This is an optimization exercise on Yosys and OpenROAD, whose aim is small area and few clock cycles, not a production implementation.
At most, simulation tests tie the RTL to the original design; equivalence was not proved.
Not every run is shown, and edits may drop behaviour that the tests do not exercise.
The RTL of runs 6 and 7 was laid out without a check of its function.

==> design.v <==
module ALU(
    clk,
    rst_n,
    valid,
    ready,
    mode,
    in_A,
    in_B,
    out
);
    input         clk, rst_n;
    input         valid;
    input  [1:0]  mode;  
    output        ready;
    input  [31:0] in_A, in_B;
    output [63:0] out;
    parameter IDLE = 3'd0;
    parameter MUL  = 3'd1;
    parameter DIV  = 3'd2;
    parameter AND  = 3'd3;
    parameter AVG  = 3'd4;
    parameter OUT  = 3'd5;
    reg  [ 2:0] state, state_nxt;
    reg  [ 4:0] counter, counter_nxt;
    reg  [64:0] shreg, shreg_nxt;  
    reg  [31:0] alu_in, alu_in_nxt;
    reg  [32:0] alu_out;
    reg         ready_;
    assign ready = ready_;
    assign out = shreg[63:0];
    always @(*) begin
        case(state)
            IDLE: begin
                if (valid) 
                    case (mode)
                        0 : state_nxt = MUL;
                        1 : state_nxt = DIV;
                        2 : state_nxt = AND;
                        3 : state_nxt = AVG;
                    endcase
                else state_nxt = IDLE;
            end
            MUL : state_nxt = (counter != 31) ? MUL : OUT;
            DIV : state_nxt = (counter != 31) ? DIV : OUT;
            AND : state_nxt = OUT;
            AVG : state_nxt = OUT;
            OUT : state_nxt = IDLE;
            default : state_nxt = IDLE;
        endcase
    end
    always @(*) begin
        if ((state == MUL) || (state == DIV)) counter_nxt = counter + 1; 
        else                                  counter_nxt = 0;
    end
    always @(*) begin
        case(state)
            IDLE: begin
                if (valid) alu_in_nxt = in_B;
                else       alu_in_nxt = 0;
            end
            OUT : alu_in_nxt = 0;
            default: alu_in_nxt = alu_in;
        endcase
    end
    always @(*) begin
        case (state)
            MUL : begin
                if (shreg[0]) alu_out = shreg[63:32] + alu_in;
                else          alu_out = shreg[63:32];
            end
            DIV : alu_out = shreg[64:32] - {1'b0, alu_in};
            AND : alu_out = shreg[31:0] & alu_in;
            AVG : alu_out = (shreg[31:0] + alu_in) >> 1;
            default alu_out = 0;
        endcase
    end
    always @(*) begin
        case (state)
            IDLE: begin
                if (valid) begin
                    shreg_nxt = {33'b0, in_A};
                    if (state_nxt == DIV) shreg_nxt = shreg_nxt << 1;                 
                end
                else shreg_nxt = 0;
            end
            MUL : shreg_nxt = {1'b0, alu_out, shreg[31:1]};
            DIV : begin
                if (shreg[64:32] < {1'b0, alu_in}) shreg_nxt = shreg << 1;
                else                      shreg_nxt = {alu_out[31:0], shreg[31:0], 1'b1};
                if (counter == 31) shreg_nxt = {1'b0, shreg_nxt[64:33], shreg_nxt[31:0]};
            end
            AND : shreg_nxt = {32'b0, alu_out};
            AVG : shreg_nxt = {32'b0, alu_out};
            OUT : shreg_nxt = 0;
            default : shreg_nxt = 0;
        endcase
    end
    always @(posedge clk or negedge rst_n) begin
        if (!rst_n) begin
            state   <= IDLE;
            counter <= 0;
            shreg   <= 0;
            alu_in  <= 0;
            ready_  <= 0;
        end
        else begin
            state   <= state_nxt;
            counter <= counter_nxt;
            shreg   <= shreg_nxt;
            alu_in  <= alu_in_nxt;
            ready_  <= (state_nxt == OUT) ? 1 : 0;
        end
    end
endmodule
==> run.sh <==
#!/bin/bash
# synth_recipe.tcl (not shown) runs the flow's synth.tcl, then flattens the netlist and writes it again
# the make line also repeats each setting of config.mk as NAME=value (left out here)
make -C /OpenROAD-flow-scripts/flow DESIGN_CONFIG=/design/flow/config.mk WORK_HOME=/design/flow/orfs CLKGATE_MAP_FILE= SYNTH_SCRIPT=/design/flow/synth_recipe.tcl finish
==> config.mk <==
export PLATFORM = sky130hd
export DESIGN_NAME = ALU
export DESIGN_NICKNAME = ALU
export VERILOG_FILES = /design/flow/design.v
export SDC_FILE = /design/flow/constraint.sdc
export NUM_CORES = 4
export LEC_CHECK = 0
export CAP_MARGIN = 20
export CORE_MARGIN = 2
export CORE_UTILIZATION = 40
export SLEW_MARGIN = 20
==> constraint.sdc <==
create_clock -name core_clock -period 10.0 [get_ports {clk}]
set_input_delay 2.0000 -clock core_clock [delete_from_list [all_inputs] [get_ports {clk}]]
set_output_delay 2.0000 -clock core_clock [all_outputs]
set_load 0.01 [all_outputs]
==> Flow_metrics.wiki, run 1 <==
{| class="wikitable"
! Metric !! Value
|-
| Compound-Gate Fraction of Synth Area || 0.325
|-
| Kind of end point of the critical path || register
|-
| Top FF cell, synth || dfrtp_1
|-
| Fill cell total of the finished layout || 3207
|-
| Total setup violations reported at the end of the flow || 0
|-
| Number of distinct library cells after synthesis || 105
|-
| Fraction of standard cell area in multi-input logic || 0.630
|-
| Post-Synth Adder-Cell Area || 0.102
|-
| Clock distribution area overhead in the final layout || 0.0219
|-
| Endpoint required time on the critical path || 10240 ps
|-
| Biggest area contributors in the synthesized netlist || dfrtp_1 21%, ha_1 9.7%, a21oi_1 5.6%
|-
| Count of antenna diodes in the layout || 0
|-
| Area overhead of the layout relative to synthesis || 9.76%
|-
| Y dimension of the die || 184 µm
|-
| Worst slack at placement || 4360 ps
|-
| Post-CTS setup buffers || 0
|-
| YS warnings || 1
|-
| Slew of the pin with the lowest slew margin || 1090 ps
|-
| Number of multi-input combinational cells || 1259
|-
| Run status || finished clean
|-
| Global-route wire length before repair || 77000 µm
|-
| Utilization after layout || 0.447
|-
| Synth Area per Inst || 8.01 µm²
|-
| Initial antenna violation count || 0
|-
| Largest buffer count on any clock path || 2
|-
| Max-slew violation count || 0
|-
| TritonRoute pass-1 iters || 7
|-
| Number of I/O pins || 134
|-
| Dpl hpwl || 39800 µm
|-
| Cell with the most instances after synthesis || a21oi_1
|-
| Critical path startpoint category || input pin
|-
| Number of non-filler instances in the completed layout || 2017
|-
| Share of the synthesized area in the top cell type || 0.206
|-
| Combinational family with the most area after synthesis || compound AO/OA/AOI/OAI gates
|-
| XOR/XNOR share of the synthesized area || 0.0461
|-
| Number of vias per cell after detailed routing || 6.43
|-
| Number of enable-type register cells in the synthesized netlist || 0
|-
| Final weighted congestion in routability-driven placement || 0.969
|-
| Sequential element share of the synthesized area || 0.206
|-
| Largest area contributor in the synthesized netlist || dfrtp_1
|-
| Overflow after GRT || 0
|-
| Placeable core region || 31600 µm²
|-
| Number of well taps || 402
|-
| Maximum level of the CTS H-tree || 3
|-
| Area taken by flip-flops and latches || 2650 µm²
|-
| Post-Route Hold Slack || 468 ps
|-
| Kind of cell adding the most delay to the critical path || simple AND/OR/NAND/NOR gates
|-
| Initial standard-cell utilization of the core || 0.408
|-
| Synth Cell Area || 12900 µm²
|-
| Final-stage net count || 1782
|-
| Clock latency on the worst-skew pair || 390 ps
|-
| Class of the most critical hold timing path || register to register
|-
| Share of the cycle needed by the critical path after routing || 0.487
|-
| Placed cell count || 2001
|-
| Fmax || 205 MHz
|-
| Simple-gate area share of the yosys netlist || 0.169
|-
| Unrepaired setup endpoints after global routing || no
|-
| Clock tree skew after final layout || 18.3 ps
|-
| Layout cells sized above 1 || 0.0619
|-
| Maximum number of pins on one net before global-route repair || 55
|-
| Number of gates resized after CTS || 0
|-
| Clock tree buffer count of the final layout || 9
|-
| Non-clock buffering overhead in the final layout || 0.102
|-
| Number of buffers and inverters on the critical path || 2
|-
| GRT Resource Usage Total || 0.302
|-
| Final hold violation count || 0
|-
| Vias in the first global route || 12300
|-
| Flip-flop and latch count || 106
|-
| Area of the die || 33700 µm²
|-
| Proportion of synthesized flip-flops having asynchronous set or reset || 1.00
|-
| TritonCTS buffer count || 9
|-
| Worst Path Arrival || 5110 ps
|-
| Nets in the synthesized netlist || 1782
|-
| Root Buffer Master || clkbuf_16
|-
| Number of max-cap violations || 0
|-
| Wire length per cell after detailed routing || 25.5 µm
|-
| Clock slew seen by the registers of the worst setup and hold paths || 80 ps
|-
| DRC marker count from the first detailed-route iteration || 1371
|-
| Die Wd || 184 µm
|-
| Mux share of post-synthesis cell area || 0.0471
|-
| Count of hold buffers inserted by post-cts repair || 0
|-
| Std cell rows || 65
|-
| Synth Instances || 1610
|-
| Instance area at placement || 13800 µm²
|-
| Cell class with the largest area share || multi-input combinational cells
|-
| CTS sink cnt || 106
|-
| Maximum single-stage delay on the critical path || 660 ps
|-
| Fin Setup TNS || 0 ps
|-
| DRC violations left || 0
|-
| Clock tree from TritonCTS || built
|-
| Remaining max-slew budget at the tightest pin || 0.272
|-
| Summed area of non-filler cells in the final layout || 14200 µm²
|-
| Area used by multi-input combinational logic || 8920 µm²
|-
| CP max stage cell || or3_1
|-
| Final min period || 4870 ps
|-
| Count of buffers not belonging to the clock network in the layout || 149
|-
| Port-buffer cells || 133
|-
| Final critical-path setup slack || 5130 ps
|-
| Critical path fanouts, max || 54
|-
| Seq/total area || 0.187
|-
| Classification of the worst setup path || input pin to register
|-
| Inverters || 85
|-
| Number of nets still failing antenna checks after routing || 0
|-
| Sequence of cells on the critical path || clkdlybuf4s50_1, and2_4, a21oi_1, or3_1, buf_4, mux2_1, a222oi_1, nand2_1
|-
| #FFs+latches synth || 106
|-
| Most used standard cells in the synthesized netlist || 145 x a21oi_1, 127 x nand2_1, 127 x nor2_1, 106 x dfrtp_1, 100 x ha_1
|}
Testbench counts for the RTL of run 1, summed over its fixed seeds: cycles 43,519.
run 1: worst paths after layout:
check | slack (ps) | from | endpoint | depth (start not counted)
worst max-delay path | 5130 | valid | shreg[7] | 8
worst min-delay path | 470 | counter[0] | counter[0] | 1
worst max register to register | 5400 | shreg[0] | shreg[60] | 13
worst min register to register | 470 | counter[0] | counter[0] | 1
max in group asynchronous | 7130 | rst_n | shreg[4] | 2
min in group asynchronous | 1680 | rst_n | alu_in[29] | 1
run 1: placed cells by master (no fill, tap or decap), drive strengths merged, types with 33 or more instances in the layout:
cell,n
mux2i,37
xnor2,58
clkdlybuf4s50,132
nor3,34
a21oi,149
o21ai,100
nor2,129
a22o,35
dfrtp,106
ha,100
o211ai,33
nand2,130
inv,88
run 1: routing by layer:
metal | vias up | global-route usage | share of wire
li1 | 5954 | - | -
met1 | 6337 | 0.390 | 0.42
met2 | 584 | 0.510 | 0.47
met3 | 97 | 0.0384 | 0.063
met4 | 0 | 0.120 | 0.044
met5 | - | 0 | 0
run 1: sequential cells by signal, summed over array words and instances (netlist names):
signal and flops:
ready_ 1, counter 5, state 3, alu_in 32, shreg 65
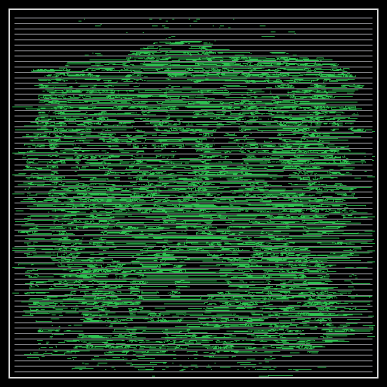
(run_1/layer_met1.png)
Scale: 2 px per µm. Supply wires on this layer in gray.
main direction: horizontal
wire length on this layer: 21.6 mm
share of all routed wire: 42%
longest straight run: 63.0 µm
nets with wire on the layer: 1613
met1 global-route usage: 0.390
via total after detailed routing: 13000
total detailed-routing wirelength: 51500 µm

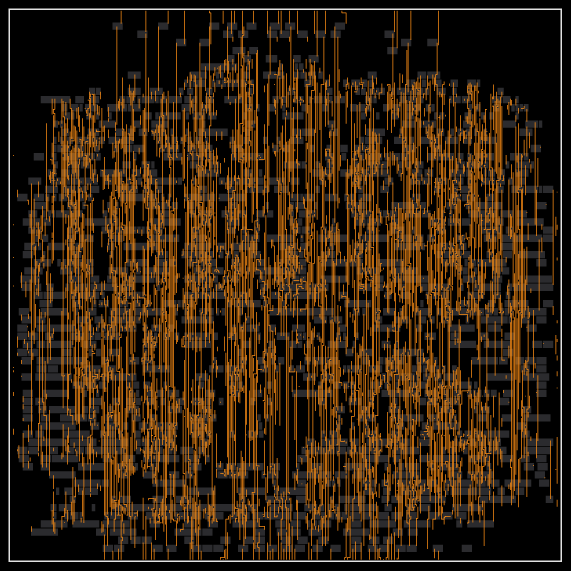
(run_1/layer_met2.png)
Scale: 3 px per µm.
main direction: vertical
share of all routed wire: 47%
wire length on this layer: 24.3 mm
met2 usage in global routing: 0.510

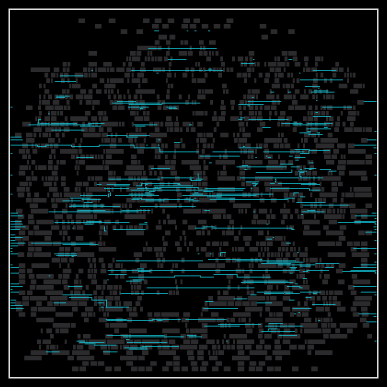
(run_1/layer_met3.png)
Scale: 2 px per µm.
share of all routed wire: 6.3%
longest straight run: 95.7 µm
main direction: horizontal
met3 demand-to-capacity share in global routing: 0.0384

==> run 2: changes to the inputs <==
==> design.v (replaced) <==
module ALU(
    clk,
    rst_n,
    valid,
    ready,
    mode,
    in_A,
    in_B,
    out
);
    input         clk, rst_n;
    input         valid;
    input  [1:0]  mode;  
    output        ready;
    input  [31:0] in_A, in_B;
    output [63:0] out;
    parameter K = 4;                 
    localparam NSTEP = 32 / K;
    localparam IDLE  = 3'd0;
    localparam MUL   = 3'd1;
    localparam DSRCH = 3'd2;         
    localparam DSTEP = 3'd3;         
    localparam AVG   = 3'd4;
    reg  [2:0]  state;
    reg  [4:0]  cnt;
    reg         ready_;
    reg  [31:0] X;    
    reg  [31:0] H;    
    reg  [31:0] L;    
    assign ready = ready_;
    assign out   = {H, L};
    wire is_mul = (state == MUL);
    wire is_div = (state == DSRCH) || (state == DSTEP);
    wire [K-1:0] m = is_mul ? L[K-1:0] : {{(K-1){1'b0}}, 1'b1};
    reg  [31+K:0] S;
    integer j;
    always @(*) begin
        S = {{K{1'b0}}, H} + {{K{1'b0}}, (X & {32{m[0]}}) ^ {32{is_div}}} + is_div;
        for (j = 1; j < K; j = j + 1)
            S = S + ({{K{1'b0}}, X & {32{m[j]}}} << j);
    end
    wire c1 = S[32];                                    
    wire c2 = (state == DSRCH) && !X[31] && (cnt != 5'd31) &&
              (H[31:1] >= X[30:0]);                     
    always @(posedge clk) begin
        case (state)
            IDLE: begin
                X <= in_B;
                H <= (mode[0]) ? in_A : 32'd0;
                L <= in_A & ((mode == 2'd0) ? 32'hffffffff : (mode == 2'd2) ? in_B : 32'd0);
            end
            MUL: begin
                H <= S[31+K:K];
                L <= {S[K-1:0], L[31:K]};
            end
            DSRCH, DSTEP: begin
                if (c2) X <= X << 1;
                else begin
                    X <= X >> 1;
                    if (c1) H <= S[31:0];
                    L <= {L[30:0], c1};
                end
            end
            default: begin  
                H <= 32'd0;
                L <= S[32:1];
            end
        endcase
    end
    always @(posedge clk or negedge rst_n) begin
        if (!rst_n) begin
            state  <= IDLE;
            cnt    <= 5'd0;
            ready_ <= 1'b0;
        end else begin
            ready_ <= 1'b0;
            case (state)
                IDLE: begin
                    cnt <= 5'd0;
                    if (valid && !ready_) begin
                        case (mode)
                            2'd0: state <= MUL;
                            2'd1: state <= DSRCH;
                            2'd2: ready_ <= 1'b1;
                            2'd3: state <= AVG;
                        endcase
                    end
                end
                MUL: begin
                    cnt <= cnt + 5'd1;
                    if (cnt == NSTEP - 1) begin
                        state  <= IDLE;
                        ready_ <= 1'b1;
                    end
                end
                DSRCH, DSTEP: begin
                    if (c2) cnt <= cnt + 5'd1;
                    else begin
                        cnt <= cnt - 5'd1;
                        state <= DSTEP;
                        if (cnt == 5'd0) begin
                            state  <= IDLE;
                            ready_ <= 1'b1;
                        end
                    end
                end
                default: begin
                    state  <= IDLE;
                    ready_ <= 1'b1;
                end
            endcase
        end
    end
endmodule
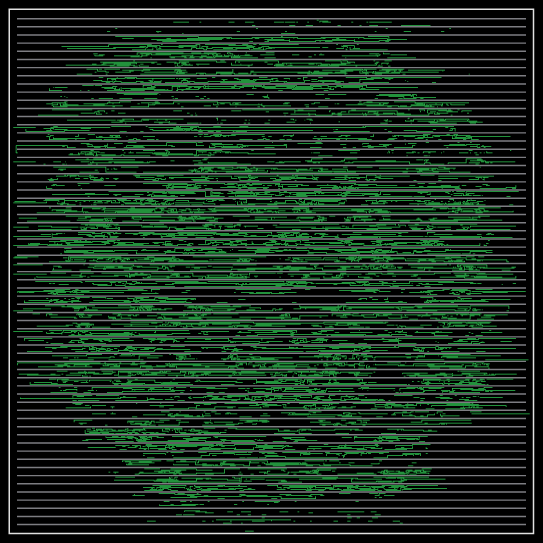
(run_2/layer_met1.png)
Scale: 3 px per µm. Supply wires on this layer in gray.
met1 global-route usage: 0.369
total detailed-routing wirelength: 40100 µm
via total after detailed routing: 10400

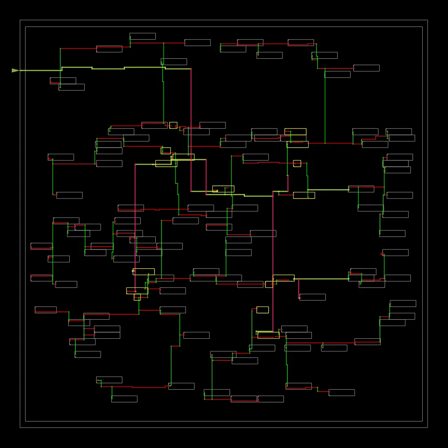
(run_2/clocks.png)
clock latency on the worst-skew pair: 370 ps
TritonCTS buffer count: 9
flip-flop and latch count: 105

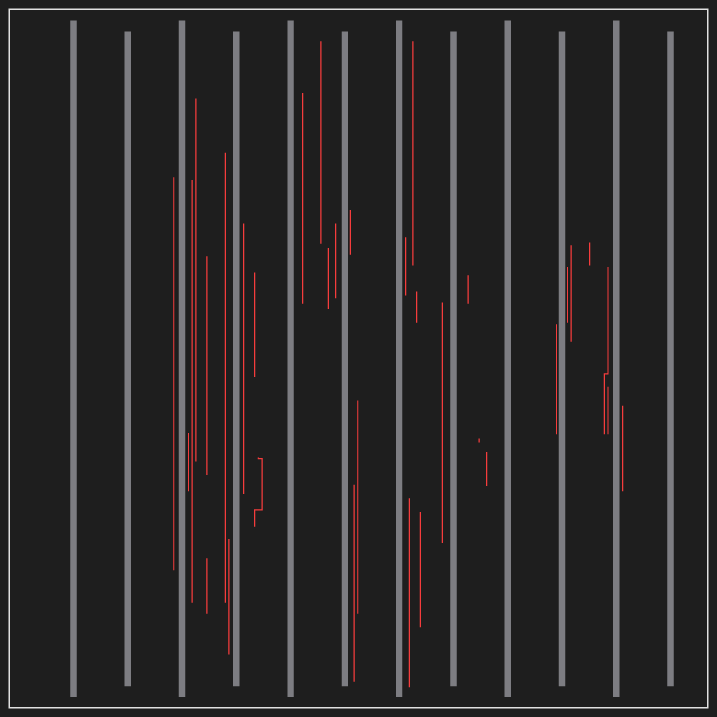
(run_2/layer_met4.png)
Scale: 4 px per µm. Supply wires on this layer in gray.
main direction: vertical
share of all routed wire: 3.1%

==> Flow_metrics.wiki, run 2 <==
{| class="wikitable"
! Metric !! Value
|-
| Run status || finished clean
|-
| Count of hold buffers inserted by post-cts repair || 0 (unchanged)
|-
| Share of the synthesized area in the top cell type || 0.249 (+0.0429)
|-
| Area of the die || 30400 µm² (-9.9%)
|-
| Dpl hpwl || 30200 µm (-24%)
|-
| Sequential element share of the synthesized area || 0.268 (+0.0624)
|-
| Instance area at placement || 13300 µm² (-4.1%)
|-
| Minimum setup slack among reg-to-reg paths || 2460 ps (-2940 ps)
|-
| Global-route wire length before repair || 62100 µm (-19%)
|-
| Y dimension of the die || 174 µm (-5.1%)
|-
| Number of multi-input combinational cells || 920 (-27%)
|-
| Final critical-path setup slack || 2460 ps (-2670 ps)
|-
| Remaining max-slew budget at the tightest pin || 0.189 (-0.0828)
|-
| Largest area contributor in the synthesized netlist || edfxtp_1
|-
| Number of max-cap violations || 0 (unchanged)
|-
| Met2 WL || 18500 µm (-24%)
|-
| Synth Cell Area || 11600 µm² (-10%)
|-
| Maximum number of pins on one net before global-route repair || 60 (+9.1%)
|-
| Number of I/O pins || 134 (unchanged)
|-
| Area taken by flip-flops and latches || 3110 µm² (+17%)
|-
| Sequence of cells on the critical path || buf_4, nor2b_4, nand2_1, or2_2, nand2_1, xnor2_1, fa_1, fa_1, inv_1, fa_1, inv_1, ha_1, a21oi_2, o211ai_1, a31oi_2, a211oi_4, o31ai_1, and3_1, nor2_1, a21oi_4, buf_4
|-
| YS warnings || 1 (unchanged)
|-
| CTS sink cnt || 105 (-0.94%)
|-
| Worst Path Arrival || 7550 ps (+2440 ps)
|-
| Slew of the pin with the lowest slew margin || 1210 ps (+117 ps)
|-
| Critical hold path startpoint || cnt[0]
|-
| Number of non-filler instances in the completed layout || 1743 (-14%)
|-
| Number of well taps || 384 (-4.5%)
|-
| Seq/total area || 0.229 (+0.0411)
|-
| Initial standard-cell utilization of the core || 0.405 (-0.00254)
|-
| Layout cells sized above 1 || 0.0456 (-0.0163)
|-
| Overflow after GRT || 0 (unchanged)
|-
| Share of the cycle needed by the critical path after routing || 0.754 (+0.267)
|-
| Combinational family with the most area after synthesis || adder cells
|-
| Metal1 wirelength || 17200 µm (-20%)
|-
| Largest buffer count on any clock path || 2 (unchanged)
|-
| Std cell rows || 62 (-4.6%)
|-
| Clock distribution area overhead in the final layout || 0.0227 (+0.000783)
|-
| Final weighted congestion in routability-driven placement || 0.925 (-4.6%)
|-
| FF-to-FF End || H[13]
|-
| Cells on worst reg2reg path || 21 (+8)
|-
| Top routing layer used || met5
|-
| Summed area of non-filler cells in the final layout || 13600 µm² (-3.8%)
|-
| Placed cell count || 1726 (-14%)
|-
| Final min period || 7540 ps (+2670 ps)
|-
| Proportion of synthesized flip-flops having asynchronous set or reset || 0.0857 (-0.914)
|-
| Vias in the first global route || 10200 (-17%)
|-
| Synth Area per Inst || 9.16 µm² (+14%)
|-
| Root Buffer Master || clkbuf_16
|-
| Placeable core region || 28600 µm² (-9.5%)
|-
| Number of nets still failing antenna checks after routing || 0 (unchanged)
|-
| Biggest area contributors in the synthesized netlist || edfxtp_1 25%, fa_1 16%, ha_1 7.9%
|-
| Synth Instances || 1265 (-21%)
|-
| Top FF cell, synth || edfxtp_1
|-
| Fmax || 133 MHz (-35%)
|-
| Post-Route Hold Slack || 563 ps (+94.2 ps)
|-
| Count of buffers not belonging to the clock network in the layout || 152 (+2.0%)
|-
| Most used standard cells in the synthesized netlist || 166 x inv_1, 105 x nand2_1, 96 x edfxtp_1, 93 x fa_1, 73 x ha_1
|-
| Cell class with the largest area share || multi-input combinational cells
|-
| Most used cell along the critical path || fa_1
|-
| WHS Path Cells || 1 (unchanged)
|-
| Inverters || 166 (+95%)
|-
| Final-stage net count || 1589 (-11%)
|-
| Clock tree from TritonCTS || built
|-
| TritonRoute pass-1 iters || 6 (-1)
|-
| CP max stage cell || or2_2
|-
| Simple-gate area share of the yosys netlist || 0.147 (-0.0222)
|-
| Wire length per cell after detailed routing || 23.0 µm (-9.8%)
|-
| Utilization after layout || 0.475 (+0.0281)
|-
| Kind of end point of the critical path || register
|-
| Cell with the most instances after synthesis || inv_1
|-
| Number of buffers and inverters on the critical path || 4 (+2)
|-
| Clock tree buffer count of the final layout || 11 (+2)
|-
| Number of enable-type register cells in the synthesized netlist || 96 (+96)
|-
| Kind of cell adding the most delay to the critical path || adder cells
|-
| Initial antenna violation count || 1 (+1)
|-
| Fraction of standard cell area in multi-input logic || 0.558 (-0.0718)
|-
| Area overhead of the layout relative to synthesis || 17.4%
|-
| Post-Synth Adder-Cell Area || 0.239 (+0.138)
|-
| Number of distinct library cells after synthesis || 73 (-30%)
|-
| Unrepaired setup endpoints after global routing || no
|-
| Fin Setup TNS || 0 ps (unchanged)
|-
| Max-slew violation count || 0 (unchanged)
|-
| Count of antenna diodes in the layout || 0 (unchanged)
|-
| Number of vias per cell after detailed routing || 5.95 (-7.4%)
|-
| Number of gates resized after CTS || 0 (unchanged)
|-
| Routed wl met3 || 3150 µm (-3.0%)
|-
| Leading cell types in the layout, fill and taps excluded || 165 x inv_1, 133 x clkdlybuf4s50_1, 104 x nand2_1
|-
| Mux share of post-synthesis cell area || 0.00712 (-0.0399)
|-
| Nets in the synthesized netlist || 1500 (-16%)
|-
| DRC violations left || 0 (unchanged)
|-
| Post-CTS setup buffers || 0 (unchanged)
|-
| Maximum level of the CTS H-tree || 3 (unchanged)
|-
| Crit Reg-Reg Startpoint || state[1]
|-
| Class of the most critical hold timing path || register to register
|-
| Non-clock buffering overhead in the final layout || 0.109 (+0.00684)
|-
| Total setup violations reported at the end of the flow || 0 (unchanged)
|-
| Compound-Gate Fraction of Synth Area || 0.219 (-0.107)
|-
| #FFs+latches synth || 105 (-0.94%)
|-
| Clock slew seen by the registers of the worst setup and hold paths || 90 ps (about the same)
|-
| Endpoint required time on the critical path || 10000 ps (-240 ps)
|-
| Fill cell total of the finished layout || 2720 (-15%)
|-
| Clock tree skew after final layout || 12.8 ps (-5.49 ps)
|-
| Classification of the worst setup path || register to register
|-
| XOR/XNOR share of the synthesized area || 0.0408 (-0.00530)
|-
| DRC marker count from the first detailed-route iteration || 1112 (-19%)
|-
| Regs by FF count || H x32, L x32, X x32
|-
| Worst slack at placement || 2650 ps (-1720 ps)
|-
| Port-buffer cells || 133 (unchanged)
|-
| Die Wd || 174 µm (-5.1%)
|-
| Critical path startpoint category || register
|-
| Critical path fanouts, max || 59 (+9.3%)
|-
| GRT Resource Usage Total || 0.266 (-0.0361)
|-
| Area used by multi-input combinational logic || 7600 µm² (-15%)
|-
| Leading cell type in the layout, fill and taps excluded || inv_1
|-
| Final hold violation count || 0 (unchanged)
|-
| Maximum single-stage delay on the critical path || 780 ps (+120 ps)
|-
| Worst-case hold path end point || cnt[0]
|}
Testbench counts for the RTL of run 2, summed over its fixed seeds: cycles 9,501.
==> run 2: how the worst max path moves through the flow <==
stage,from,end,depth (start not counted)
4_1_cts,state[1],H[13],21
6_report,state[1],H[13],21
3_5_place_dp,state[1],H[15],21
2_1_floorplan,state[1],H[0],24
3_3_place_gp,state[1],H[15],21
5_1_grt,state[1],H[12],21
==> run 2: routing by layer <==
| metal | vias up | GRT usage |
|---|---|---|
| li1 | 4695 | - |
| met3 | 75 | 0.0433 |
| met5 | - | 0 |
| met1 | 5134 | 0.369 |
| met4 | 2 | 0.0886 |
| met2 | 470 | 0.423 |
==> run 2: kinds of logic (layout without fill, tap and decap cells) <==
logic type               after synthesis  in the layout
AND/OR/NAND/NOR                      348            348
AO/OA/AOI/OAI                        344            344
adder cells (fa/ha/maj)              166            166
XOR/XNOR                              54             54
multiplexers                           8              8
buffers and inverters                240            334
flip-flops                           105            105
==> run 3: changes to the inputs <==
==> design.v (replaced) <==
module ALU(
    clk,
    rst_n,
    valid,
    ready,
    mode,
    in_A,
    in_B,
    out
);
    input         clk, rst_n;
    input         valid;
    input  [1:0]  mode;  
    output        ready;
    input  [31:0] in_A, in_B;
    output [63:0] out;
    parameter K  = 8;                
    parameter CW = 4;                
    localparam NSTEP = 32 / K;
    localparam W = 32 + K;           
    localparam IDLE  = 2'd0;
    localparam MUL   = 2'd1;
    localparam DSRCH = 2'd2;         
    localparam DSTEP = 2'd3;         
    reg  [1:0]  state;
    reg  [4:0]  cnt;
    reg         ready_;
    reg  [31:0] X;
    reg  [31:0] H;
    reg  [31:0] L;
    assign ready = ready_;
    assign out   = {H, L};
    wire idle   = (state == IDLE);
    wire start  = idle && valid && !ready_;
    wire op_mul = idle ? (mode == 2'd0) : (state == MUL);
    wire op_div = idle ? (mode == 2'd1) : state[1];
    wire srch   = idle ? 1'b1 : (state == DSRCH);
    wire [31:0] Xi = idle ? in_B : X;
    wire [31:0] Hi = idle ? (in_A & {32{mode[0]}}) : H;
    wire [31:0] Li = idle ? (in_A & {32{mode == 2'd0}}) : L;
    wire [K-1:0] m = op_mul ? Li[K-1:0] : {{(K-1){1'b0}}, 1'b1};
    reg [W-1:0] cs_s, cs_c, pp;
    reg [W-1:0] t;
    integer j;
    always @(*) begin
        cs_s = {{K{1'b0}}, Hi};
        pp   = {{K{1'b0}}, (Xi & {32{m[0]}}) ^ {32{op_div}}};
        t    = {{(K-1){1'b0}}, Xi & {32{m[1]}}, op_div};
        cs_c = ((cs_s & pp) | (cs_s & t) | (pp & t)) << 1;
        cs_s = cs_s ^ pp ^ t;
        for (j = 2; j < K; j = j + 1) begin
            pp   = {{K{1'b0}}, Xi & {32{m[j]}}} << j;
            t    = ((cs_s & cs_c) | (cs_s & pp) | (cs_c & pp)) << 1;
            cs_s = cs_s ^ cs_c ^ pp;
            cs_c = t;
        end
    end
    reg [W-1:0] G, P;
    integer i, d;
    always @(*) begin
        G = cs_s & cs_c;
        P = cs_s ^ cs_c;
        for (d = 1; d < W; d = d * 2)
            for (i = 2*d-1; i < W; i = i + 2*d) begin
                G[i] = G[i] | (P[i] & G[i-d]);
                P[i] = P[i] & P[i-d];
            end
        for (d = 64; d >= 1; d = d / 2)
            for (i = 3*d-1; i < W; i = i + 2*d) begin
                G[i] = G[i] | (P[i] & G[i-d]);
                P[i] = P[i] & P[i-d];
            end
    end
    wire [W-1:0] S = cs_s ^ cs_c ^ {G[W-2:0], 1'b0};
    wire c1 = S[32];                                    
    wire c2 = srch && !Xi[31] && (cnt != 5'd31) &&
              (Hi[31:32-CW] >= Xi[30:31-CW]);
    always @(posedge clk) begin
        if (op_mul) begin
            X <= Xi;
            H <= S[31+K:K];
            L <= {S[K-1:0], Li[31:K]};
        end else if (op_div) begin
            if (c2) begin
                X <= Xi << 1;
                H <= Hi;
            end else begin
                X <= Xi >> 1;
                H <= c1 ? S[31:0] : Hi;
            end
            L <= {Li[30:0], c1 & !c2};
        end else begin  
            H <= 32'd0;
            L <= mode[0] ? S[32:1] : (in_A & in_B);
        end
    end
    always @(posedge clk or negedge rst_n) begin
        if (!rst_n) begin
            state  <= IDLE;
            cnt    <= 5'd0;
            ready_ <= 1'b0;
        end else begin
            ready_ <= 1'b0;
            case (state)
                IDLE: begin
                    if (start) begin
                        case (mode)
                            2'd0: begin
                                cnt   <= 5'd1;
                                state <= MUL;
                            end
                            2'd1: begin
                                if (c2) begin
                                    cnt   <= 5'd1;
                                    state <= DSRCH;
                                end else
                                    ready_ <= 1'b1;    
                            end
                            default: ready_ <= 1'b1;
                        endcase
                    end
                end
                MUL: begin
                    cnt <= cnt + 5'd1;
                    if (cnt == NSTEP - 1) begin
                        cnt    <= 5'd0;
                        state  <= IDLE;
                        ready_ <= 1'b1;
                    end
                end
                default: begin  
                    if (c2) cnt <= cnt + 5'd1;
                    else begin
                        cnt   <= cnt - 5'd1;
                        state <= DSTEP;
                        if (cnt == 5'd0) begin
                            cnt    <= 5'd0;
                            state  <= IDLE;
                            ready_ <= 1'b1;
                        end
                    end
                end
            endcase
        end
    end
endmodule
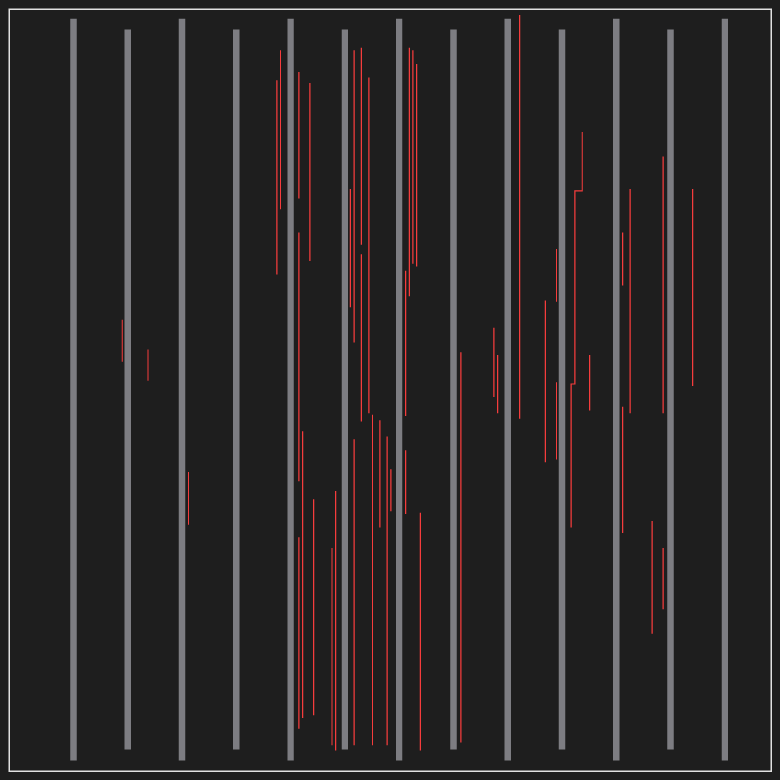
(run_3/layer_met4.png)
Scale: 4 px per µm. Supply wires on this layer in gray.
main direction: vertical
nets with wire on the layer: 41
longest straight run: 101 µm
total detailed-routing wirelength: 49700 µm
via total after detailed routing: 12700

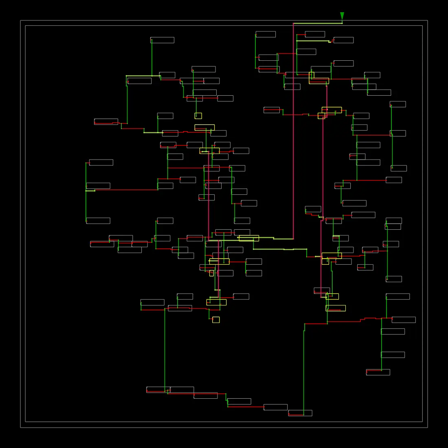
(run_3/clocks.png)
clock latency on the worst-skew pair: 380 ps
clock tree skew after final layout: 12.6 ps

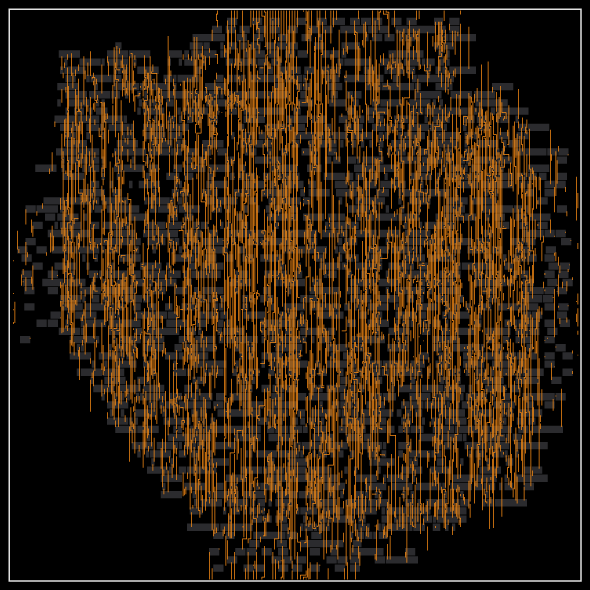
(run_3/layer_met2.png)
Scale: 3 px per µm.
longest straight run: 71.7 µm
nets with wire on the layer: 1790
main direction: vertical
met2 usage in global routing: 0.455

==> Flow_metrics.wiki, run 3 <==
{| class="wikitable"
! Metric !! Value
|-
| Run status || finished clean
|-
| Regs by FF count || H x32, L x32, X x32
|-
| Layout cells sized above 1 || 0.114 (+0.0683)
|-
| Area of the die || 36100 µm² (+19%)
|-
| Fin Setup TNS || 0 ps (unchanged)
|-
| Overflow after GRT || 0 (unchanged)
|-
| Remaining max-slew budget at the tightest pin || 0.393 (+0.204)
|-
| Area overhead of the layout relative to synthesis || 21.4%
|-
| Maximum number of pins on one net before global-route repair || 77 (+28%)
|-
| Metal1 wirelength || 20700 µm (+20%)
|-
| Worst slack at placement || -218 ps (-2860 ps)
|-
| Non-clock buffering overhead in the final layout || 0.145 (+0.0362)
|-
| CP max stage cell || fa_1
|-
| Maximum single-stage delay on the critical path || 550 ps (-230 ps)
|-
| Total setup violations reported at the end of the flow || 0 (unchanged)
|-
| Number of distinct library cells after synthesis || 62 (-15%)
|-
| XOR/XNOR share of the synthesized area || 0.0303 (-0.0104)
|-
| Number of multi-input combinational cells || 1242 (+35%)
|-
| Vias in the first global route || 13200 (+28%)
|-
| Wire length per cell after detailed routing || 22.6 µm (-1.9%)
|-
| Final min period || 9540 ps (+2000 ps)
|-
| Utilization after layout || 0.490 (+0.0150)
|-
| Final-stage net count || 2088 (+31%)
|-
| Dpl hpwl || 39100 µm (+29%)
|-
| Inverters || 117 (-30%)
|-
| CTS sink cnt || 104 (-0.95%)
|-
| GRT Resource Usage Total || 0.282 (+0.0163)
|-
| Max-slew violation count || 0 (unchanged)
|-
| Largest area contributor in the synthesized netlist || fa_1
|-
| Count of buffers not belonging to the clock network in the layout || 268 (+76%)
|-
| Seq/total area || 0.145 (-0.0833)
|-
| Area taken by flip-flops and latches || 2440 µm² (-21%)
|-
| Clock tree from TritonCTS || built
|-
| Cell class with the largest area share || multi-input combinational cells
|-
| Number of well taps || 455 (+18%)
|-
| Kind of end point of the critical path || register
|-
| Placed cell count || 2185 (+27%)
|-
| Leading cell type in the layout, fill and taps excluded || nand2_1
|-
| Worst Path Arrival || 9800 ps (+2250 ps)
|-
| Initial antenna violation count || 0 (-1)
|-
| Global-route wire length before repair || 77200 µm (+24%)
|-
| Synth Instances || 1566 (+24%)
|-
| Most used cell along the critical path || fa_1
|-
| Y dimension of the die || 190 µm (+9.1%)
|-
| Placeable core region || 34300 µm² (+20%)
|-
| Cell with the most instances after synthesis || nand2_1
|-
| Critical path startpoint category || input pin
|-
| Die Wd || 190 µm (+9.1%)
|-
| Endpoint required time on the critical path || 10260 ps (+260 ps)
|-
| Leading cell types in the layout, fill and taps excluded || 285 x nand2_1, 233 x fa_1, 131 x clkdlybuf4s50_1
|-
| Number of max-cap violations || 0 (unchanged)
|-
| Number of I/O pins || 134 (unchanged)
|-
| TritonRoute pass-1 iters || 6 (unchanged)
|-
| Synth Cell Area || 13900 µm² (+19%)
|-
| Number of nets still failing antenna checks after routing || 0 (unchanged)
|-
| Count of antenna diodes in the layout || 0 (unchanged)
|-
| DRC violations left || 0 (unchanged)
|-
| Instance area at placement || 16500 µm² (+24%)
|-
| Flip-flop and latch count || 104 (-0.95%)
|}
Testbench counts for the RTL of run 3, summed over its fixed seeds: cycles 5,710.
==> run 3: cell count changes in the layout (fill, tap and decap cells not counted), sizes merged, moves of 29 or more <==
| cell | previous run | this run |
|---|---|---|
| nand2 | 105 | 286 |
| fa | 93 | 233 |
| buf | 19 | 136 |
| dfxtp | 0 | 64 |
| edfxtp | 96 | 32 |
| and2 | 66 | 4 |
| nor2 | 72 | 125 |
| a21oi | 58 | 106 |
| and3 | 9 | 57 |
| inv | 168 | 121 |
| mux2i | 6 | 42 |
| a221o | 32 | 2 |
| ha | 73 | 44 |
==> run 3: final timing paths <==
kind	endpoint	start	depth (start not counted)	slack, ps
max in group asynchronous	state[1]	rst_n	1	7770
setup / recovery	H[0]	in_A[0]	32	460
min in group asynchronous	ready_	rst_n	1	1920
setup reg to reg	H[0]	state[0]	31	1410
hold reg to reg	L[10]	L[9]	2	510
hold / removal	L[10]	L[9]	2	510
==> run 3: worst max-delay path: cells and delay by family <==
| kind | cells | cell delay [ps] |
|---|---|---|
| AND/OR/NAND/NOR | 8 | 920 |
| AO/OA/AOI/OAI | 5 | 850 |
| adder cells (fa/ha/maj) | 9 | 4120 |
| XOR/XNOR | 2 | 320 |
| buffers and inverters | 8 | 1560 |
==> run 4: a larger rewrite; changed files in full <==
removed: run.sh
==> design.v <==
module ALU(
    clk,
    rst_n,
    valid,
    ready,
    mode,
    in_A,
    in_B,
    out
);
    input         clk, rst_n;
    input         valid;
    input  [1:0]  mode;  
    output        ready;
    input  [31:0] in_A, in_B;
    output [63:0] out;
    localparam K  = 8;               
    localparam CW = 4;               
    localparam NSTEP = 4;
    localparam W = 40;               
    localparam IDLE  = 2'd0;
    localparam MUL   = 2'd1;
    localparam DSRCH = 2'd2;         
    localparam DSTEP = 2'd3;         
    reg  [1:0]  state;
    reg  [4:0]  cnt;
    reg         ready_;
    reg  [31:0] X;
    reg  [31:0] H;
    reg  [31:0] L;
    assign ready = ready_;
    assign out   = {H, L};
    wire idle   = (state == IDLE);
    wire start  = idle && valid && !ready_;
    wire op_mul = idle ? (mode == 2'd0) : (state == MUL);
    wire op_div = idle ? (mode == 2'd1) : state[1];
    wire srch   = idle ? 1'b1 : (state == DSRCH);
    wire [31:0] Xi = idle ? in_B : X;
    wire [31:0] Hi = idle ? (in_A & {32{mode[0]}}) : H;
    wire [31:0] Li = idle ? (in_A & {32{mode == 2'd0}}) : L;
    wire [K-1:0] m = op_mul ? Li[K-1:0] : {{(K-1){1'b0}}, 1'b1};
    wire [31:0] nHi = ~Hi;
    wire        ncin = ~op_div;
    wire [31:0] npp0 = ~((Xi & {32{m[0]}}) ^ {32{op_div}});
    wire [31:0] npp1 = ~(Xi & {32{m[1]}});
    wire [31:0] npp2 = ~(Xi & {32{m[2]}});
    wire [31:0] npp3 = ~(Xi & {32{m[3]}});
    wire [31:0] npp4 = ~(Xi & {32{m[4]}});
    wire [31:0] npp5 = ~(Xi & {32{m[5]}});
    wire [31:0] npp6 = ~(Xi & {32{m[6]}});
    wire [31:0] npp7 = ~(Xi & {32{m[7]}});
    wire fs0, fc0, fs1, fc1, fs2, fc2, fs3, fc3, fs4, fc4, fs5, fc5, fs6, fc6, fs7, fc7, fs8, fc8, fs9, fc9, fs10, fc10, fs11, fc11, fs12, fc12, fs13, fc13, fs14, fc14, fs15, fc15, fs16, fc16, fs17, fc17, fs18, fc18, fs19, fc19, fs20, fc20, fs21, fc21, fs22, fc22, fs23, fc23, fs24, fc24, fs25, fc25, fs26, fc26, fs27, fc27, fs28, fc28, fs29, fc29, fs30, fc30, fs31, fc31, fs32, fc32, fs33, fc33, fs34, fc34, fs35, fc35, fs36, fc36, fs37, fc37, fs38, fc38, fs39, fc39, fs40, fc40, fs41, fc41, fs42, fc42, fs43, fc43, fs44, fc44, fs45, fc45, fs46, fc46, fs47, fc47, fs48, fc48, fs49, fc49, fs50, fc50, fs51, fc51, fs52, fc52, fs53, fc53, fs54, fc54, fs55, fc55, fs56, fc56, fs57, fc57, fs58, fc58, fs59, fc59, fs60, fc60, fs61, fc61, fs62, fc62, fs63, fc63, fs64, fc64, fs65, fc65, fs66, fc66, fs67, fc67, fs68, fc68, fs69, fc69, fs70, fc70, fs71, fc71, fs72, fc72, fs73, fc73, fs74, fc74, fs75, fc75, fs76, fc76, fs77, fc77, fs78, fc78, fs79, fc79, fs80, fc80, fs81, fc81, fs82, fc82, fs83, fc83, fs84, fc84, fs85, fc85, fs86, fc86, fs87, fc87, fs88, fc88, fs89, fc89, fs90, fc90, fs91, fc91, fs92, fc92, fs93, fc93, fs94, fc94, fs95, fc95, fs96, fc96, fs97, fc97, fs98, fc98, fs99, fc99, fs100, fc100, fs101, fc101, fs102, fc102, fs103, fc103, fs104, fc104, fs105, fc105, fs106, fc106, fs107, fc107, fs108, fc108, fs109, fc109, fs110, fc110, fs111, fc111, fs112, fc112, fs113, fc113, fs114, fc114, fs115, fc115, fs116, fc116, fs117, fc117, fs118, fc118, fs119, fc119, fs120, fc120, fs121, fc121, fs122, fc122, fs123, fc123, fs124, fc124, fs125, fc125, fs126, fc126, fs127, fc127, fs128, fc128, fs129, fc129, fs130, fc130, fs131, fc131, fs132, fc132, fs133, fc133, fs134, fc134, fs135, fc135, fs136, fc136, fs137, fc137, fs138, fc138, fs139, fc139, fs140, fc140, fs141, fc141, fs142, fc142, fs143, fc143, fs144, fc144, fs145, fc145, fs146, fc146, fs147, fc147, fs148, fc148, fs149, fc149, fs150, fc150, fs151, fc151, fs152, fc152, fs153, fc153, fs154, fc154, fs155, fc155, fs156, fc156, fs157, fc157, fs158, fc158, fs159, fc159, fs160, fc160, fs161, fc161, fs162, fc162, fs163, fc163, fs164, fc164, fs165, fc165, fs166, fc166, fs167, fc167, fs168, fc168, fs169, fc169, fs170, fc170, fs171, fc171, fs172, fc172, fs173, fc173, fs174, fc174, fs175, fc175, fs176, fc176, fs177, fc177, fs178, fc178, fs179, fc179, fs180, fc180, fs181, fc181, fs182, fc182, fs183, fc183, fs184, fc184, fs185, fc185, fs186, fc186, fs187, fc187, fs188, fc188, fs189, fc189, fs190, fc190, fs191, fc191, fs192, fc192, fs193, fc193, fs194, fc194, fs195, fc195, fs196, fc196, fs197, fc197, fs198, fc198, fs199, fc199, fs200, fc200, fs201, fc201, fs202, fc202, fs203, fc203, fs204, fc204, fs205, fc205, fs206, fc206, fs207, fc207, fs208, fc208, fs209, fc209, fs210, fc210;
    wire hs0, hc0, hs1, hc1, hs2, hc2, hs3, hc3, hs4, hc4, hs5, hc5, hs6, hc6;
    assign hs0 = ~(nHi[5] ^ npp0[5]);
    assign hc0 = nHi[5] | npp0[5];
    ALU_fa u_fa0 (.a(nHi[6]), .b(npp0[6]), .c(npp1[5]), .s(fs0), .co(fc0));
    assign hs1 = ~(npp2[4] ^ npp3[3]);
    assign hc1 = npp2[4] | npp3[3];
    ALU_fa u_fa1 (.a(nHi[7]), .b(npp0[7]), .c(npp1[6]), .s(fs1), .co(fc1));
    ALU_fa u_fa2 (.a(npp2[5]), .b(npp3[4]), .c(npp4[3]), .s(fs2), .co(fc2));
    assign hs2 = ~(npp5[2] ^ npp6[1]);
    assign hc2 = npp5[2] | npp6[1];
    ALU_fa u_fa3 (.a(nHi[8]), .b(npp0[8]), .c(npp1[7]), .s(fs3), .co(fc3));
    ALU_fa u_fa4 (.a(npp2[6]), .b(npp3[5]), .c(npp4[4]), .s(fs4), .co(fc4));
    ALU_fa u_fa5 (.a(npp5[3]), .b(npp6[2]), .c(npp7[1]), .s(fs5), .co(fc5));
    ALU_fa u_fa6 (.a(nHi[9]), .b(npp0[9]), .c(npp1[8]), .s(fs6), .co(fc6));
    ALU_fa u_fa7 (.a(npp2[7]), .b(npp3[6]), .c(npp4[5]), .s(fs7), .co(fc7));
    ALU_fa u_fa8 (.a(npp5[4]), .b(npp6[3]), .c(npp7[2]), .s(fs8), .co(fc8));
    ALU_fa u_fa9 (.a(nHi[10]), .b(npp0[10]), .c(npp1[9]), .s(fs9), .co(fc9));
    ALU_fa u_fa10 (.a(npp2[8]), .b(npp3[7]), .c(npp4[6]), .s(fs10), .co(fc10));
    ALU_fa u_fa11 (.a(npp5[5]), .b(npp6[4]), .c(npp7[3]), .s(fs11), .co(fc11));
    ALU_fa u_fa12 (.a(nHi[11]), .b(npp0[11]), .c(npp1[10]), .s(fs12), .co(fc12));
    ALU_fa u_fa13 (.a(npp2[9]), .b(npp3[8]), .c(npp4[7]), .s(fs13), .co(fc13));
    ALU_fa u_fa14 (.a(npp5[6]), .b(npp6[5]), .c(npp7[4]), .s(fs14), .co(fc14));
    ALU_fa u_fa15 (.a(nHi[12]), .b(npp0[12]), .c(npp1[11]), .s(fs15), .co(fc15));
    ALU_fa u_fa16 (.a(npp2[10]), .b(npp3[9]), .c(npp4[8]), .s(fs16), .co(fc16));
    ALU_fa u_fa17 (.a(npp5[7]), .b(npp6[6]), .c(npp7[5]), .s(fs17), .co(fc17));
    ALU_fa u_fa18 (.a(nHi[13]), .b(npp0[13]), .c(npp1[12]), .s(fs18), .co(fc18));
    ALU_fa u_fa19 (.a(npp2[11]), .b(npp3[10]), .c(npp4[9]), .s(fs19), .co(fc19));
    ALU_fa u_fa20 (.a(npp5[8]), .b(npp6[7]), .c(npp7[6]), .s(fs20), .co(fc20));
    ALU_fa u_fa21 (.a(nHi[14]), .b(npp0[14]), .c(npp1[13]), .s(fs21), .co(fc21));
    ALU_fa u_fa22 (.a(npp2[12]), .b(npp3[11]), .c(npp4[10]), .s(fs22), .co(fc22));
    ALU_fa u_fa23 (.a(npp5[9]), .b(npp6[8]), .c(npp7[7]), .s(fs23), .co(fc23));
    ALU_fa u_fa24 (.a(nHi[15]), .b(npp0[15]), .c(npp1[14]), .s(fs24), .co(fc24));
    ALU_fa u_fa25 (.a(npp2[13]), .b(npp3[12]), .c(npp4[11]), .s(fs25), .co(fc25));
    ALU_fa u_fa26 (.a(npp5[10]), .b(npp6[9]), .c(npp7[8]), .s(fs26), .co(fc26));
    ALU_fa u_fa27 (.a(nHi[16]), .b(npp0[16]), .c(npp1[15]), .s(fs27), .co(fc27));
    ALU_fa u_fa28 (.a(npp2[14]), .b(npp3[13]), .c(npp4[12]), .s(fs28), .co(fc28));
    ALU_fa u_fa29 (.a(npp5[11]), .b(npp6[10]), .c(npp7[9]), .s(fs29), .co(fc29));
    ALU_fa u_fa30 (.a(nHi[17]), .b(npp0[17]), .c(npp1[16]), .s(fs30), .co(fc30));
    ALU_fa u_fa31 (.a(npp2[15]), .b(npp3[14]), .c(npp4[13]), .s(fs31), .co(fc31));
    ALU_fa u_fa32 (.a(npp5[12]), .b(npp6[11]), .c(npp7[10]), .s(fs32), .co(fc32));
    ALU_fa u_fa33 (.a(nHi[18]), .b(npp0[18]), .c(npp1[17]), .s(fs33), .co(fc33));
    ALU_fa u_fa34 (.a(npp2[16]), .b(npp3[15]), .c(npp4[14]), .s(fs34), .co(fc34));
    ALU_fa u_fa35 (.a(npp5[13]), .b(npp6[12]), .c(npp7[11]), .s(fs35), .co(fc35));
    ALU_fa u_fa36 (.a(nHi[19]), .b(npp0[19]), .c(npp1[18]), .s(fs36), .co(fc36));
    ALU_fa u_fa37 (.a(npp2[17]), .b(npp3[16]), .c(npp4[15]), .s(fs37), .co(fc37));
    ALU_fa u_fa38 (.a(npp5[14]), .b(npp6[13]), .c(npp7[12]), .s(fs38), .co(fc38));
    ALU_fa u_fa39 (.a(nHi[20]), .b(npp0[20]), .c(npp1[19]), .s(fs39), .co(fc39));
    ALU_fa u_fa40 (.a(npp2[18]), .b(npp3[17]), .c(npp4[16]), .s(fs40), .co(fc40));
    ALU_fa u_fa41 (.a(npp5[15]), .b(npp6[14]), .c(npp7[13]), .s(fs41), .co(fc41));
    ALU_fa u_fa42 (.a(nHi[21]), .b(npp0[21]), .c(npp1[20]), .s(fs42), .co(fc42));
    ALU_fa u_fa43 (.a(npp2[19]), .b(npp3[18]), .c(npp4[17]), .s(fs43), .co(fc43));
    ALU_fa u_fa44 (.a(npp5[16]), .b(npp6[15]), .c(npp7[14]), .s(fs44), .co(fc44));
    ALU_fa u_fa45 (.a(nHi[22]), .b(npp0[22]), .c(npp1[21]), .s(fs45), .co(fc45));
    ALU_fa u_fa46 (.a(npp2[20]), .b(npp3[19]), .c(npp4[18]), .s(fs46), .co(fc46));
    ALU_fa u_fa47 (.a(npp5[17]), .b(npp6[16]), .c(npp7[15]), .s(fs47), .co(fc47));
    ALU_fa u_fa48 (.a(nHi[23]), .b(npp0[23]), .c(npp1[22]), .s(fs48), .co(fc48));
    ALU_fa u_fa49 (.a(npp2[21]), .b(npp3[20]), .c(npp4[19]), .s(fs49), .co(fc49));
    ALU_fa u_fa50 (.a(npp5[18]), .b(npp6[17]), .c(npp7[16]), .s(fs50), .co(fc50));
    ALU_fa u_fa51 (.a(nHi[24]), .b(npp0[24]), .c(npp1[23]), .s(fs51), .co(fc51));
    ALU_fa u_fa52 (.a(npp2[22]), .b(npp3[21]), .c(npp4[20]), .s(fs52), .co(fc52));
    ALU_fa u_fa53 (.a(npp5[19]), .b(npp6[18]), .c(npp7[17]), .s(fs53), .co(fc53));
    ALU_fa u_fa54 (.a(nHi[25]), .b(npp0[25]), .c(npp1[24]), .s(fs54), .co(fc54));
    ALU_fa u_fa55 (.a(npp2[23]), .b(npp3[22]), .c(npp4[21]), .s(fs55), .co(fc55));
    ALU_fa u_fa56 (.a(npp5[20]), .b(npp6[19]), .c(npp7[18]), .s(fs56), .co(fc56));
    ALU_fa u_fa57 (.a(nHi[26]), .b(npp0[26]), .c(npp1[25]), .s(fs57), .co(fc57));
    ALU_fa u_fa58 (.a(npp2[24]), .b(npp3[23]), .c(npp4[22]), .s(fs58), .co(fc58));
    ALU_fa u_fa59 (.a(npp5[21]), .b(npp6[20]), .c(npp7[19]), .s(fs59), .co(fc59));
    ALU_fa u_fa60 (.a(nHi[27]), .b(npp0[27]), .c(npp1[26]), .s(fs60), .co(fc60));
    ALU_fa u_fa61 (.a(npp2[25]), .b(npp3[24]), .c(npp4[23]), .s(fs61), .co(fc61));
    ALU_fa u_fa62 (.a(npp5[22]), .b(npp6[21]), .c(npp7[20]), .s(fs62), .co(fc62));
    ALU_fa u_fa63 (.a(nHi[28]), .b(npp0[28]), .c(npp1[27]), .s(fs63), .co(fc63));
    ALU_fa u_fa64 (.a(npp2[26]), .b(npp3[25]), .c(npp4[24]), .s(fs64), .co(fc64));
    ALU_fa u_fa65 (.a(npp5[23]), .b(npp6[22]), .c(npp7[21]), .s(fs65), .co(fc65));
    ALU_fa u_fa66 (.a(nHi[29]), .b(npp0[29]), .c(npp1[28]), .s(fs66), .co(fc66));
    ALU_fa u_fa67 (.a(npp2[27]), .b(npp3[26]), .c(npp4[25]), .s(fs67), .co(fc67));
    ALU_fa u_fa68 (.a(npp5[24]), .b(npp6[23]), .c(npp7[22]), .s(fs68), .co(fc68));
    ALU_fa u_fa69 (.a(nHi[30]), .b(npp0[30]), .c(npp1[29]), .s(fs69), .co(fc69));
    ALU_fa u_fa70 (.a(npp2[28]), .b(npp3[27]), .c(npp4[26]), .s(fs70), .co(fc70));
    ALU_fa u_fa71 (.a(npp5[25]), .b(npp6[24]), .c(npp7[23]), .s(fs71), .co(fc71));
    ALU_fa u_fa72 (.a(nHi[31]), .b(npp0[31]), .c(npp1[30]), .s(fs72), .co(fc72));
    ALU_fa u_fa73 (.a(npp2[29]), .b(npp3[28]), .c(npp4[27]), .s(fs73), .co(fc73));
    ALU_fa u_fa74 (.a(npp5[26]), .b(npp6[25]), .c(npp7[24]), .s(fs74), .co(fc74));
    ALU_fa u_fa75 (.a(npp1[31]), .b(npp2[30]), .c(npp3[29]), .s(fs75), .co(fc75));
    ALU_fa u_fa76 (.a(npp4[28]), .b(npp5[27]), .c(npp6[26]), .s(fs76), .co(fc76));
    ALU_fa u_fa77 (.a(npp2[31]), .b(npp3[30]), .c(npp4[29]), .s(fs77), .co(fc77));
    assign hs3 = ~(nHi[3] ^ npp0[3]);
    assign hc3 = nHi[3] | npp0[3];
    ALU_fa u_fa78 (.a(nHi[4]), .b(npp0[4]), .c(npp1[3]), .s(fs78), .co(fc78));
    assign hs4 = ~(npp2[2] ^ npp3[1]);
    assign hc4 = npp2[2] | npp3[1];
    ALU_fa u_fa79 (.a(hs0), .b(npp1[4]), .c(npp2[3]), .s(fs79), .co(fc79));
    ALU_fa u_fa80 (.a(npp3[2]), .b(npp4[1]), .c(npp5[0]), .s(fs80), .co(fc80));
    ALU_fa u_fa81 (.a(hc0), .b(fs0), .c(hs1), .s(fs81), .co(fc81));
    ALU_fa u_fa82 (.a(npp4[2]), .b(npp5[1]), .c(npp6[0]), .s(fs82), .co(fc82));
    ALU_fa u_fa83 (.a(fc0), .b(hc1), .c(fs1), .s(fs83), .co(fc83));
    ALU_fa u_fa84 (.a(fs2), .b(hs2), .c(npp7[0]), .s(fs84), .co(fc84));
    ALU_fa u_fa85 (.a(fc1), .b(fc2), .c(hc2), .s(fs85), .co(fc85));
    ALU_fa u_fa86 (.a(fs3), .b(fs4), .c(fs5), .s(fs86), .co(fc86));
    ALU_fa u_fa87 (.a(fc3), .b(fc4), .c(fc5), .s(fs87), .co(fc87));
    ALU_fa u_fa88 (.a(fs6), .b(fs7), .c(fs8), .s(fs88), .co(fc88));
    ALU_fa u_fa89 (.a(fc6), .b(fc7), .c(fc8), .s(fs89), .co(fc89));
    ALU_fa u_fa90 (.a(fs9), .b(fs10), .c(fs11), .s(fs90), .co(fc90));
    ALU_fa u_fa91 (.a(fc9), .b(fc10), .c(fc11), .s(fs91), .co(fc91));
    ALU_fa u_fa92 (.a(fs12), .b(fs13), .c(fs14), .s(fs92), .co(fc92));
    ALU_fa u_fa93 (.a(fc12), .b(fc13), .c(fc14), .s(fs93), .co(fc93));
    ALU_fa u_fa94 (.a(fs15), .b(fs16), .c(fs17), .s(fs94), .co(fc94));
    ALU_fa u_fa95 (.a(fc15), .b(fc16), .c(fc17), .s(fs95), .co(fc95));
    ALU_fa u_fa96 (.a(fs18), .b(fs19), .c(fs20), .s(fs96), .co(fc96));
    ALU_fa u_fa97 (.a(fc18), .b(fc19), .c(fc20), .s(fs97), .co(fc97));
    ALU_fa u_fa98 (.a(fs21), .b(fs22), .c(fs23), .s(fs98), .co(fc98));
    ALU_fa u_fa99 (.a(fc21), .b(fc22), .c(fc23), .s(fs99), .co(fc99));
    ALU_fa u_fa100 (.a(fs24), .b(fs25), .c(fs26), .s(fs100), .co(fc100));
    ALU_fa u_fa101 (.a(fc24), .b(fc25), .c(fc26), .s(fs101), .co(fc101));
    ALU_fa u_fa102 (.a(fs27), .b(fs28), .c(fs29), .s(fs102), .co(fc102));
    ALU_fa u_fa103 (.a(fc27), .b(fc28), .c(fc29), .s(fs103), .co(fc103));
    ALU_fa u_fa104 (.a(fs30), .b(fs31), .c(fs32), .s(fs104), .co(fc104));
    ALU_fa u_fa105 (.a(fc30), .b(fc31), .c(fc32), .s(fs105), .co(fc105));
    ALU_fa u_fa106 (.a(fs33), .b(fs34), .c(fs35), .s(fs106), .co(fc106));
    ALU_fa u_fa107 (.a(fc33), .b(fc34), .c(fc35), .s(fs107), .co(fc107));
    ALU_fa u_fa108 (.a(fs36), .b(fs37), .c(fs38), .s(fs108), .co(fc108));
    ALU_fa u_fa109 (.a(fc36), .b(fc37), .c(fc38), .s(fs109), .co(fc109));
    ALU_fa u_fa110 (.a(fs39), .b(fs40), .c(fs41), .s(fs110), .co(fc110));
    ALU_fa u_fa111 (.a(fc39), .b(fc40), .c(fc41), .s(fs111), .co(fc111));
    ALU_fa u_fa112 (.a(fs42), .b(fs43), .c(fs44), .s(fs112), .co(fc112));
    ALU_fa u_fa113 (.a(fc42), .b(fc43), .c(fc44), .s(fs113), .co(fc113));
    ALU_fa u_fa114 (.a(fs45), .b(fs46), .c(fs47), .s(fs114), .co(fc114));
    ALU_fa u_fa115 (.a(fc45), .b(fc46), .c(fc47), .s(fs115), .co(fc115));
    ALU_fa u_fa116 (.a(fs48), .b(fs49), .c(fs50), .s(fs116), .co(fc116));
    ALU_fa u_fa117 (.a(fc48), .b(fc49), .c(fc50), .s(fs117), .co(fc117));
    ALU_fa u_fa118 (.a(fs51), .b(fs52), .c(fs53), .s(fs118), .co(fc118));
    ALU_fa u_fa119 (.a(fc51), .b(fc52), .c(fc53), .s(fs119), .co(fc119));
    ALU_fa u_fa120 (.a(fs54), .b(fs55), .c(fs56), .s(fs120), .co(fc120));
    ALU_fa u_fa121 (.a(fc54), .b(fc55), .c(fc56), .s(fs121), .co(fc121));
    ALU_fa u_fa122 (.a(fs57), .b(fs58), .c(fs59), .s(fs122), .co(fc122));
    ALU_fa u_fa123 (.a(fc57), .b(fc58), .c(fc59), .s(fs123), .co(fc123));
    ALU_fa u_fa124 (.a(fs60), .b(fs61), .c(fs62), .s(fs124), .co(fc124));
    ALU_fa u_fa125 (.a(fc60), .b(fc61), .c(fc62), .s(fs125), .co(fc125));
    ALU_fa u_fa126 (.a(fs63), .b(fs64), .c(fs65), .s(fs126), .co(fc126));
    ALU_fa u_fa127 (.a(fc63), .b(fc64), .c(fc65), .s(fs127), .co(fc127));
    ALU_fa u_fa128 (.a(fs66), .b(fs67), .c(fs68), .s(fs128), .co(fc128));
    ALU_fa u_fa129 (.a(fc66), .b(fc67), .c(fc68), .s(fs129), .co(fc129));
    ALU_fa u_fa130 (.a(fs69), .b(fs70), .c(fs71), .s(fs130), .co(fc130));
    ALU_fa u_fa131 (.a(fc69), .b(fc70), .c(fc71), .s(fs131), .co(fc131));
    ALU_fa u_fa132 (.a(fs72), .b(fs73), .c(fs74), .s(fs132), .co(fc132));
    ALU_fa u_fa133 (.a(fc72), .b(fc73), .c(fc74), .s(fs133), .co(fc133));
    ALU_fa u_fa134 (.a(fs75), .b(fs76), .c(npp7[25]), .s(fs134), .co(fc134));
    ALU_fa u_fa135 (.a(fc75), .b(fc76), .c(fs77), .s(fs135), .co(fc135));
    ALU_fa u_fa136 (.a(npp5[28]), .b(npp6[27]), .c(npp7[26]), .s(fs136), .co(fc136));
    ALU_fa u_fa137 (.a(fc77), .b(npp3[31]), .c(npp4[30]), .s(fs137), .co(fc137));
    ALU_fa u_fa138 (.a(npp5[29]), .b(npp6[28]), .c(npp7[27]), .s(fs138), .co(fc138));
    ALU_fa u_fa139 (.a(npp4[31]), .b(npp5[30]), .c(npp6[29]), .s(fs139), .co(fc139));
    assign hs5 = ~(nHi[2] ^ npp0[2]);
    assign hc5 = nHi[2] | npp0[2];
    ALU_fa u_fa140 (.a(hs3), .b(npp1[2]), .c(npp2[1]), .s(fs140), .co(fc140));
    ALU_fa u_fa141 (.a(hc3), .b(fs78), .c(hs4), .s(fs141), .co(fc141));
    ALU_fa u_fa142 (.a(fc78), .b(hc4), .c(fs79), .s(fs142), .co(fc142));
    ALU_fa u_fa143 (.a(fc79), .b(fc80), .c(fs81), .s(fs143), .co(fc143));
    ALU_fa u_fa144 (.a(fc81), .b(fc82), .c(fs83), .s(fs144), .co(fc144));
    ALU_fa u_fa145 (.a(fc83), .b(fc84), .c(fs85), .s(fs145), .co(fc145));
    ALU_fa u_fa146 (.a(fc85), .b(fc86), .c(fs87), .s(fs146), .co(fc146));
    ALU_fa u_fa147 (.a(fc87), .b(fc88), .c(fs89), .s(fs147), .co(fc147));
    ALU_fa u_fa148 (.a(fc89), .b(fc90), .c(fs91), .s(fs148), .co(fc148));
    ALU_fa u_fa149 (.a(fc91), .b(fc92), .c(fs93), .s(fs149), .co(fc149));
    ALU_fa u_fa150 (.a(fc93), .b(fc94), .c(fs95), .s(fs150), .co(fc150));
    ALU_fa u_fa151 (.a(fc95), .b(fc96), .c(fs97), .s(fs151), .co(fc151));
    ALU_fa u_fa152 (.a(fc97), .b(fc98), .c(fs99), .s(fs152), .co(fc152));
    ALU_fa u_fa153 (.a(fc99), .b(fc100), .c(fs101), .s(fs153), .co(fc153));
    ALU_fa u_fa154 (.a(fc101), .b(fc102), .c(fs103), .s(fs154), .co(fc154));
    ALU_fa u_fa155 (.a(fc103), .b(fc104), .c(fs105), .s(fs155), .co(fc155));
    ALU_fa u_fa156 (.a(fc105), .b(fc106), .c(fs107), .s(fs156), .co(fc156));
    ALU_fa u_fa157 (.a(fc107), .b(fc108), .c(fs109), .s(fs157), .co(fc157));
    ALU_fa u_fa158 (.a(fc109), .b(fc110), .c(fs111), .s(fs158), .co(fc158));
    ALU_fa u_fa159 (.a(fc111), .b(fc112), .c(fs113), .s(fs159), .co(fc159));
    ALU_fa u_fa160 (.a(fc113), .b(fc114), .c(fs115), .s(fs160), .co(fc160));
    ALU_fa u_fa161 (.a(fc115), .b(fc116), .c(fs117), .s(fs161), .co(fc161));
    ALU_fa u_fa162 (.a(fc117), .b(fc118), .c(fs119), .s(fs162), .co(fc162));
    ALU_fa u_fa163 (.a(fc119), .b(fc120), .c(fs121), .s(fs163), .co(fc163));
    ALU_fa u_fa164 (.a(fc121), .b(fc122), .c(fs123), .s(fs164), .co(fc164));
    ALU_fa u_fa165 (.a(fc123), .b(fc124), .c(fs125), .s(fs165), .co(fc165));
    ALU_fa u_fa166 (.a(fc125), .b(fc126), .c(fs127), .s(fs166), .co(fc166));
    ALU_fa u_fa167 (.a(fc127), .b(fc128), .c(fs129), .s(fs167), .co(fc167));
    ALU_fa u_fa168 (.a(fc129), .b(fc130), .c(fs131), .s(fs168), .co(fc168));
    ALU_fa u_fa169 (.a(fc131), .b(fc132), .c(fs133), .s(fs169), .co(fc169));
    ALU_fa u_fa170 (.a(fc133), .b(fc134), .c(fs135), .s(fs170), .co(fc170));
    ALU_fa u_fa171 (.a(fc135), .b(fc136), .c(fs137), .s(fs171), .co(fc171));
    ALU_fa u_fa172 (.a(fc137), .b(fc138), .c(fs139), .s(fs172), .co(fc172));
    ALU_fa u_fa173 (.a(fc139), .b(npp5[31]), .c(npp6[30]), .s(fs173), .co(fc173));
    assign hs6 = ~(nHi[0] ^ npp0[0]);
    assign hc6 = nHi[0] | npp0[0];
    ALU_fa u_fa174 (.a(nHi[1]), .b(npp0[1]), .c(npp1[0]), .s(fs174), .co(fc174));
    ALU_fa u_fa175 (.a(hs5), .b(npp1[1]), .c(npp2[0]), .s(fs175), .co(fc175));
    ALU_fa u_fa176 (.a(hc5), .b(fs140), .c(npp3[0]), .s(fs176), .co(fc176));
    ALU_fa u_fa177 (.a(fc140), .b(fs141), .c(npp4[0]), .s(fs177), .co(fc177));
    ALU_fa u_fa178 (.a(fc141), .b(fs142), .c(fs80), .s(fs178), .co(fc178));
    ALU_fa u_fa179 (.a(fc142), .b(fs143), .c(fs82), .s(fs179), .co(fc179));
    ALU_fa u_fa180 (.a(fc143), .b(fs144), .c(fs84), .s(fs180), .co(fc180));
    ALU_fa u_fa181 (.a(fc144), .b(fs145), .c(fs86), .s(fs181), .co(fc181));
    ALU_fa u_fa182 (.a(fc145), .b(fs146), .c(fs88), .s(fs182), .co(fc182));
    ALU_fa u_fa183 (.a(fc146), .b(fs147), .c(fs90), .s(fs183), .co(fc183));
    ALU_fa u_fa184 (.a(fc147), .b(fs148), .c(fs92), .s(fs184), .co(fc184));
    ALU_fa u_fa185 (.a(fc148), .b(fs149), .c(fs94), .s(fs185), .co(fc185));
    ALU_fa u_fa186 (.a(fc149), .b(fs150), .c(fs96), .s(fs186), .co(fc186));
    ALU_fa u_fa187 (.a(fc150), .b(fs151), .c(fs98), .s(fs187), .co(fc187));
    ALU_fa u_fa188 (.a(fc151), .b(fs152), .c(fs100), .s(fs188), .co(fc188));
    ALU_fa u_fa189 (.a(fc152), .b(fs153), .c(fs102), .s(fs189), .co(fc189));
    ALU_fa u_fa190 (.a(fc153), .b(fs154), .c(fs104), .s(fs190), .co(fc190));
    ALU_fa u_fa191 (.a(fc154), .b(fs155), .c(fs106), .s(fs191), .co(fc191));
    ALU_fa u_fa192 (.a(fc155), .b(fs156), .c(fs108), .s(fs192), .co(fc192));
    ALU_fa u_fa193 (.a(fc156), .b(fs157), .c(fs110), .s(fs193), .co(fc193));
    ALU_fa u_fa194 (.a(fc157), .b(fs158), .c(fs112), .s(fs194), .co(fc194));
    ALU_fa u_fa195 (.a(fc158), .b(fs159), .c(fs114), .s(fs195), .co(fc195));
    ALU_fa u_fa196 (.a(fc159), .b(fs160), .c(fs116), .s(fs196), .co(fc196));
    ALU_fa u_fa197 (.a(fc160), .b(fs161), .c(fs118), .s(fs197), .co(fc197));
    ALU_fa u_fa198 (.a(fc161), .b(fs162), .c(fs120), .s(fs198), .co(fc198));
    ALU_fa u_fa199 (.a(fc162), .b(fs163), .c(fs122), .s(fs199), .co(fc199));
    ALU_fa u_fa200 (.a(fc163), .b(fs164), .c(fs124), .s(fs200), .co(fc200));
    ALU_fa u_fa201 (.a(fc164), .b(fs165), .c(fs126), .s(fs201), .co(fc201));
    ALU_fa u_fa202 (.a(fc165), .b(fs166), .c(fs128), .s(fs202), .co(fc202));
    ALU_fa u_fa203 (.a(fc166), .b(fs167), .c(fs130), .s(fs203), .co(fc203));
    ALU_fa u_fa204 (.a(fc167), .b(fs168), .c(fs132), .s(fs204), .co(fc204));
    ALU_fa u_fa205 (.a(fc168), .b(fs169), .c(fs134), .s(fs205), .co(fc205));
    ALU_fa u_fa206 (.a(fc169), .b(fs170), .c(fs136), .s(fs206), .co(fc206));
    ALU_fa u_fa207 (.a(fc170), .b(fs171), .c(fs138), .s(fs207), .co(fc207));
    ALU_fa u_fa208 (.a(fc171), .b(fs172), .c(npp7[28]), .s(fs208), .co(fc208));
    ALU_fa u_fa209 (.a(fc172), .b(fs173), .c(npp7[29]), .s(fs209), .co(fc209));
    ALU_fa u_fa210 (.a(fc173), .b(npp6[31]), .c(npp7[30]), .s(fs210), .co(fc210));
    wire [W-1:0] na = {1'b1, fc210, fc209, fc208, fc207, fc206, fc205, fc204, fc203, fc202, fc201, fc200, fc199, fc198, fc197, fc196, fc195, fc194, fc193, fc192, fc191, fc190, fc189, fc188, fc187, fc186, fc185, fc184, fc183, fc182, fc181, fc180, fc179, fc178, fc177, fc176, fc175, fc174, hc6, hs6};
    wire [W-1:0] nb = {1'b1, npp7[31], fs210, fs209, fs208, fs207, fs206, fs205, fs204, fs203, fs202, fs201, fs200, fs199, fs198, fs197, fs196, fs195, fs194, fs193, fs192, fs191, fs190, fs189, fs188, fs187, fs186, fs185, fs184, fs183, fs182, fs181, fs180, fs179, fs178, fs177, fs176, fs175, fs174, ncin};
    reg [W-1:0] G, P;
    integer i, d;
    always @(*) begin
        G = na & nb;
        P = na ^ nb;
        G[0] = G[0] | P[0];                              
        for (d = 1; d < W; d = d * 2)
            for (i = 2*d-1; i < W; i = i + 2*d) begin
                G[i] = G[i] | (P[i] & G[i-d]);
                P[i] = P[i] & P[i-d];
            end
        for (d = 64; d >= 1; d = d / 2)
            for (i = 3*d-1; i < W; i = i + 2*d) begin
                G[i] = G[i] | (P[i] & G[i-d]);
                P[i] = P[i] & P[i-d];
            end
    end
    wire [W-1:0] S = ~(na ^ nb ^ {G[W-2:0], 1'b1});
    wire c1 = S[32];                                    
    wire c2 = srch && !Xi[31] && (cnt != 5'd31) &&
              (Hi[31:32-CW] >= Xi[30:31-CW]);
    always @(posedge clk) begin
        if (op_mul) begin
            X <= Xi;
            H <= S[31+K:K];
            L <= {S[K-1:0], Li[31:K]};
        end else if (op_div) begin
            if (c2) begin
                X <= Xi << 1;
                H <= Hi;
            end else begin
                X <= Xi >> 1;
                H <= c1 ? S[31:0] : Hi;
            end
            L <= {Li[30:0], c1 & !c2};
        end else begin  
            H <= 32'd0;
            L <= mode[0] ? S[32:1] : (in_A & in_B);
        end
    end
    always @(posedge clk or negedge rst_n) begin
        if (!rst_n) begin
            state  <= IDLE;
            cnt    <= 5'd0;
            ready_ <= 1'b0;
        end else begin
            ready_ <= 1'b0;
            case (state)
                IDLE: begin
                    if (start) begin
                        case (mode)
                            2'd0: begin
                                cnt   <= 5'd1;
                                state <= MUL;
                            end
                            2'd1: begin
                                if (c2) begin
                                    cnt   <= 5'd1;
                                    state <= DSRCH;
                                end else
                                    ready_ <= 1'b1;    
                            end
                            default: ready_ <= 1'b1;
                        endcase
                    end
                end
                MUL: begin
                    cnt <= cnt + 5'd1;
                    if (cnt == NSTEP - 1) begin
                        cnt    <= 5'd0;
                        state  <= IDLE;
                        ready_ <= 1'b1;
                    end
                end
                default: begin  
                    if (c2) cnt <= cnt + 5'd1;
                    else begin
                        cnt   <= cnt - 5'd1;
                        state <= DSTEP;
                        if (cnt == 5'd0) begin
                            cnt    <= 5'd0;
                            state  <= IDLE;
                            ready_ <= 1'b1;
                        end
                    end
                end
            endcase
        end
    end
endmodule
module ALU_fa(a, b, c, s, co);
    input  a, b, c;
    output s, co;
    assign s  = a ^ b ^ c;
    assign co = (a & b) | (a & c) | (b & c);
endmodule
==> flow/run.sh <==
#!/bin/bash
# The standard layout (standard.sh), with one change: the buffers that
# buffer_ports puts on every input and output port are the smallest buffer
# cell instead of the default choice. ORFS's global_place.tcl passes
# BUFFER_PORTS_ARGS to buffer_ports.
set -euo pipefail
export BUFFER_PORTS_ARGS="-buffer_cell sky130_fd_sc_hd__buf_1"
bash standard.sh > standard_run.log 2>&1
==> standard.sh <==
#!/bin/bash
# synth_recipe.tcl (not shown) runs the flow's synth.tcl, then flattens the netlist and writes it again
# the make line also repeats each setting of config.mk as NAME=value (left out here)
make -C /OpenROAD-flow-scripts/flow DESIGN_CONFIG=/design/flow/config.mk WORK_HOME=/design/flow/orfs CLKGATE_MAP_FILE= SYNTH_SCRIPT=/design/flow/synth_recipe.tcl "${@:-finish}"
==> config.mk <==
export PLATFORM = sky130hd
export DESIGN_NAME = ALU
export DESIGN_NICKNAME = ALU
export VERILOG_FILES = /design/flow/design.v
export SDC_FILE = /design/flow/constraint.sdc
export NUM_CORES = 4
export LEC_CHECK = 0
export CAP_MARGIN = 20
export CORE_MARGIN = 2
export CORE_UTILIZATION = 40
export CTS_BUF_LIST = sky130_fd_sc_hd__clkbuf_8
export SLEW_MARGIN = 20
export SYNTH_HIERARCHICAL = 1
export SYNTH_MINIMUM_KEEP_SIZE = 0
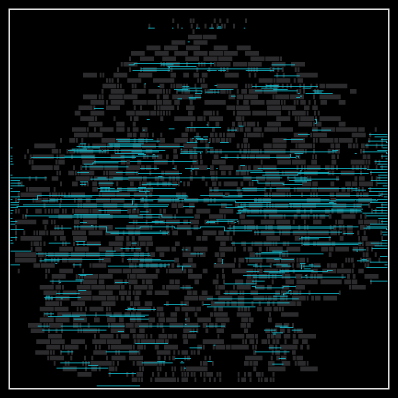
(run_4/layer_met3.png)
Scale: 2 px per µm.
wire length on this layer: 5040 µm
nets with wire on the layer: 268
longest straight run: 84.2 µm
main direction: horizontal
total detailed-routing wirelength: 48700 µm
via total after detailed routing: 12100
met3 demand-to-capacity share in global routing: 0.0766

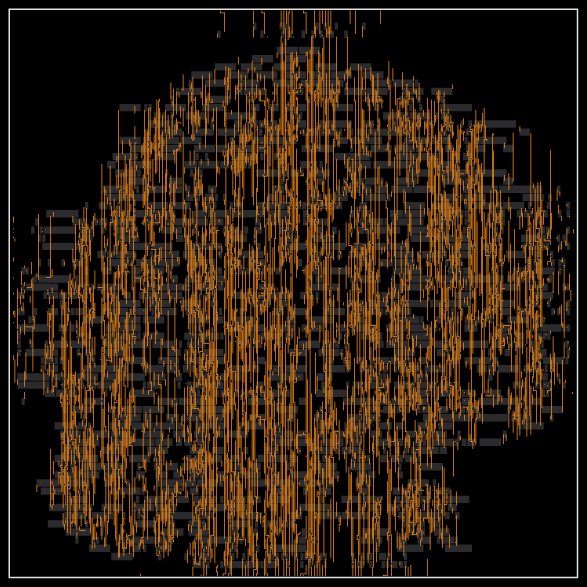
(run_4/layer_met2.png)
Scale: 3 px per µm.
longest straight run: 77.2 µm
nets with wire on the layer: 1676
share of all routed wire: 45%
main direction: vertical
met2 usage in global routing: 0.426

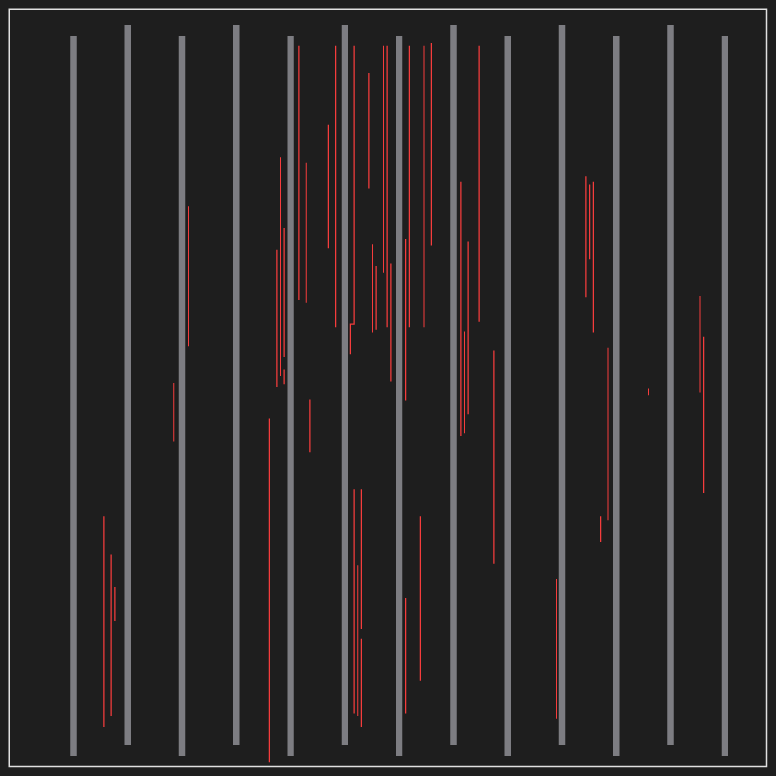
(run_4/layer_met4.png)
Scale: 4 px per µm. Supply wires on this layer in gray.
nets with wire on the layer: 43
wire length on this layer: 1810 µm

==> Flow_metrics.wiki, run 4 <==
{| class="wikitable"
! Metric !! Value
|-
| Run status || finished clean
|-
| Class of the most critical hold timing path || register to register
|-
| Classification of the worst setup path || input pin to register
|-
| Minimum setup slack among reg-to-reg paths || 1590 ps (+180 ps)
|-
| CP max stage cell || o21ai_4
|-
| Final critical-path setup slack || 1140 ps
|-
| Kind of cell adding the most delay to the critical path || adder cells
|-
| Overflow after GRT || 0 (unchanged)
|-
| Number of distinct library cells after synthesis || 55 (-11%)
|-
| Worst slack at placement || 786 ps (+1000 ps)
|-
| Crit Reg-Reg Startpoint || state[0]
|-
| Kind of end point of the critical path || register
|-
| Layer carrying the most global-route usage || met2
|-
| Clock latency on the worst-skew pair || 410 ps (+30 ps)
|-
| Worst Path Arrival || 9160 ps (-640 ps)
|-
| Slew of the pin with the lowest slew margin || 1120 ps
|-
| Instance area at placement || 14700 µm² (-11%)
|-
| DRC marker count from the first detailed-route iteration || 1218
|-
| Synth Instances || 1518 (-3.1%)
|-
| Simple-gate area share of the yosys netlist || 0.185
|-
| Wire length per cell after detailed routing || 23.6 µm (+4.7%)
|-
| Remaining max-slew budget at the tightest pin || 0.253 (-0.141)
|-
| Nets in the synthesized netlist || 1869
|-
| Mux share of post-synthesis cell area || 0.0352
|-
| WP depth || 22 (-31%)
|-
| Post-Synth Adder-Cell Area || 0.385
|-
| Number of non-filler instances in the completed layout || 2061
|-
| TritonRoute pass-1 iters || 6 (unchanged)
|-
| WHS Path Cells || 2 (unchanged)
|-
| Clock tree skew after final layout || 15.7 ps (+3.14 ps)
|-
| Max-slew violation count || 0 (unchanged)
|-
| Leading cell types in the layout, fill and taps excluded || 380 x nand2_1, 231 x fa_1, 132 x buf_1
|-
| CTS sink cnt || 104 (unchanged)
|-
| Critical path startpoint category || input pin
|-
| Port-buffer cells || 133
|-
| FF-to-FF End || H[25]
|-
| Combinational family with the most area after synthesis || adder cells
|-
| Maximum single-stage delay on the critical path || 820 ps (+270 ps)
|-
| Critical hold path startpoint || L[5]
|-
| Std cell rows || 67
|-
| Fin Setup TNS || 0 ps (unchanged)
|-
| Largest area contributor in the synthesized netlist || fa_1
|-
| Sequential element share of the synthesized area || 0.178
|-
| Number of gates resized after CTS || 0
|-
| Number of nets still failing antenna checks after routing || 0 (unchanged)
|-
| Dpl hpwl || 38300 µm (-1.9%)
|-
| Fill cell total of the finished layout || 3329
|-
| Final min period || 8860 ps (-687 ps)
|-
| Number of enable-type register cells in the synthesized netlist || 32
|-
| Initial standard-cell utilization of the core || 0.407
|-
| Final weighted congestion in routability-driven placement || 0.919
|-
| Area overhead of the layout relative to synthesis || 9.22%
|-
| Final hold violation count || 0
|-
| YS warnings || 7
|-
| Placed cell count || 2045 (-6.4%)
|-
| Number of vias per cell after detailed routing || 5.89
|-
| Area taken by flip-flops and latches || 2440 µm² (unchanged)
|-
| Most used standard cells in the synthesized netlist || 381 x nand2_1, 231 x fa_1, 108 x nor2_1, 74 x a21oi_1
|-
| Biggest area contributors in the synthesized netlist || fa_1 34%, nand2_1 10%, dfxtp_1 9.4%
|-
| Total setup violations reported at the end of the flow || 0 (unchanged)
|-
| Number of I/O pins || 134 (unchanged)
|-
| Area of the die || 35700 µm² (-1.2%)
|-
| Number of max-cap violations || 0 (unchanged)
|-
| Share of the synthesized area in the top cell type || 0.338
|-
| Sequence of cells on the critical path || buf_1, nor2_1, o21ai_4, buf_4, nor2_1, nand2_1, fa_1, fa_1, fa_1, fa_1, ha_1, nand4_1, nor3_1, nand4_1, and3_1, o21a_1, o21bai_1, fa_1, a21oi_4, buf_4, mux2i_1, a22o_1
|-
| Clock slew seen by the registers of the worst setup and hold paths || 120 ps
|-
| Unrepaired setup endpoints after global routing || no
|-
| Count of antenna diodes in the layout || 0 (unchanged)
|-
| Post-CTS setup buffers || 0
|-
| Compound-Gate Fraction of Synth Area || 0.139
|-
| Cell with the most instances after synthesis || nand2_1
|-
| Most used cell along the critical path || fa_1
|-
| Final-stage net count || 1959 (-6.2%)
|-
| Maximum level of the CTS H-tree || 3
|-
| XOR/XNOR share of the synthesized area || 0.0339 (+0.00358)
|-
| TritonCTS buffer count || 9
|-
| Largest buffer count on any clock path || 2
|-
| Met1 global-route usage || 0.374
|-
| Utilization after layout || 0.445 (-0.0459)
|-
| Cells on worst reg2reg path || 22 (-29%)
|-
| Clock tree from TritonCTS || built
|-
| #FFs+latches synth || 104
|-
| GRT Resource Usage Total || 0.277 (-0.00498)
|-
| Leading cell type in the layout, fill and taps excluded || nand2_1
|-
| Area used by multi-input combinational logic || 10700 µm²
|-
| Endpoint required time on the critical path || 10310 ps (+50 ps)
|-
| Count of hold buffers inserted by post-cts repair || 0
|-
| Top FF cell, synth || dfxtp_1
|-
| Die Wd || 189 µm (-0.60%)
|-
| Root Buffer Master || clkbuf_8
|-
| Y dimension of the die || 189 µm (-0.60%)
|-
| Vias in the first global route || 12300 (-6.2%)
|-
| Regs by FF count || H x32, L x32, X x32
|-
| Number of buffers and inverters on the critical path || 3 (-5)
|-
| Placeable core region || 33600 µm² (-2.0%)
|-
| Summed area of non-filler cells in the final layout || 14900 µm²
|-
| Critical path fanouts, max || 35
|-
| DRC violations left || 0 (unchanged)
|-
| Synth Area per Inst || 9.01 µm²
|-
| Maximum number of pins on one net before global-route repair || 65 (-16%)
|-
| Global-route wire length before repair || 74700 µm (-3.3%)
|-
| Startpoint of the worst setup timing path || mode[1]
|-
| Fmax || 113 MHz
|-
| Initial antenna violation count || 0 (unchanged)
|-
| Layout cells sized above 1 || 0.0558 (-0.0581)
|-
| Share of the cycle needed by the critical path after routing || 0.886
|-
| Post-Route Hold Slack || 526 ps
|-
| CP Capture Point || H[25]
|-
| Proportion of synthesized flip-flops having asynchronous set or reset || 0.0769
|-
| Synth Cell Area || 13700 µm² (-1.2%)
|-
| Worst-case hold path end point || L[6]
|}
Testbench counts for the RTL of run 4, summed over its fixed seeds: cycles 5,710.
## run 4: cell types whose count changed after synthesis, sizes merged, moves of 16 or more
cell,previous run,this run
nand2,286,381
inv,117,65
a21oi,106,75
and3,57,28
nor3,57,30
o21ai,49,26
nor2,125,109
## run 4: routing by layer
layer	up-vias	wire length, µm
li1	5301	-
met1	6052	20100
met2	691	21700
met3	98	5040
met4	0	1810
met5	-	0
## run 4: Yosys stat by module (local to each module, per instance)
module / cells / copies in the design / flops+latches
ALU: 1307 / 1 / 104
ALU_fa: 1 / 211 / 0
## run 4: cell type report
class,instances,share of cell area
Clock buffer,10,0.00921
Clock inverter,6,0.00569
Inverter,65,0.0163
Multi-Input combinational cell,1258,0.715
Sequential cell,104,0.164
Tap cell,448,0.0375
Timing Repair Buffer,170,0.0531
==> run 5: changes to the inputs <==
--- a/config.mk
+++ b/config.mk
@@ -8,7 +8,6 @@
 export CAP_MARGIN = 20
 export CORE_MARGIN = 2
 export CORE_UTILIZATION = 40
-export CTS_BUF_LIST = sky130_fd_sc_hd__clkbuf_8
 export SLEW_MARGIN = 20
 export SYNTH_HIERARCHICAL = 1
 export SYNTH_MINIMUM_KEEP_SIZE = 0
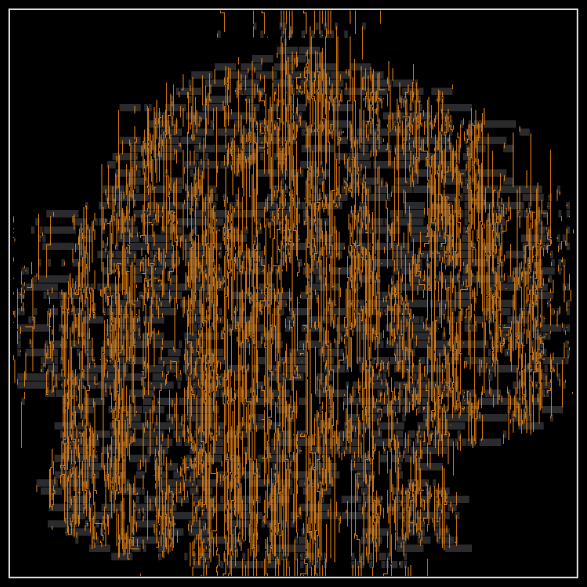
(run_5/layer_met2.png)
Scale: 3 px per µm.
share of all routed wire: 45%
wire length on this layer: 21.8 mm
nets with wire on the layer: 1686
total detailed-routing wirelength: 48700 µm
via total after detailed routing: 12100
met2 usage in global routing: 0.430

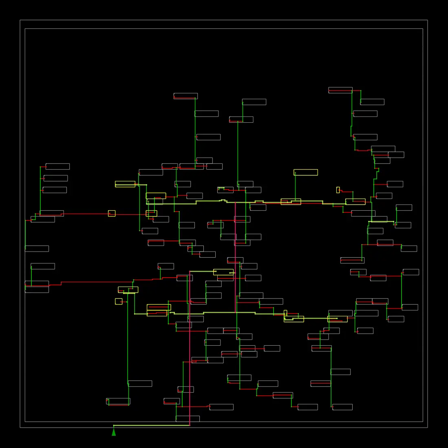
(run_5/clocks.png)
CTS sink cnt: 104
clock tree skew after final layout: 13.8 ps

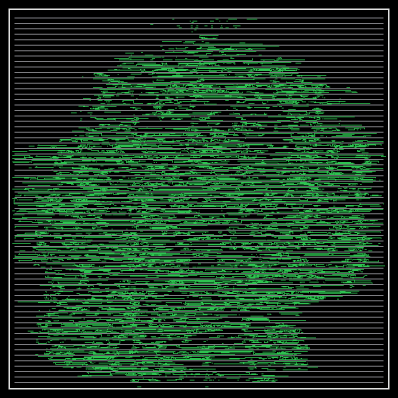
(run_5/layer_met1.png)
Scale: 2 px per µm. Supply wires on this layer in gray.
main direction: horizontal
nets with wire on the layer: 1745
wire length on this layer: 20.5 mm
met1 global-route usage: 0.387

==> Flow_metrics.wiki, run 5 <==
{| class="wikitable"
! Metric !! Value
|-
| Worst slack at placement || 786 ps (unchanged)
|-
| Critical path startpoint category || input pin
|-
| Synth Instances || 1518 (unchanged)
|-
| Unrepaired setup endpoints after global routing || no
|-
| Post-CTS setup buffers || 0 (unchanged)
|-
| Post-Synth Adder-Cell Area || 0.385 (unchanged)
|-
| Largest area contributor in the synthesized netlist || fa_1
|-
| Number of enable-type register cells in the synthesized netlist || 32 (unchanged)
|-
| Number of non-filler instances in the completed layout || 2061 (unchanged)
|-
| Sequence of cells on the critical path || buf_1, nor2_1, o21ai_4, buf_4, nor2_1, nand2_1, fa_1, fa_1, fa_1, fa_1, ha_1, nand4_1, nor3_1, nand4_1, and3_1, o21a_1, o21bai_1, fa_1, a21oi_4, buf_4, nor2b_1, o32ai_1
|-
| Final weighted congestion in routability-driven placement || 0.919 (unchanged)
|-
| Area overhead of the layout relative to synthesis || 9.96%
|-
| Root Buffer Master || clkbuf_16
|-
| Placed cell count || 2045 (unchanged)
|-
| Met3 demand-to-capacity share in global routing || 0.0617 (-0.0148)
|-
| Kind of cell adding the most delay to the critical path || adder cells
|-
| Remaining max-slew budget at the tightest pin || 0.246 (-0.00637)
|-
| Sequential element share of the synthesized area || 0.178 (unchanged)
|-
| Critical path fanouts, max || 35 (unchanged)
|-
| Maximum single-stage delay on the critical path || 820 ps (about the same)
|-
| Layer carrying the most global-route usage || met2
|-
| Area of the die || 35700 µm² (unchanged)
|-
| Leading cell types in the layout, fill and taps excluded || 380 x nand2_1, 231 x fa_1, 132 x buf_1
|-
| Cell with the most instances after synthesis || nand2_1
|-
| Biggest area contributors in the synthesized netlist || fa_1 34%, nand2_1 10%, dfxtp_1 9.4%
|-
| Y dimension of the die || 189 µm (unchanged)
|-
| GRT Resource Usage Total || 0.277 (about the same)
|-
| Minimum setup slack among reg-to-reg paths || 1590 ps (about the same)
|-
| Count of antenna diodes in the layout || 0 (unchanged)
|-
| Vias in the first global route || 12300 (-0.19%)
|-
| Total setup violations reported at the end of the flow || 0 (unchanged)
|-
| Placeable core region || 33600 µm² (unchanged)
|-
| Kind of end point of the critical path || register
|-
| Post-Route Hold Slack || 516 ps (-10.3 ps)
|-
| Leading cell type in the layout, fill and taps excluded || nand2_1
|-
| Final critical-path setup slack || 1050 ps (-91.1 ps)
|-
| Count of hold buffers inserted by post-cts repair || 0 (unchanged)
|-
| Number of vias per cell after detailed routing || 5.89 (about the same)
|-
| Proportion of synthesized flip-flops having asynchronous set or reset || 0.0769 (unchanged)
|-
| Clock slew seen by the registers of the worst setup and hold paths || 80 ps (-40 ps)
|-
| Utilization after layout || 0.448 (+0.00301)
|-
| Initial standard-cell utilization of the core || 0.407 (unchanged)
|-
| Fmax || 112 MHz (-1.0%)
|-
| Top routing layer used || met4
|-
| Run status || finished clean
|-
| Metal1 wirelength || 20500 µm (+2.0%)
|-
| Summed area of non-filler cells in the final layout || 15000 µm² (+0.68%)
|-
| Synth Cell Area || 13700 µm² (unchanged)
|-
| Final-stage net count || 1959 (unchanged)
|-
| Dpl hpwl || 38300 µm (unchanged)
|-
| Most used cell along the critical path || fa_1
|-
| TritonRoute pass-1 iters || 5 (-1)
|-
| DRC violations left || 0 (unchanged)
|-
| Overflow after GRT || 0 (unchanged)
|-
| Combinational family with the most area after synthesis || adder cells
|-
| Initial antenna violation count || 0 (unchanged)
|-
| Simple-gate area share of the yosys netlist || 0.185 (unchanged)
|-
| Max-slew violation count || 0 (unchanged)
|-
| Worst Path Arrival || 9220 ps (+60 ps)
|-
| Instance area at placement || 14700 µm² (unchanged)
|-
| Wire length per cell after detailed routing || 23.6 µm (about the same)
|-
| Number of buffers and inverters on the critical path || 3 (unchanged)
|-
| Crit Reg-Reg Startpoint || state[0]
|-
| WHS Path Cells || 2 (unchanged)
|-
| Layout cells sized above 1 || 0.0558 (unchanged)
|-
| Largest buffer count on any clock path || 2 (unchanged)
|-
| Fill cell total of the finished layout || 3325 (-0.12%)
|-
| Global-route wire length before repair || 75000 µm (+0.41%)
|-
| Share of the synthesized area in the top cell type || 0.338 (unchanged)
|-
| Number of distinct library cells after synthesis || 55 (unchanged)
|-
| TritonCTS buffer count || 9 (unchanged)
|-
| Critical hold path startpoint || L[4]
|-
| Die Wd || 189 µm (unchanged)
|-
| Met2 WL || 21800 µm (+0.13%)
|-
| Synth Area per Inst || 9.01 µm² (unchanged)
|-
| XOR/XNOR share of the synthesized area || 0.0339 (unchanged)
|-
| YS warnings || 7 (unchanged)
|-
| CP max stage cell || o21ai_4
|-
| Port-buffer cells || 133 (unchanged)
|-
| Routed wl met3 || 4860 µm (-3.7%)
|-
| Most used standard cells in the synthesized netlist || 381 x nand2_1, 231 x fa_1, 108 x nor2_1, 74 x a21oi_1
|-
| Mux share of post-synthesis cell area || 0.0352 (unchanged)
|-
| Classification of the worst setup path || input pin to register
|-
| Clock tree from TritonCTS || built
|-
| Compound-Gate Fraction of Synth Area || 0.139 (unchanged)
|-
| Endpoint required time on the critical path || 10270 ps (-40 ps)
|-
| Share of the cycle needed by the critical path after routing || 0.895 (+0.00911)
|-
| Worst-case hold path end point || L[5]
|-
| FF-to-FF End || H[19]
|-
| Number of gates resized after CTS || 0 (unchanged)
|-
| Class of the most critical hold timing path || register to register
|-
| Fin Setup TNS || 0 ps (unchanged)
|-
| DRC marker count from the first detailed-route iteration || 1279 (+5.0%)
|-
| #FFs+latches synth || 104 (unchanged)
|-
| Maximum level of the CTS H-tree || 3 (unchanged)
|-
| Maximum number of pins on one net before global-route repair || 65 (unchanged)
|-
| Clock latency on the worst-skew pair || 380 ps (-30 ps)
|-
| Std cell rows || 67 (unchanged)
|-
| Final hold violation count || 0 (unchanged)
|-
| Slew of the pin with the lowest slew margin || 1130 ps (+9.54 ps)
|-
| Number of max-cap violations || 0 (unchanged)
|-
| Nets in the synthesized netlist || 1869 (unchanged)
|-
| Cells on worst reg2reg path || 22 (unchanged)
|-
| Final min period || 8950 ps (+91.1 ps)
|-
| Top FF cell, synth || dfxtp_1
|-
| Number of nets still failing antenna checks after routing || 0 (unchanged)
|-
| Number of I/O pins || 134 (unchanged)
|}
[run 5: cell counts after synthesis]
No cell type changed its count.
[run 5: cell families (layout without fill, tap and decap cells)]
| kind of cell | count (synthesis) | after routing |
|---|---|---|
| muxes | 47 | 47 |
| buffers and inverters | 156 | 251 |
| adders and majority gates | 282 | 282 |
| and+or+nand+nor | 605 | 605 |
| DFF | 104 | 104 |
| xor gates and xnor gates | 53 | 53 |
| AOI/OAI and AO/OA | 271 | 271 |
[run 5: worst max path at each step]
stage | startpoint | end | slack, ps | cells after the start
finish | mode[1] | H[19] | 1050 | 22
CTS | mode[1] | H[19] | 1170 | 22
global placement | mode[1] | H[25] | 920 | 22
detailed placement | mode[1] | H[25] | 790 | 22
global route | mode[1] | H[17] | 640 | 22
floorplan | mode[0] | H[26] | 1890 | 22
[run 5: layout make-up]
cell class	instances	area, µm²	share of cell area
sequential	104	2440	0.162
inverter	65	244	0.0162
multi-input combinational	1258	10700	0.710
tap	448	561	0.0373
clock buffer	12	246	0.0164
timing repair buffer	170	793	0.0527
clock inverter	4	77.6	0.00516
[run 5: modules after synthesis, one instance, submodules excluded]
module  flip-flops and latches  times used  cells  area [µm²]
ALU_fa                       0         211      1        20.0
ALU                        104           1   1307        9460
==> run 6: changes to the inputs <==
--- a/design.v
+++ b/design.v
@@ -18,25 +18,28 @@
     localparam CW = 4;               
     localparam NSTEP = 4;
     localparam W = 40;               
-    localparam IDLE  = 2'd0;
-    localparam MUL   = 2'd1;
-    localparam DSRCH = 2'd2;         
-    localparam DSTEP = 2'd3;         
-    reg  [1:0]  state;
+    localparam IDLE  = 3'd0;
+    localparam MUL   = 3'd1;
+    localparam DSRCH = 3'd2;         
+    localparam DSTEP = 3'd3;         
+    localparam LAND  = 3'd4;         
+    localparam LAVG  = 3'd5;         
+    reg  [2:0]  state;
     reg  [4:0]  cnt;
     reg         ready_;
     reg  [31:0] X;
     reg  [31:0] H;
     reg  [31:0] L;
+    reg  [31:0] X_nx, H_nx, L_nx;
     assign ready = ready_;
-    assign out   = {H, L};
+    assign out   = {H_nx, L_nx};
     wire idle   = (state == IDLE);
     wire start  = idle && valid && !ready_;
     wire op_mul = idle ? (mode == 2'd0) : (state == MUL);
-    wire op_div = idle ? (mode == 2'd1) : state[1];
-    wire srch   = idle ? 1'b1 : (state == DSRCH);
+    wire op_div = idle ? (mode == 2'd1) : (state == DSRCH) || (state == DSTEP);
+    wire srch   = idle ? (mode == 2'd1) : (state == DSRCH);
     wire [31:0] Xi = idle ? in_B : X;
-    wire [31:0] Hi = idle ? (in_A & {32{mode[0]}}) : H;
+    wire [31:0] Hi = idle ? (in_A & {32{mode != 2'd0}}) : H;
     wire [31:0] Li = idle ? (in_A & {32{mode == 2'd0}}) : L;
     wire [K-1:0] m = op_mul ? Li[K-1:0] : {{(K-1){1'b0}}, 1'b1};
     wire [31:0] nHi = ~Hi;
@@ -299,25 +302,32 @@
     wire c1 = S[32];                                    
     wire c2 = srch && !Xi[31] && (cnt != 5'd31) &&
               (Hi[31:32-CW] >= Xi[30:31-CW]);
-    always @(posedge clk) begin
+    wire load = idle && !op_mul && !c2;
+    always @(*) begin
         if (op_mul) begin
-            X <= Xi;
-            H <= S[31+K:K];
-            L <= {S[K-1:0], Li[31:K]};
-        end else if (op_div) begin
-            if (c2) begin
-                X <= Xi << 1;
-                H <= Hi;
+            X_nx = Xi;
+            H_nx = S[31+K:K];
+            L_nx = {S[K-1:0], Li[31:K]};
+        end else if (op_div || idle) begin
+            if (c2 || load) begin
+                X_nx = c2 ? Xi << 1 : Xi;
+                H_nx = Hi;
             end else begin
-                X <= Xi >> 1;
-                H <= c1 ? S[31:0] : Hi;
+                X_nx = Xi >> 1;
+                H_nx = c1 ? S[31:0] : Hi;
             end
-            L <= {Li[30:0], c1 & !c2};
+            L_nx = {Li[30:0], c1 & !c2 & !load};
         end else begin  
-            H <= 32'd0;
-            L <= mode[0] ? S[32:1] : (in_A & in_B);
+            X_nx = Xi;
+            H_nx = 32'd0;
+            L_nx = (state == LAVG) ? S[32:1] : (Hi & Xi);
         end
     end
+    always @(posedge clk) begin
+        X <= X_nx;
+        H <= H_nx;
+        L <= L_nx;
+    end
     always @(posedge clk or negedge rst_n) begin
         if (!rst_n) begin
             state  <= IDLE;
@@ -330,40 +340,51 @@
                     if (start) begin
                         case (mode)
                             2'd0: begin
-                                cnt   <= 5'd1;
-                                state <= MUL;
+                                cnt    <= 5'd1;
+                                state  <= MUL;
+                                ready_ <= (NSTEP == 2);
                             end
                             2'd1: begin
                                 if (c2) begin
                                     cnt   <= 5'd1;
                                     state <= DSRCH;
-                                end else
-                                    ready_ <= 1'b1;    
+                                end else begin
+                                    state  <= DSTEP;
+                                    ready_ <= 1'b1;
+                                end
+                            end
+                            2'd2: begin
+                                state  <= LAND;
+                                ready_ <= 1'b1;
+                            end
+                            2'd3: begin
+                                state  <= LAVG;
+                                ready_ <= 1'b1;
                             end
-                            default: ready_ <= 1'b1;
                         endcase
                     end
                 end
                 MUL: begin
                     cnt <= cnt + 5'd1;
-                    if (cnt == NSTEP - 1) begin
-                        cnt    <= 5'd0;
-                        state  <= IDLE;
-                        ready_ <= 1'b1;
+                    if (cnt == NSTEP - 2) ready_ <= 1'b1;
+                    if (ready_) begin
+                        cnt   <= 5'd0;
+                        state <= IDLE;
                     end
                 end
-                default: begin  
+                DSRCH, DSTEP: begin
                     if (c2) cnt <= cnt + 5'd1;
                     else begin
                         cnt   <= cnt - 5'd1;
                         state <= DSTEP;
+                        if (cnt == 5'd1) ready_ <= 1'b1;
                         if (cnt == 5'd0) begin
-                            cnt    <= 5'd0;
-                            state  <= IDLE;
-                            ready_ <= 1'b1;
+                            cnt   <= 5'd0;
+                            state <= IDLE;
                         end
                     end
                 end
+                default: state <= IDLE;
             endcase
         end
     end
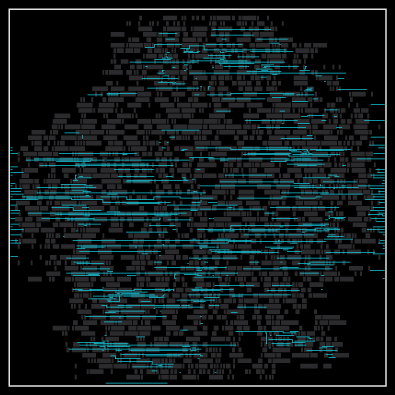
(run_6/layer_met3.png)
Scale: 2 px per µm.
total detailed-routing wirelength: 53300 µm
via total after detailed routing: 13400
met3 demand-to-capacity share in global routing: 0.0663

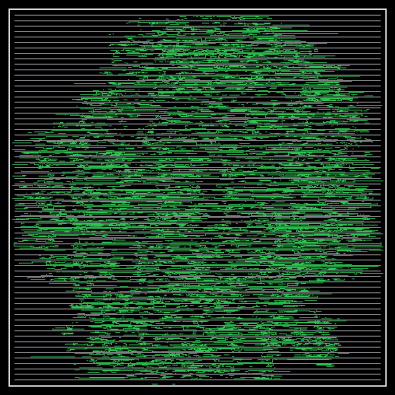
(run_6/layer_met1.png)
Scale: 2 px per µm. Supply wires on this layer in gray.
met1 global-route usage: 0.399

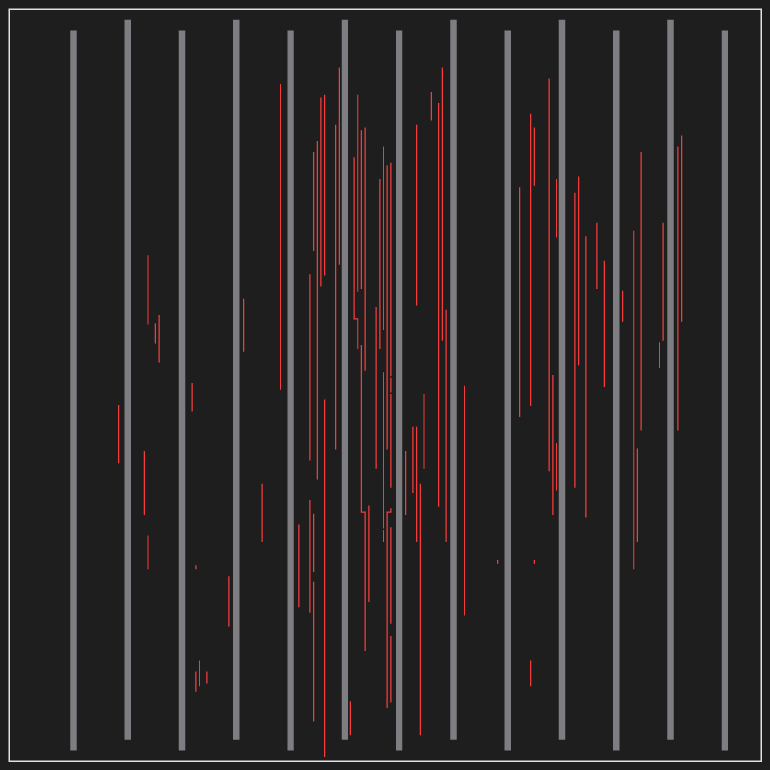
(run_6/layer_met4.png)
Scale: 4 px per µm. Supply wires on this layer in gray.

==> Flow_metrics.wiki, run 6 <==
{| class="wikitable"
! Metric !! Value
|-
| Run status || complete, but fails checks
|-
| List of failed layout checks || setup timing
|-
| Area used by multi-input combinational logic || 11500 µm² (+8.0%)
|-
| Final weighted congestion in routability-driven placement || 0.936 (+1.9%)
|-
| Count of buffers not belonging to the clock network in the layout || 409 (+140%)
|-
| Count of hold buffers inserted by post-cts repair || 0 (unchanged)
|-
| Vias in the first global route || 13700 (+11%)
|-
| Most used standard cells in the synthesized netlist || 407 x nand2_1, 231 x fa_1, 107 x nor2_1, 103 x a21oi_1, 96 x dfxtp_1
|-
| Clock tree buffer count of the final layout || 9 (-3)
|-
| WHS Path Cells || 2 (unchanged)
|-
| Fin Setup TNS || -5440 ps (-5440 ps)
|-
| Final min period || 10260 ps (+1310 ps)
|-
| Root Buffer Master || clkbuf_16
|-
| Cells on worst reg2reg path || 26 (+18%)
|-
| Clock distribution area overhead in the final layout || 0.0167 (-0.00487)
|-
| Area of the die || 35200 µm² (-1.4%)
|-
| CTS sink cnt || 105 (+0.96%)
|-
| Share of the synthesized area in the top cell type || 0.343 (+0.00495)
|-
| Number of distinct library cells after synthesis || 56 (+1.8%)
|-
| Wire length per cell after detailed routing || 22.8 µm (-3.5%)
|-
| Proportion of synthesized flip-flops having asynchronous set or reset || 0.0857 (+0.00879)
|-
| Leading cell types in the layout, fill and taps excluded || 388 x nand2_1, 234 x buf_4, 176 x fa_1
|-
| DRC violations left || 0 (unchanged)
|-
| Maximum level of the CTS H-tree || 3 (unchanged)
|-
| Classification of the worst setup path || input pin to output port
|-
| Worst Path Arrival || 8260 ps (-960 ps)
|-
| Y dimension of the die || 188 µm (-0.71%)
|-
| Minimum setup slack among reg-to-reg paths || 2570 ps (+980 ps)
|-
| Global-route wire length before repair || 80700 µm (+7.7%)
|-
| Non-clock buffering overhead in the final layout || 0.174 (+0.121)
|-
| Regs by FF count || H x32, L x32, X x32
|-
| Remaining max-slew budget at the tightest pin || 0.207 (-0.0390)
|-
| Number of max-cap violations || 0 (unchanged)
|-
| Maximum number of pins on one net before global-route repair || 64 (-1.5%)
|-
| Number of well taps || 448 (unchanged)
|-
| Fmax || 97.5 MHz (-13%)
|-
| Layout cells sized above 1 || 0.287 (+0.231)
|-
| Count of antenna diodes in the layout || 0 (unchanged)
|-
| Worst slack at placement || -751 ps (-1540 ps)
|-
| Share of the cycle needed by the critical path after routing || 1.03 (+0.131)
|-
| GRT Resource Usage Total || 0.304 (+0.0270)
|-
| Initial standard-cell utilization of the core || 0.404 (-0.00286)
|-
| Slew of the pin with the lowest slew margin || 1180 ps (+55.9 ps)
|-
| Clock slew seen by the registers of the worst setup and hold paths || 90 ps (about the same)
|-
| Die Wd || 188 µm (-0.71%)
|-
| Kind of end point of the critical path || output port
|-
| Instance area at placement || 16100 µm² (+9.1%)
|-
| Unrepaired setup endpoints after global routing || yes
|-
| Area overhead of the layout relative to synthesis || 32.5%
|-
| Nets in the synthesized netlist || 1934 (+3.5%)
|-
| Area taken by flip-flops and latches || 2150 µm² (-12%)
|-
| Initial antenna violation count || 1 (+1)
|-
| Maximum single-stage delay on the critical path || 540 ps (-280 ps)
|-
| Final critical-path setup slack || -260 ps (-1310 ps)
|-
| Critical path startpoint category || input pin
|-
| Dpl hpwl || 41000 µm (+7.0%)
|-
| Synth Instances || 1580 (+4.1%)
|-
| Number of vias per cell after detailed routing || 5.73 (-2.8%)
|-
| Flip-flop and latch count || 105 (+0.96%)
|-
| Endpoint required time on the critical path || 8000 ps (-2270 ps)
|-
| Crit Reg-Reg Startpoint || state[1]
|-
| Worst-case hold path end point || X[31]
|-
| Biggest area contributors in the synthesized netlist || fa_1 34%, dfxtp_1 14%, nand2_1 11%
|-
| TritonRoute pass-1 iters || 5 (unchanged)
|-
| Clock tree from TritonCTS || built
|-
| Layer carrying the most global-route usage || met2
|-
| Critical hold path startpoint || X[31]
|-
| Std cell rows || 67 (unchanged)
|-
| Met2 usage in global routing || 0.473 (+0.0438)
|-
| Summed area of non-filler cells in the final layout || 17900 µm² (+19%)
|-
| Seq/total area || 0.120 (-0.0422)
|-
| DRC marker count from the first detailed-route iteration || 1262 (-1.3%)
|-
| YS warnings || 7 (unchanged)
|-
| #FFs+latches synth || 105 (+0.96%)
|-
| Number of non-filler instances in the completed layout || 2336 (+13%)
|-
| Max-slew violation count || 0 (unchanged)
|-
| Largest buffer count on any clock path || 2 (unchanged)
|-
| Leading cell type in the layout, fill and taps excluded || nand2_1
|-
| Placed cell count || 2279 (+11%)
|-
| CP max stage cell || fa_1
|-
| Class of the most critical hold timing path || register to register
|-
| Final hold violation count || 0 (unchanged)
|-
| Fraction of standard cell area in multi-input logic || 0.646 (-0.0642)
|-
| Synth Cell Area || 13500 µm² (-1.4%)
|-
| Overflow after GRT || 0 (unchanged)
|-
| Cell with the most instances after synthesis || nand2_1
|-
| Total setup violations reported at the end of the flow || 35 (+35)
|-
| Post-CTS setup buffers || 25 (+25)
|-
| Largest area contributor in the synthesized netlist || fa_1
|-
| Clock latency on the worst-skew pair || 400 ps (+20 ps)
|-
| Placeable core region || 33400 µm² (-0.75%)
|-
| Cell class with the largest area share || multi-input combinational cells
|-
| Critical path fanouts, max || 6 (-83%)
|-
| Number of I/O pins || 134 (unchanged)
|-
| Number of enable-type register cells in the synthesized netlist || 0 (-100%)
|-
| Synth Area per Inst || 8.54 µm² (-5.3%)
|-
| Port-buffer cells || 133 (unchanged)
|-
| Number of multi-input combinational cells || 1299 (+3.3%)
|-
| Top FF cell, synth || dfxtp_1
|-
| Inverters || 59 (-9.2%)
|-
| Sequential element share of the synthesized area || 0.159 (-0.0193)
|-
| Clock tree skew after final layout || 19.2 ps (+5.45 ps)
|-
| Number of nets still failing antenna checks after routing || 0 (unchanged)
|-
| TritonCTS buffer count || 9 (unchanged)
|-
| Final-stage net count || 2237 (+14%)
|-
| FF-to-FF End || H[18]
|-
| Fill cell total of the finished layout || 3148 (-5.3%)
|-
| Utilization after layout || 0.536 (+0.0879)
|-
| Number of gates resized after CTS || 208 (+208)
|-
| Post-Route Hold Slack || 564 ps (+47.9 ps)
|}
run 6: cell families (layout without fill, tap and decap cells):
family	after synthesis	in the layout	synth area share
XOR/XNOR	50	50	0.0325
multiplexers	41	41	0.0318
AO/OA/AOI/OAI	340	343	0.158
flip-flops	105	105	0.159
adder cells (fa/ha/maj)	285	285	0.393
buffers and inverters	179	484	0.0538
AND/OR/NAND/NOR	580	580	0.172
run 6: worst max path at each step:
stage | start | endpoint | slack [ps] | depth (start not counted)
2_1_floorplan | mode[1] | out[56] | 10 | 26
3_3_place_gp | mode[1] | out[46] | -660 | 29
3_5_place_dp | mode[1] | out[46] | -750 | 28
4_1_cts | mode[0] | out[61] | -250 | 30
5_1_grt | mode[0] | out[57] | -470 | 28
6_report | mode[0] | out[63] | -260 | 29
run 6: routing by layer:
layer  part of all wire  wire (µm)  vias up
li1                   -          -     5857
met1               0.39      21000     6610
met2               0.46      24300      738
met3              0.097       5150      167
met4              0.053       2850        2
met5            0.00017          9        -
run 6: critical path: cells and delay by family:
family / cells / cell delay (ps)
AO/OA/AOI/OAI: 8 / 1420
AND/OR/NAND/NOR: 6 / 1010
buffers and inverters: 9 / 1210
adder cells (fa/ha/maj): 6 / 2600
==> run 7: changes to the inputs <==
--- a/design.v
+++ b/design.v
@@ -35,14 +35,15 @@
     assign out   = {H_nx, L_nx};
     wire idle   = (state == IDLE);
     wire start  = idle && valid && !ready_;
-    wire op_mul = idle ? (mode == 2'd0) : (state == MUL);
-    wire op_div = idle ? (mode == 2'd1) : (state == DSRCH) || (state == DSTEP);
+    wire op_mul = idle || (state == MUL);
+    wire op_div = (state == DSRCH) || (state == DSTEP);
     wire srch   = idle ? (mode == 2'd1) : (state == DSRCH);
     wire [31:0] Xi = idle ? in_B : X;
-    wire [31:0] Hi = idle ? (in_A & {32{mode != 2'd0}}) : H;
-    wire [31:0] Li = idle ? (in_A & {32{mode == 2'd0}}) : L;
+    wire [31:0] Hi = idle ? in_A : H;            
+    wire [31:0] Ha = idle ? 32'd0 : H;           
+    wire [31:0] Li = idle ? in_A : L;
     wire [K-1:0] m = op_mul ? Li[K-1:0] : {{(K-1){1'b0}}, 1'b1};
-    wire [31:0] nHi = ~Hi;
+    wire [31:0] nHi = ~Ha;
     wire        ncin = ~op_div;
     wire [31:0] npp0 = ~((Xi & {32{m[0]}}) ^ {32{op_div}});
     wire [31:0] npp1 = ~(Xi & {32{m[1]}});
@@ -302,9 +303,9 @@
     wire c1 = S[32];                                    
     wire c2 = srch && !Xi[31] && (cnt != 5'd31) &&
               (Hi[31:32-CW] >= Xi[30:31-CW]);
-    wire load = idle && !op_mul && !c2;
+    wire load = idle && !c2;
     always @(*) begin
-        if (op_mul) begin
+        if (idle ? (mode == 2'd0) : op_mul) begin
             X_nx = Xi;
             H_nx = S[31+K:K];
             L_nx = {S[K-1:0], Li[31:K]};
@@ -316,7 +317,7 @@
                 X_nx = Xi >> 1;
                 H_nx = c1 ? S[31:0] : Hi;
             end
-            L_nx = {Li[30:0], c1 & !c2 & !load};
+            L_nx = {Li[30:0] & {31{!idle}}, c1 & !c2 & !load};
         end else begin  
             X_nx = Xi;
             H_nx = 32'd0;
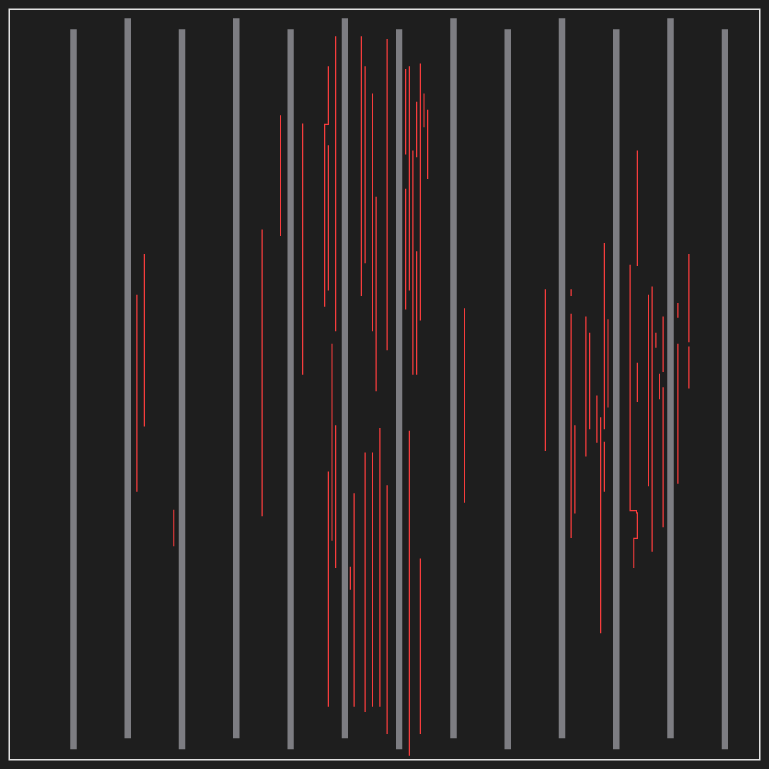
(run_7/layer_met4.png)
Scale: 4 px per µm. Supply wires on this layer in gray.
wire length on this layer: 2340 µm
longest straight run: 80.9 µm
main direction: vertical
share of all routed wire: 4.5%
nets with wire on the layer: 53
via total after detailed routing: 13100
total detailed-routing wirelength: 52100 µm

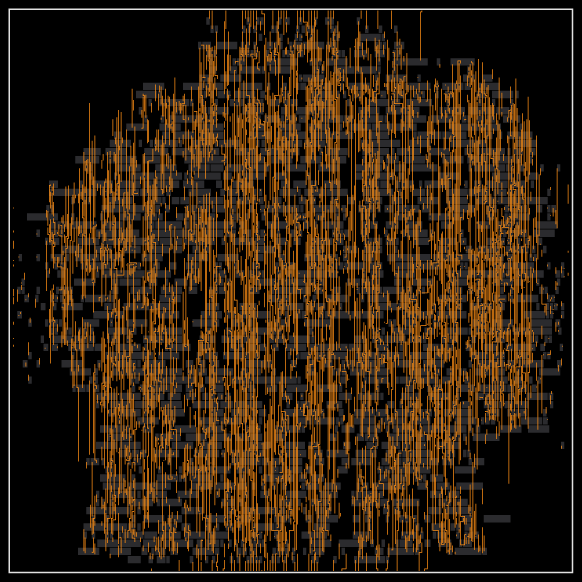
(run_7/layer_met2.png)
Scale: 3 px per µm.
nets with wire on the layer: 1833
longest straight run: 79.0 µm
main direction: vertical
wire length on this layer: 23.9 mm
share of all routed wire: 46%
met2 usage in global routing: 0.474

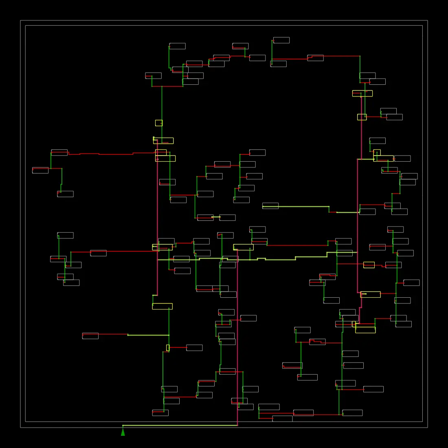
(run_7/clocks.png)
clock tree skew after final layout: 20.1 ps
clock tree buffer count of the final layout: 13

==> Flow_metrics.wiki, run 7 <==
{| class="wikitable"
! Metric !! Value
|-
| Run status || complete, but fails checks
|-
| List of failed layout checks || setup timing
|-
| Cells on worst reg2reg path || 26 (unchanged)
|-
| Placed cell count || 2211 (-3.0%)
|-
| Number of well taps || 448 (unchanged)
|-
| TritonRoute pass-1 iters || 5 (unchanged)
|-
| Slew of the pin with the lowest slew margin || 896 ps (-288 ps)
|-
| Fmax || 98.7 MHz (+1.3%)
|-
| Largest area contributor in the synthesized netlist || fa_1
|-
| Fraction of standard cell area in multi-input logic || 0.685 (+0.0393)
|-
| Overflow after GRT || 0 (unchanged)
|-
| FF-to-FF End || H[7]
|-
| Number of vias per cell after detailed routing || 5.84 (+2.0%)
|-
| Share of the synthesized area in the top cell type || 0.344 (+0.00125)
|-
| Clock latency on the worst-skew pair || 390 ps (about the same)
|-
| Final min period || 10130 ps (-132 ps)
|-
| Synth Area per Inst || 8.23 µm² (-3.6%)
|-
| Root Buffer Master || clkbuf_16
|-
| DRC violations left || 0 (unchanged)
|-
| Maximum number of pins on one net before global-route repair || 73 (+14%)
|-
| Synth Cell Area || 13400 µm² (-0.36%)
|-
| Final-stage net count || 2152 (-3.8%)
|-
| Cell with the most instances after synthesis || nand2_1
|-
| WHS Path Cells || 2 (unchanged)
|-
| Area used by multi-input combinational logic || 11100 µm² (-3.8%)
|-
| Number of distinct library cells after synthesis || 59 (+5.4%)
|-
| Area taken by flip-flops and latches || 2150 µm² (about the same)
|-
| Count of hold buffers inserted by post-cts repair || 0 (unchanged)
|-
| #FFs+latches synth || 105 (unchanged)
|-
| Std cell rows || 67 (unchanged)
|-
| Most used standard cells in the synthesized netlist || 474 x nand2_1, 231 x fa_1, 112 x a21oi_1, 97 x nor2_1, 96 x dfxtp_1
|-
| DRC marker count from the first detailed-route iteration || 1290 (+2.2%)
|-
| Initial antenna violation count || 1 (unchanged)
|-
| Port-buffer cells || 133 (unchanged)
|-
| Post-Route Hold Slack || 522 ps (-41.8 ps)
|-
| Maximum single-stage delay on the critical path || 490 ps (-50 ps)
|-
| Regs by FF count || H x32, L x32, X x32
|-
| Global-route wire length before repair || 79400 µm (-1.6%)
|-
| Met1 global-route usage || 0.388 (-0.0106)
|-
| Count of buffers not belonging to the clock network in the layout || 259 (-37%)
|-
| Final weighted congestion in routability-driven placement || 0.986 (+5.3%)
|-
| Initial standard-cell utilization of the core || 0.404 (-0.000448)
|-
| Clock slew seen by the registers of the worst setup and hold paths || 90 ps (about the same)
|-
| Area overhead of the layout relative to synthesis || 20.6%
|-
| Placeable core region || 33300 µm² (-0.25%)
|-
| Inverters || 89 (+51%)
|-
| Metal1 wirelength || 21100 µm (+0.44%)
|-
| Worst Path Arrival || 8130 ps (-130 ps)
|-
| Largest buffer count on any clock path || 2 (unchanged)
|-
| Synth Instances || 1633 (+3.4%)
|-
| Layout cells sized above 1 || 0.153 (-0.135)
|-
| WP depth || 26 (-10%)
|-
| Sequential element share of the synthesized area || 0.160 (+0.000578)
|-
| Final critical-path setup slack || -127 ps (+132 ps)
|-
| Startpoint of the worst setup timing path || in_A[0]
|-
| Area of the die || 35100 µm² (-0.35%)
|-
| Number of buffers and inverters on the critical path || 8 (-1)
|-
| Nets in the synthesized netlist || 1987 (+2.7%)
|-
| Endpoint required time on the critical path || 8000 ps (about the same)
|-
| Number of max-cap violations || 0 (unchanged)
|-
| Most used cell along the critical path || fa_2
|-
| Dpl hpwl || 39800 µm (-3.0%)
|-
| Max-slew violation count || 0 (unchanged)
|-
| Fill cell total of the finished layout || 3239 (+2.9%)
|-
| Number of I/O pins || 134 (unchanged)
|-
| Utilization after layout || 0.487 (-0.0488)
|-
| Biggest area contributors in the synthesized netlist || fa_1 34%, dfxtp_1 14%, nand2_1 13%
|-
| Top FF cell, synth || dfxtp_1
|-
| Seq/total area || 0.133 (+0.0125)
|-
| Number of enable-type register cells in the synthesized netlist || 0 (unchanged)
|-
| Number of multi-input combinational cells || 1334 (+2.7%)
|-
| Unrepaired setup endpoints after global routing || yes
|-
| Vias in the first global route || 13300 (-2.9%)
|-
| Remaining max-slew budget at the tightest pin || 0.403 (+0.195)
|-
| Met2 WL || 23900 µm (-1.3%)
|-
| Kind of end point of the critical path || output port
|-
| Maximum level of the CTS H-tree || 3 (unchanged)
|-
| CTS sink cnt || 105 (unchanged)
|-
| Critical path startpoint category || input pin
|-
| CP max stage cell || fa_1
|-
| TritonCTS buffer count || 9 (unchanged)
|-
| Class of the most critical hold timing path || register to register
|-
| Crit Reg-Reg Startpoint || state[1]
|-
| Top routing layer used || met5
|-
| Die Wd || 187 µm (-0.18%)
|-
| Classification of the worst setup path || input pin to output port
|-
| Flip-flop and latch count || 105 (unchanged)
|-
| Leading cell types in the layout, fill and taps excluded || 467 x nand2_1, 201 x fa_1, 111 x buf_1
|-
| Total setup violations reported at the end of the flow || 19 (-46%)
|-
| Share of the cycle needed by the critical path after routing || 1.01 (-0.0132)
|-
| Critical hold path startpoint || X[31]
|-
| Clock distribution area overhead in the final layout || 0.0178 (+0.00118)
|-
| Proportion of synthesized flip-flops having asynchronous set or reset || 0.0857 (unchanged)
|-
| Final hold violation count || 0 (unchanged)
|-
| CP Capture Point || out[45]
|-
| Critical path fanouts, max || 6 (unchanged)
|-
| Routed wl met3 || 4670 µm (-9.4%)
|-
| Number of nets still failing antenna checks after routing || 0 (unchanged)
|-
| Minimum setup slack among reg-to-reg paths || 2590 ps (+20 ps)
|-
| YS warnings || 7 (unchanged)
|-
| Cell class with the largest area share || multi-input combinational cells
|-
| Leading cell type in the layout, fill and taps excluded || nand2_1
|-
| Number of gates resized after CTS || 77 (-63%)
|-
| Kind of cell adding the most delay to the critical path || adder cells
|-
| Worst-case hold path end point || L[31]
|-
| Layer carrying the most global-route usage || met2
|-
| GRT Resource Usage Total || 0.297 (-0.00671)
|-
| Number of non-filler instances in the completed layout || 2251 (-3.6%)
|-
| Y dimension of the die || 187 µm (-0.18%)
|-
| Wire length per cell after detailed routing || 23.1 µm (+1.4%)
|-
| Clock tree from TritonCTS || built
|-
| Non-clock buffering overhead in the final layout || 0.109 (-0.0644)
|-
| Met3 demand-to-capacity share in global routing || 0.0636 (-0.00265)
|-
| Post-CTS setup buffers || 6 (-76%)
|-
| Count of antenna diodes in the layout || 0 (unchanged)
|}
run 7: cell count changes after synthesis, sizes merged, moves of 14 or more:
cell    before  now
nand2      407  475
xnor2       36   14
a221oi       4   32
nor3        24   10
a211oi      28   10
mux2i       26   10
o22ai       15   55
buf         48   17
a22oi       64    2
and2         6   21
clkbuf      72   89
inv         59   89
run 7: kinds of logic (layout without fill, tap and decap cells):
family / count (synthesis) / count (layout) / synth area share
AOI/OAI and AO/OA: 356 / 356 / 0.169
muxes: 12 / 12 / 0.00940
and+or+nand+nor: 656 / 657 / 0.197
xor gates and xnor gates: 24 / 24 / 0.0156
adders and majority gates: 285 / 285 / 0.394
DFF: 105 / 105 / 0.160
buffers and inverters: 195 / 364 / 0.0545
run 7: per-stage QoR:
| stage | setup WS, ps | TNS (ps) | instance area, µm² |
|---|---|---|---|
| 6_report | -127 | -1080 | 16200 |
| 5_1_grt | -265 | -5710 | 16200 |
| 4_1_cts | 0.458 | 0 | 15800 |
| 3_5_place_dp | -507 | -12000 | 15100 |
| 3_3_place_gp | -343 | -6320 | 15100 |
| 2_1_floorplan | 21.1 | 0 | 13400 |

-- separate check: timing with driven ports --
The flow's constraints put no driver on any port. The routed layouts listed below were extracted and timed again, unchanged, in two steps. Step 1 sets driving cells, clkbuf_16 on the clock port and buf_2 on the other inputs (assumed; they add their load-dependent delay and slew). Step 2 moves the port delays by t, midway between the first and last clock arrival at a register: inputs arrive t later, outputs are due t later. That takes back most of the time a late clock gives input paths. a / b / c = ideal ports / drivers / drivers and shift; a / b = the first two.
run | shift t [ns] | setup slack, ns | worst data-port slew with drivers (ns)
run 1 | 0.428 | 5.127 / 5.155 / 4.727 | 0.04
run 2 | 0.413 | 2.455 / 2.455 / 2.455 | 0.04
run 3 | 0.423 | 0.458 / 0.485 / 0.062 | 0.04
run 4 | 0.447 | 1.144 / 1.166 / 0.720 | 0.04
run 5 | 0.412 | 1.053 / 1.073 / 0.661 | 0.04
run 6 | 0.433 | -0.260 / -0.300 / -0.300 | 0.05
run 7 | 0.423 | -0.127 / -0.167 / -0.167 | 0.05
The setup slack of run 4, which loses most, moves by +0.022 ns with the drivers and by -0.424 ns with both steps.
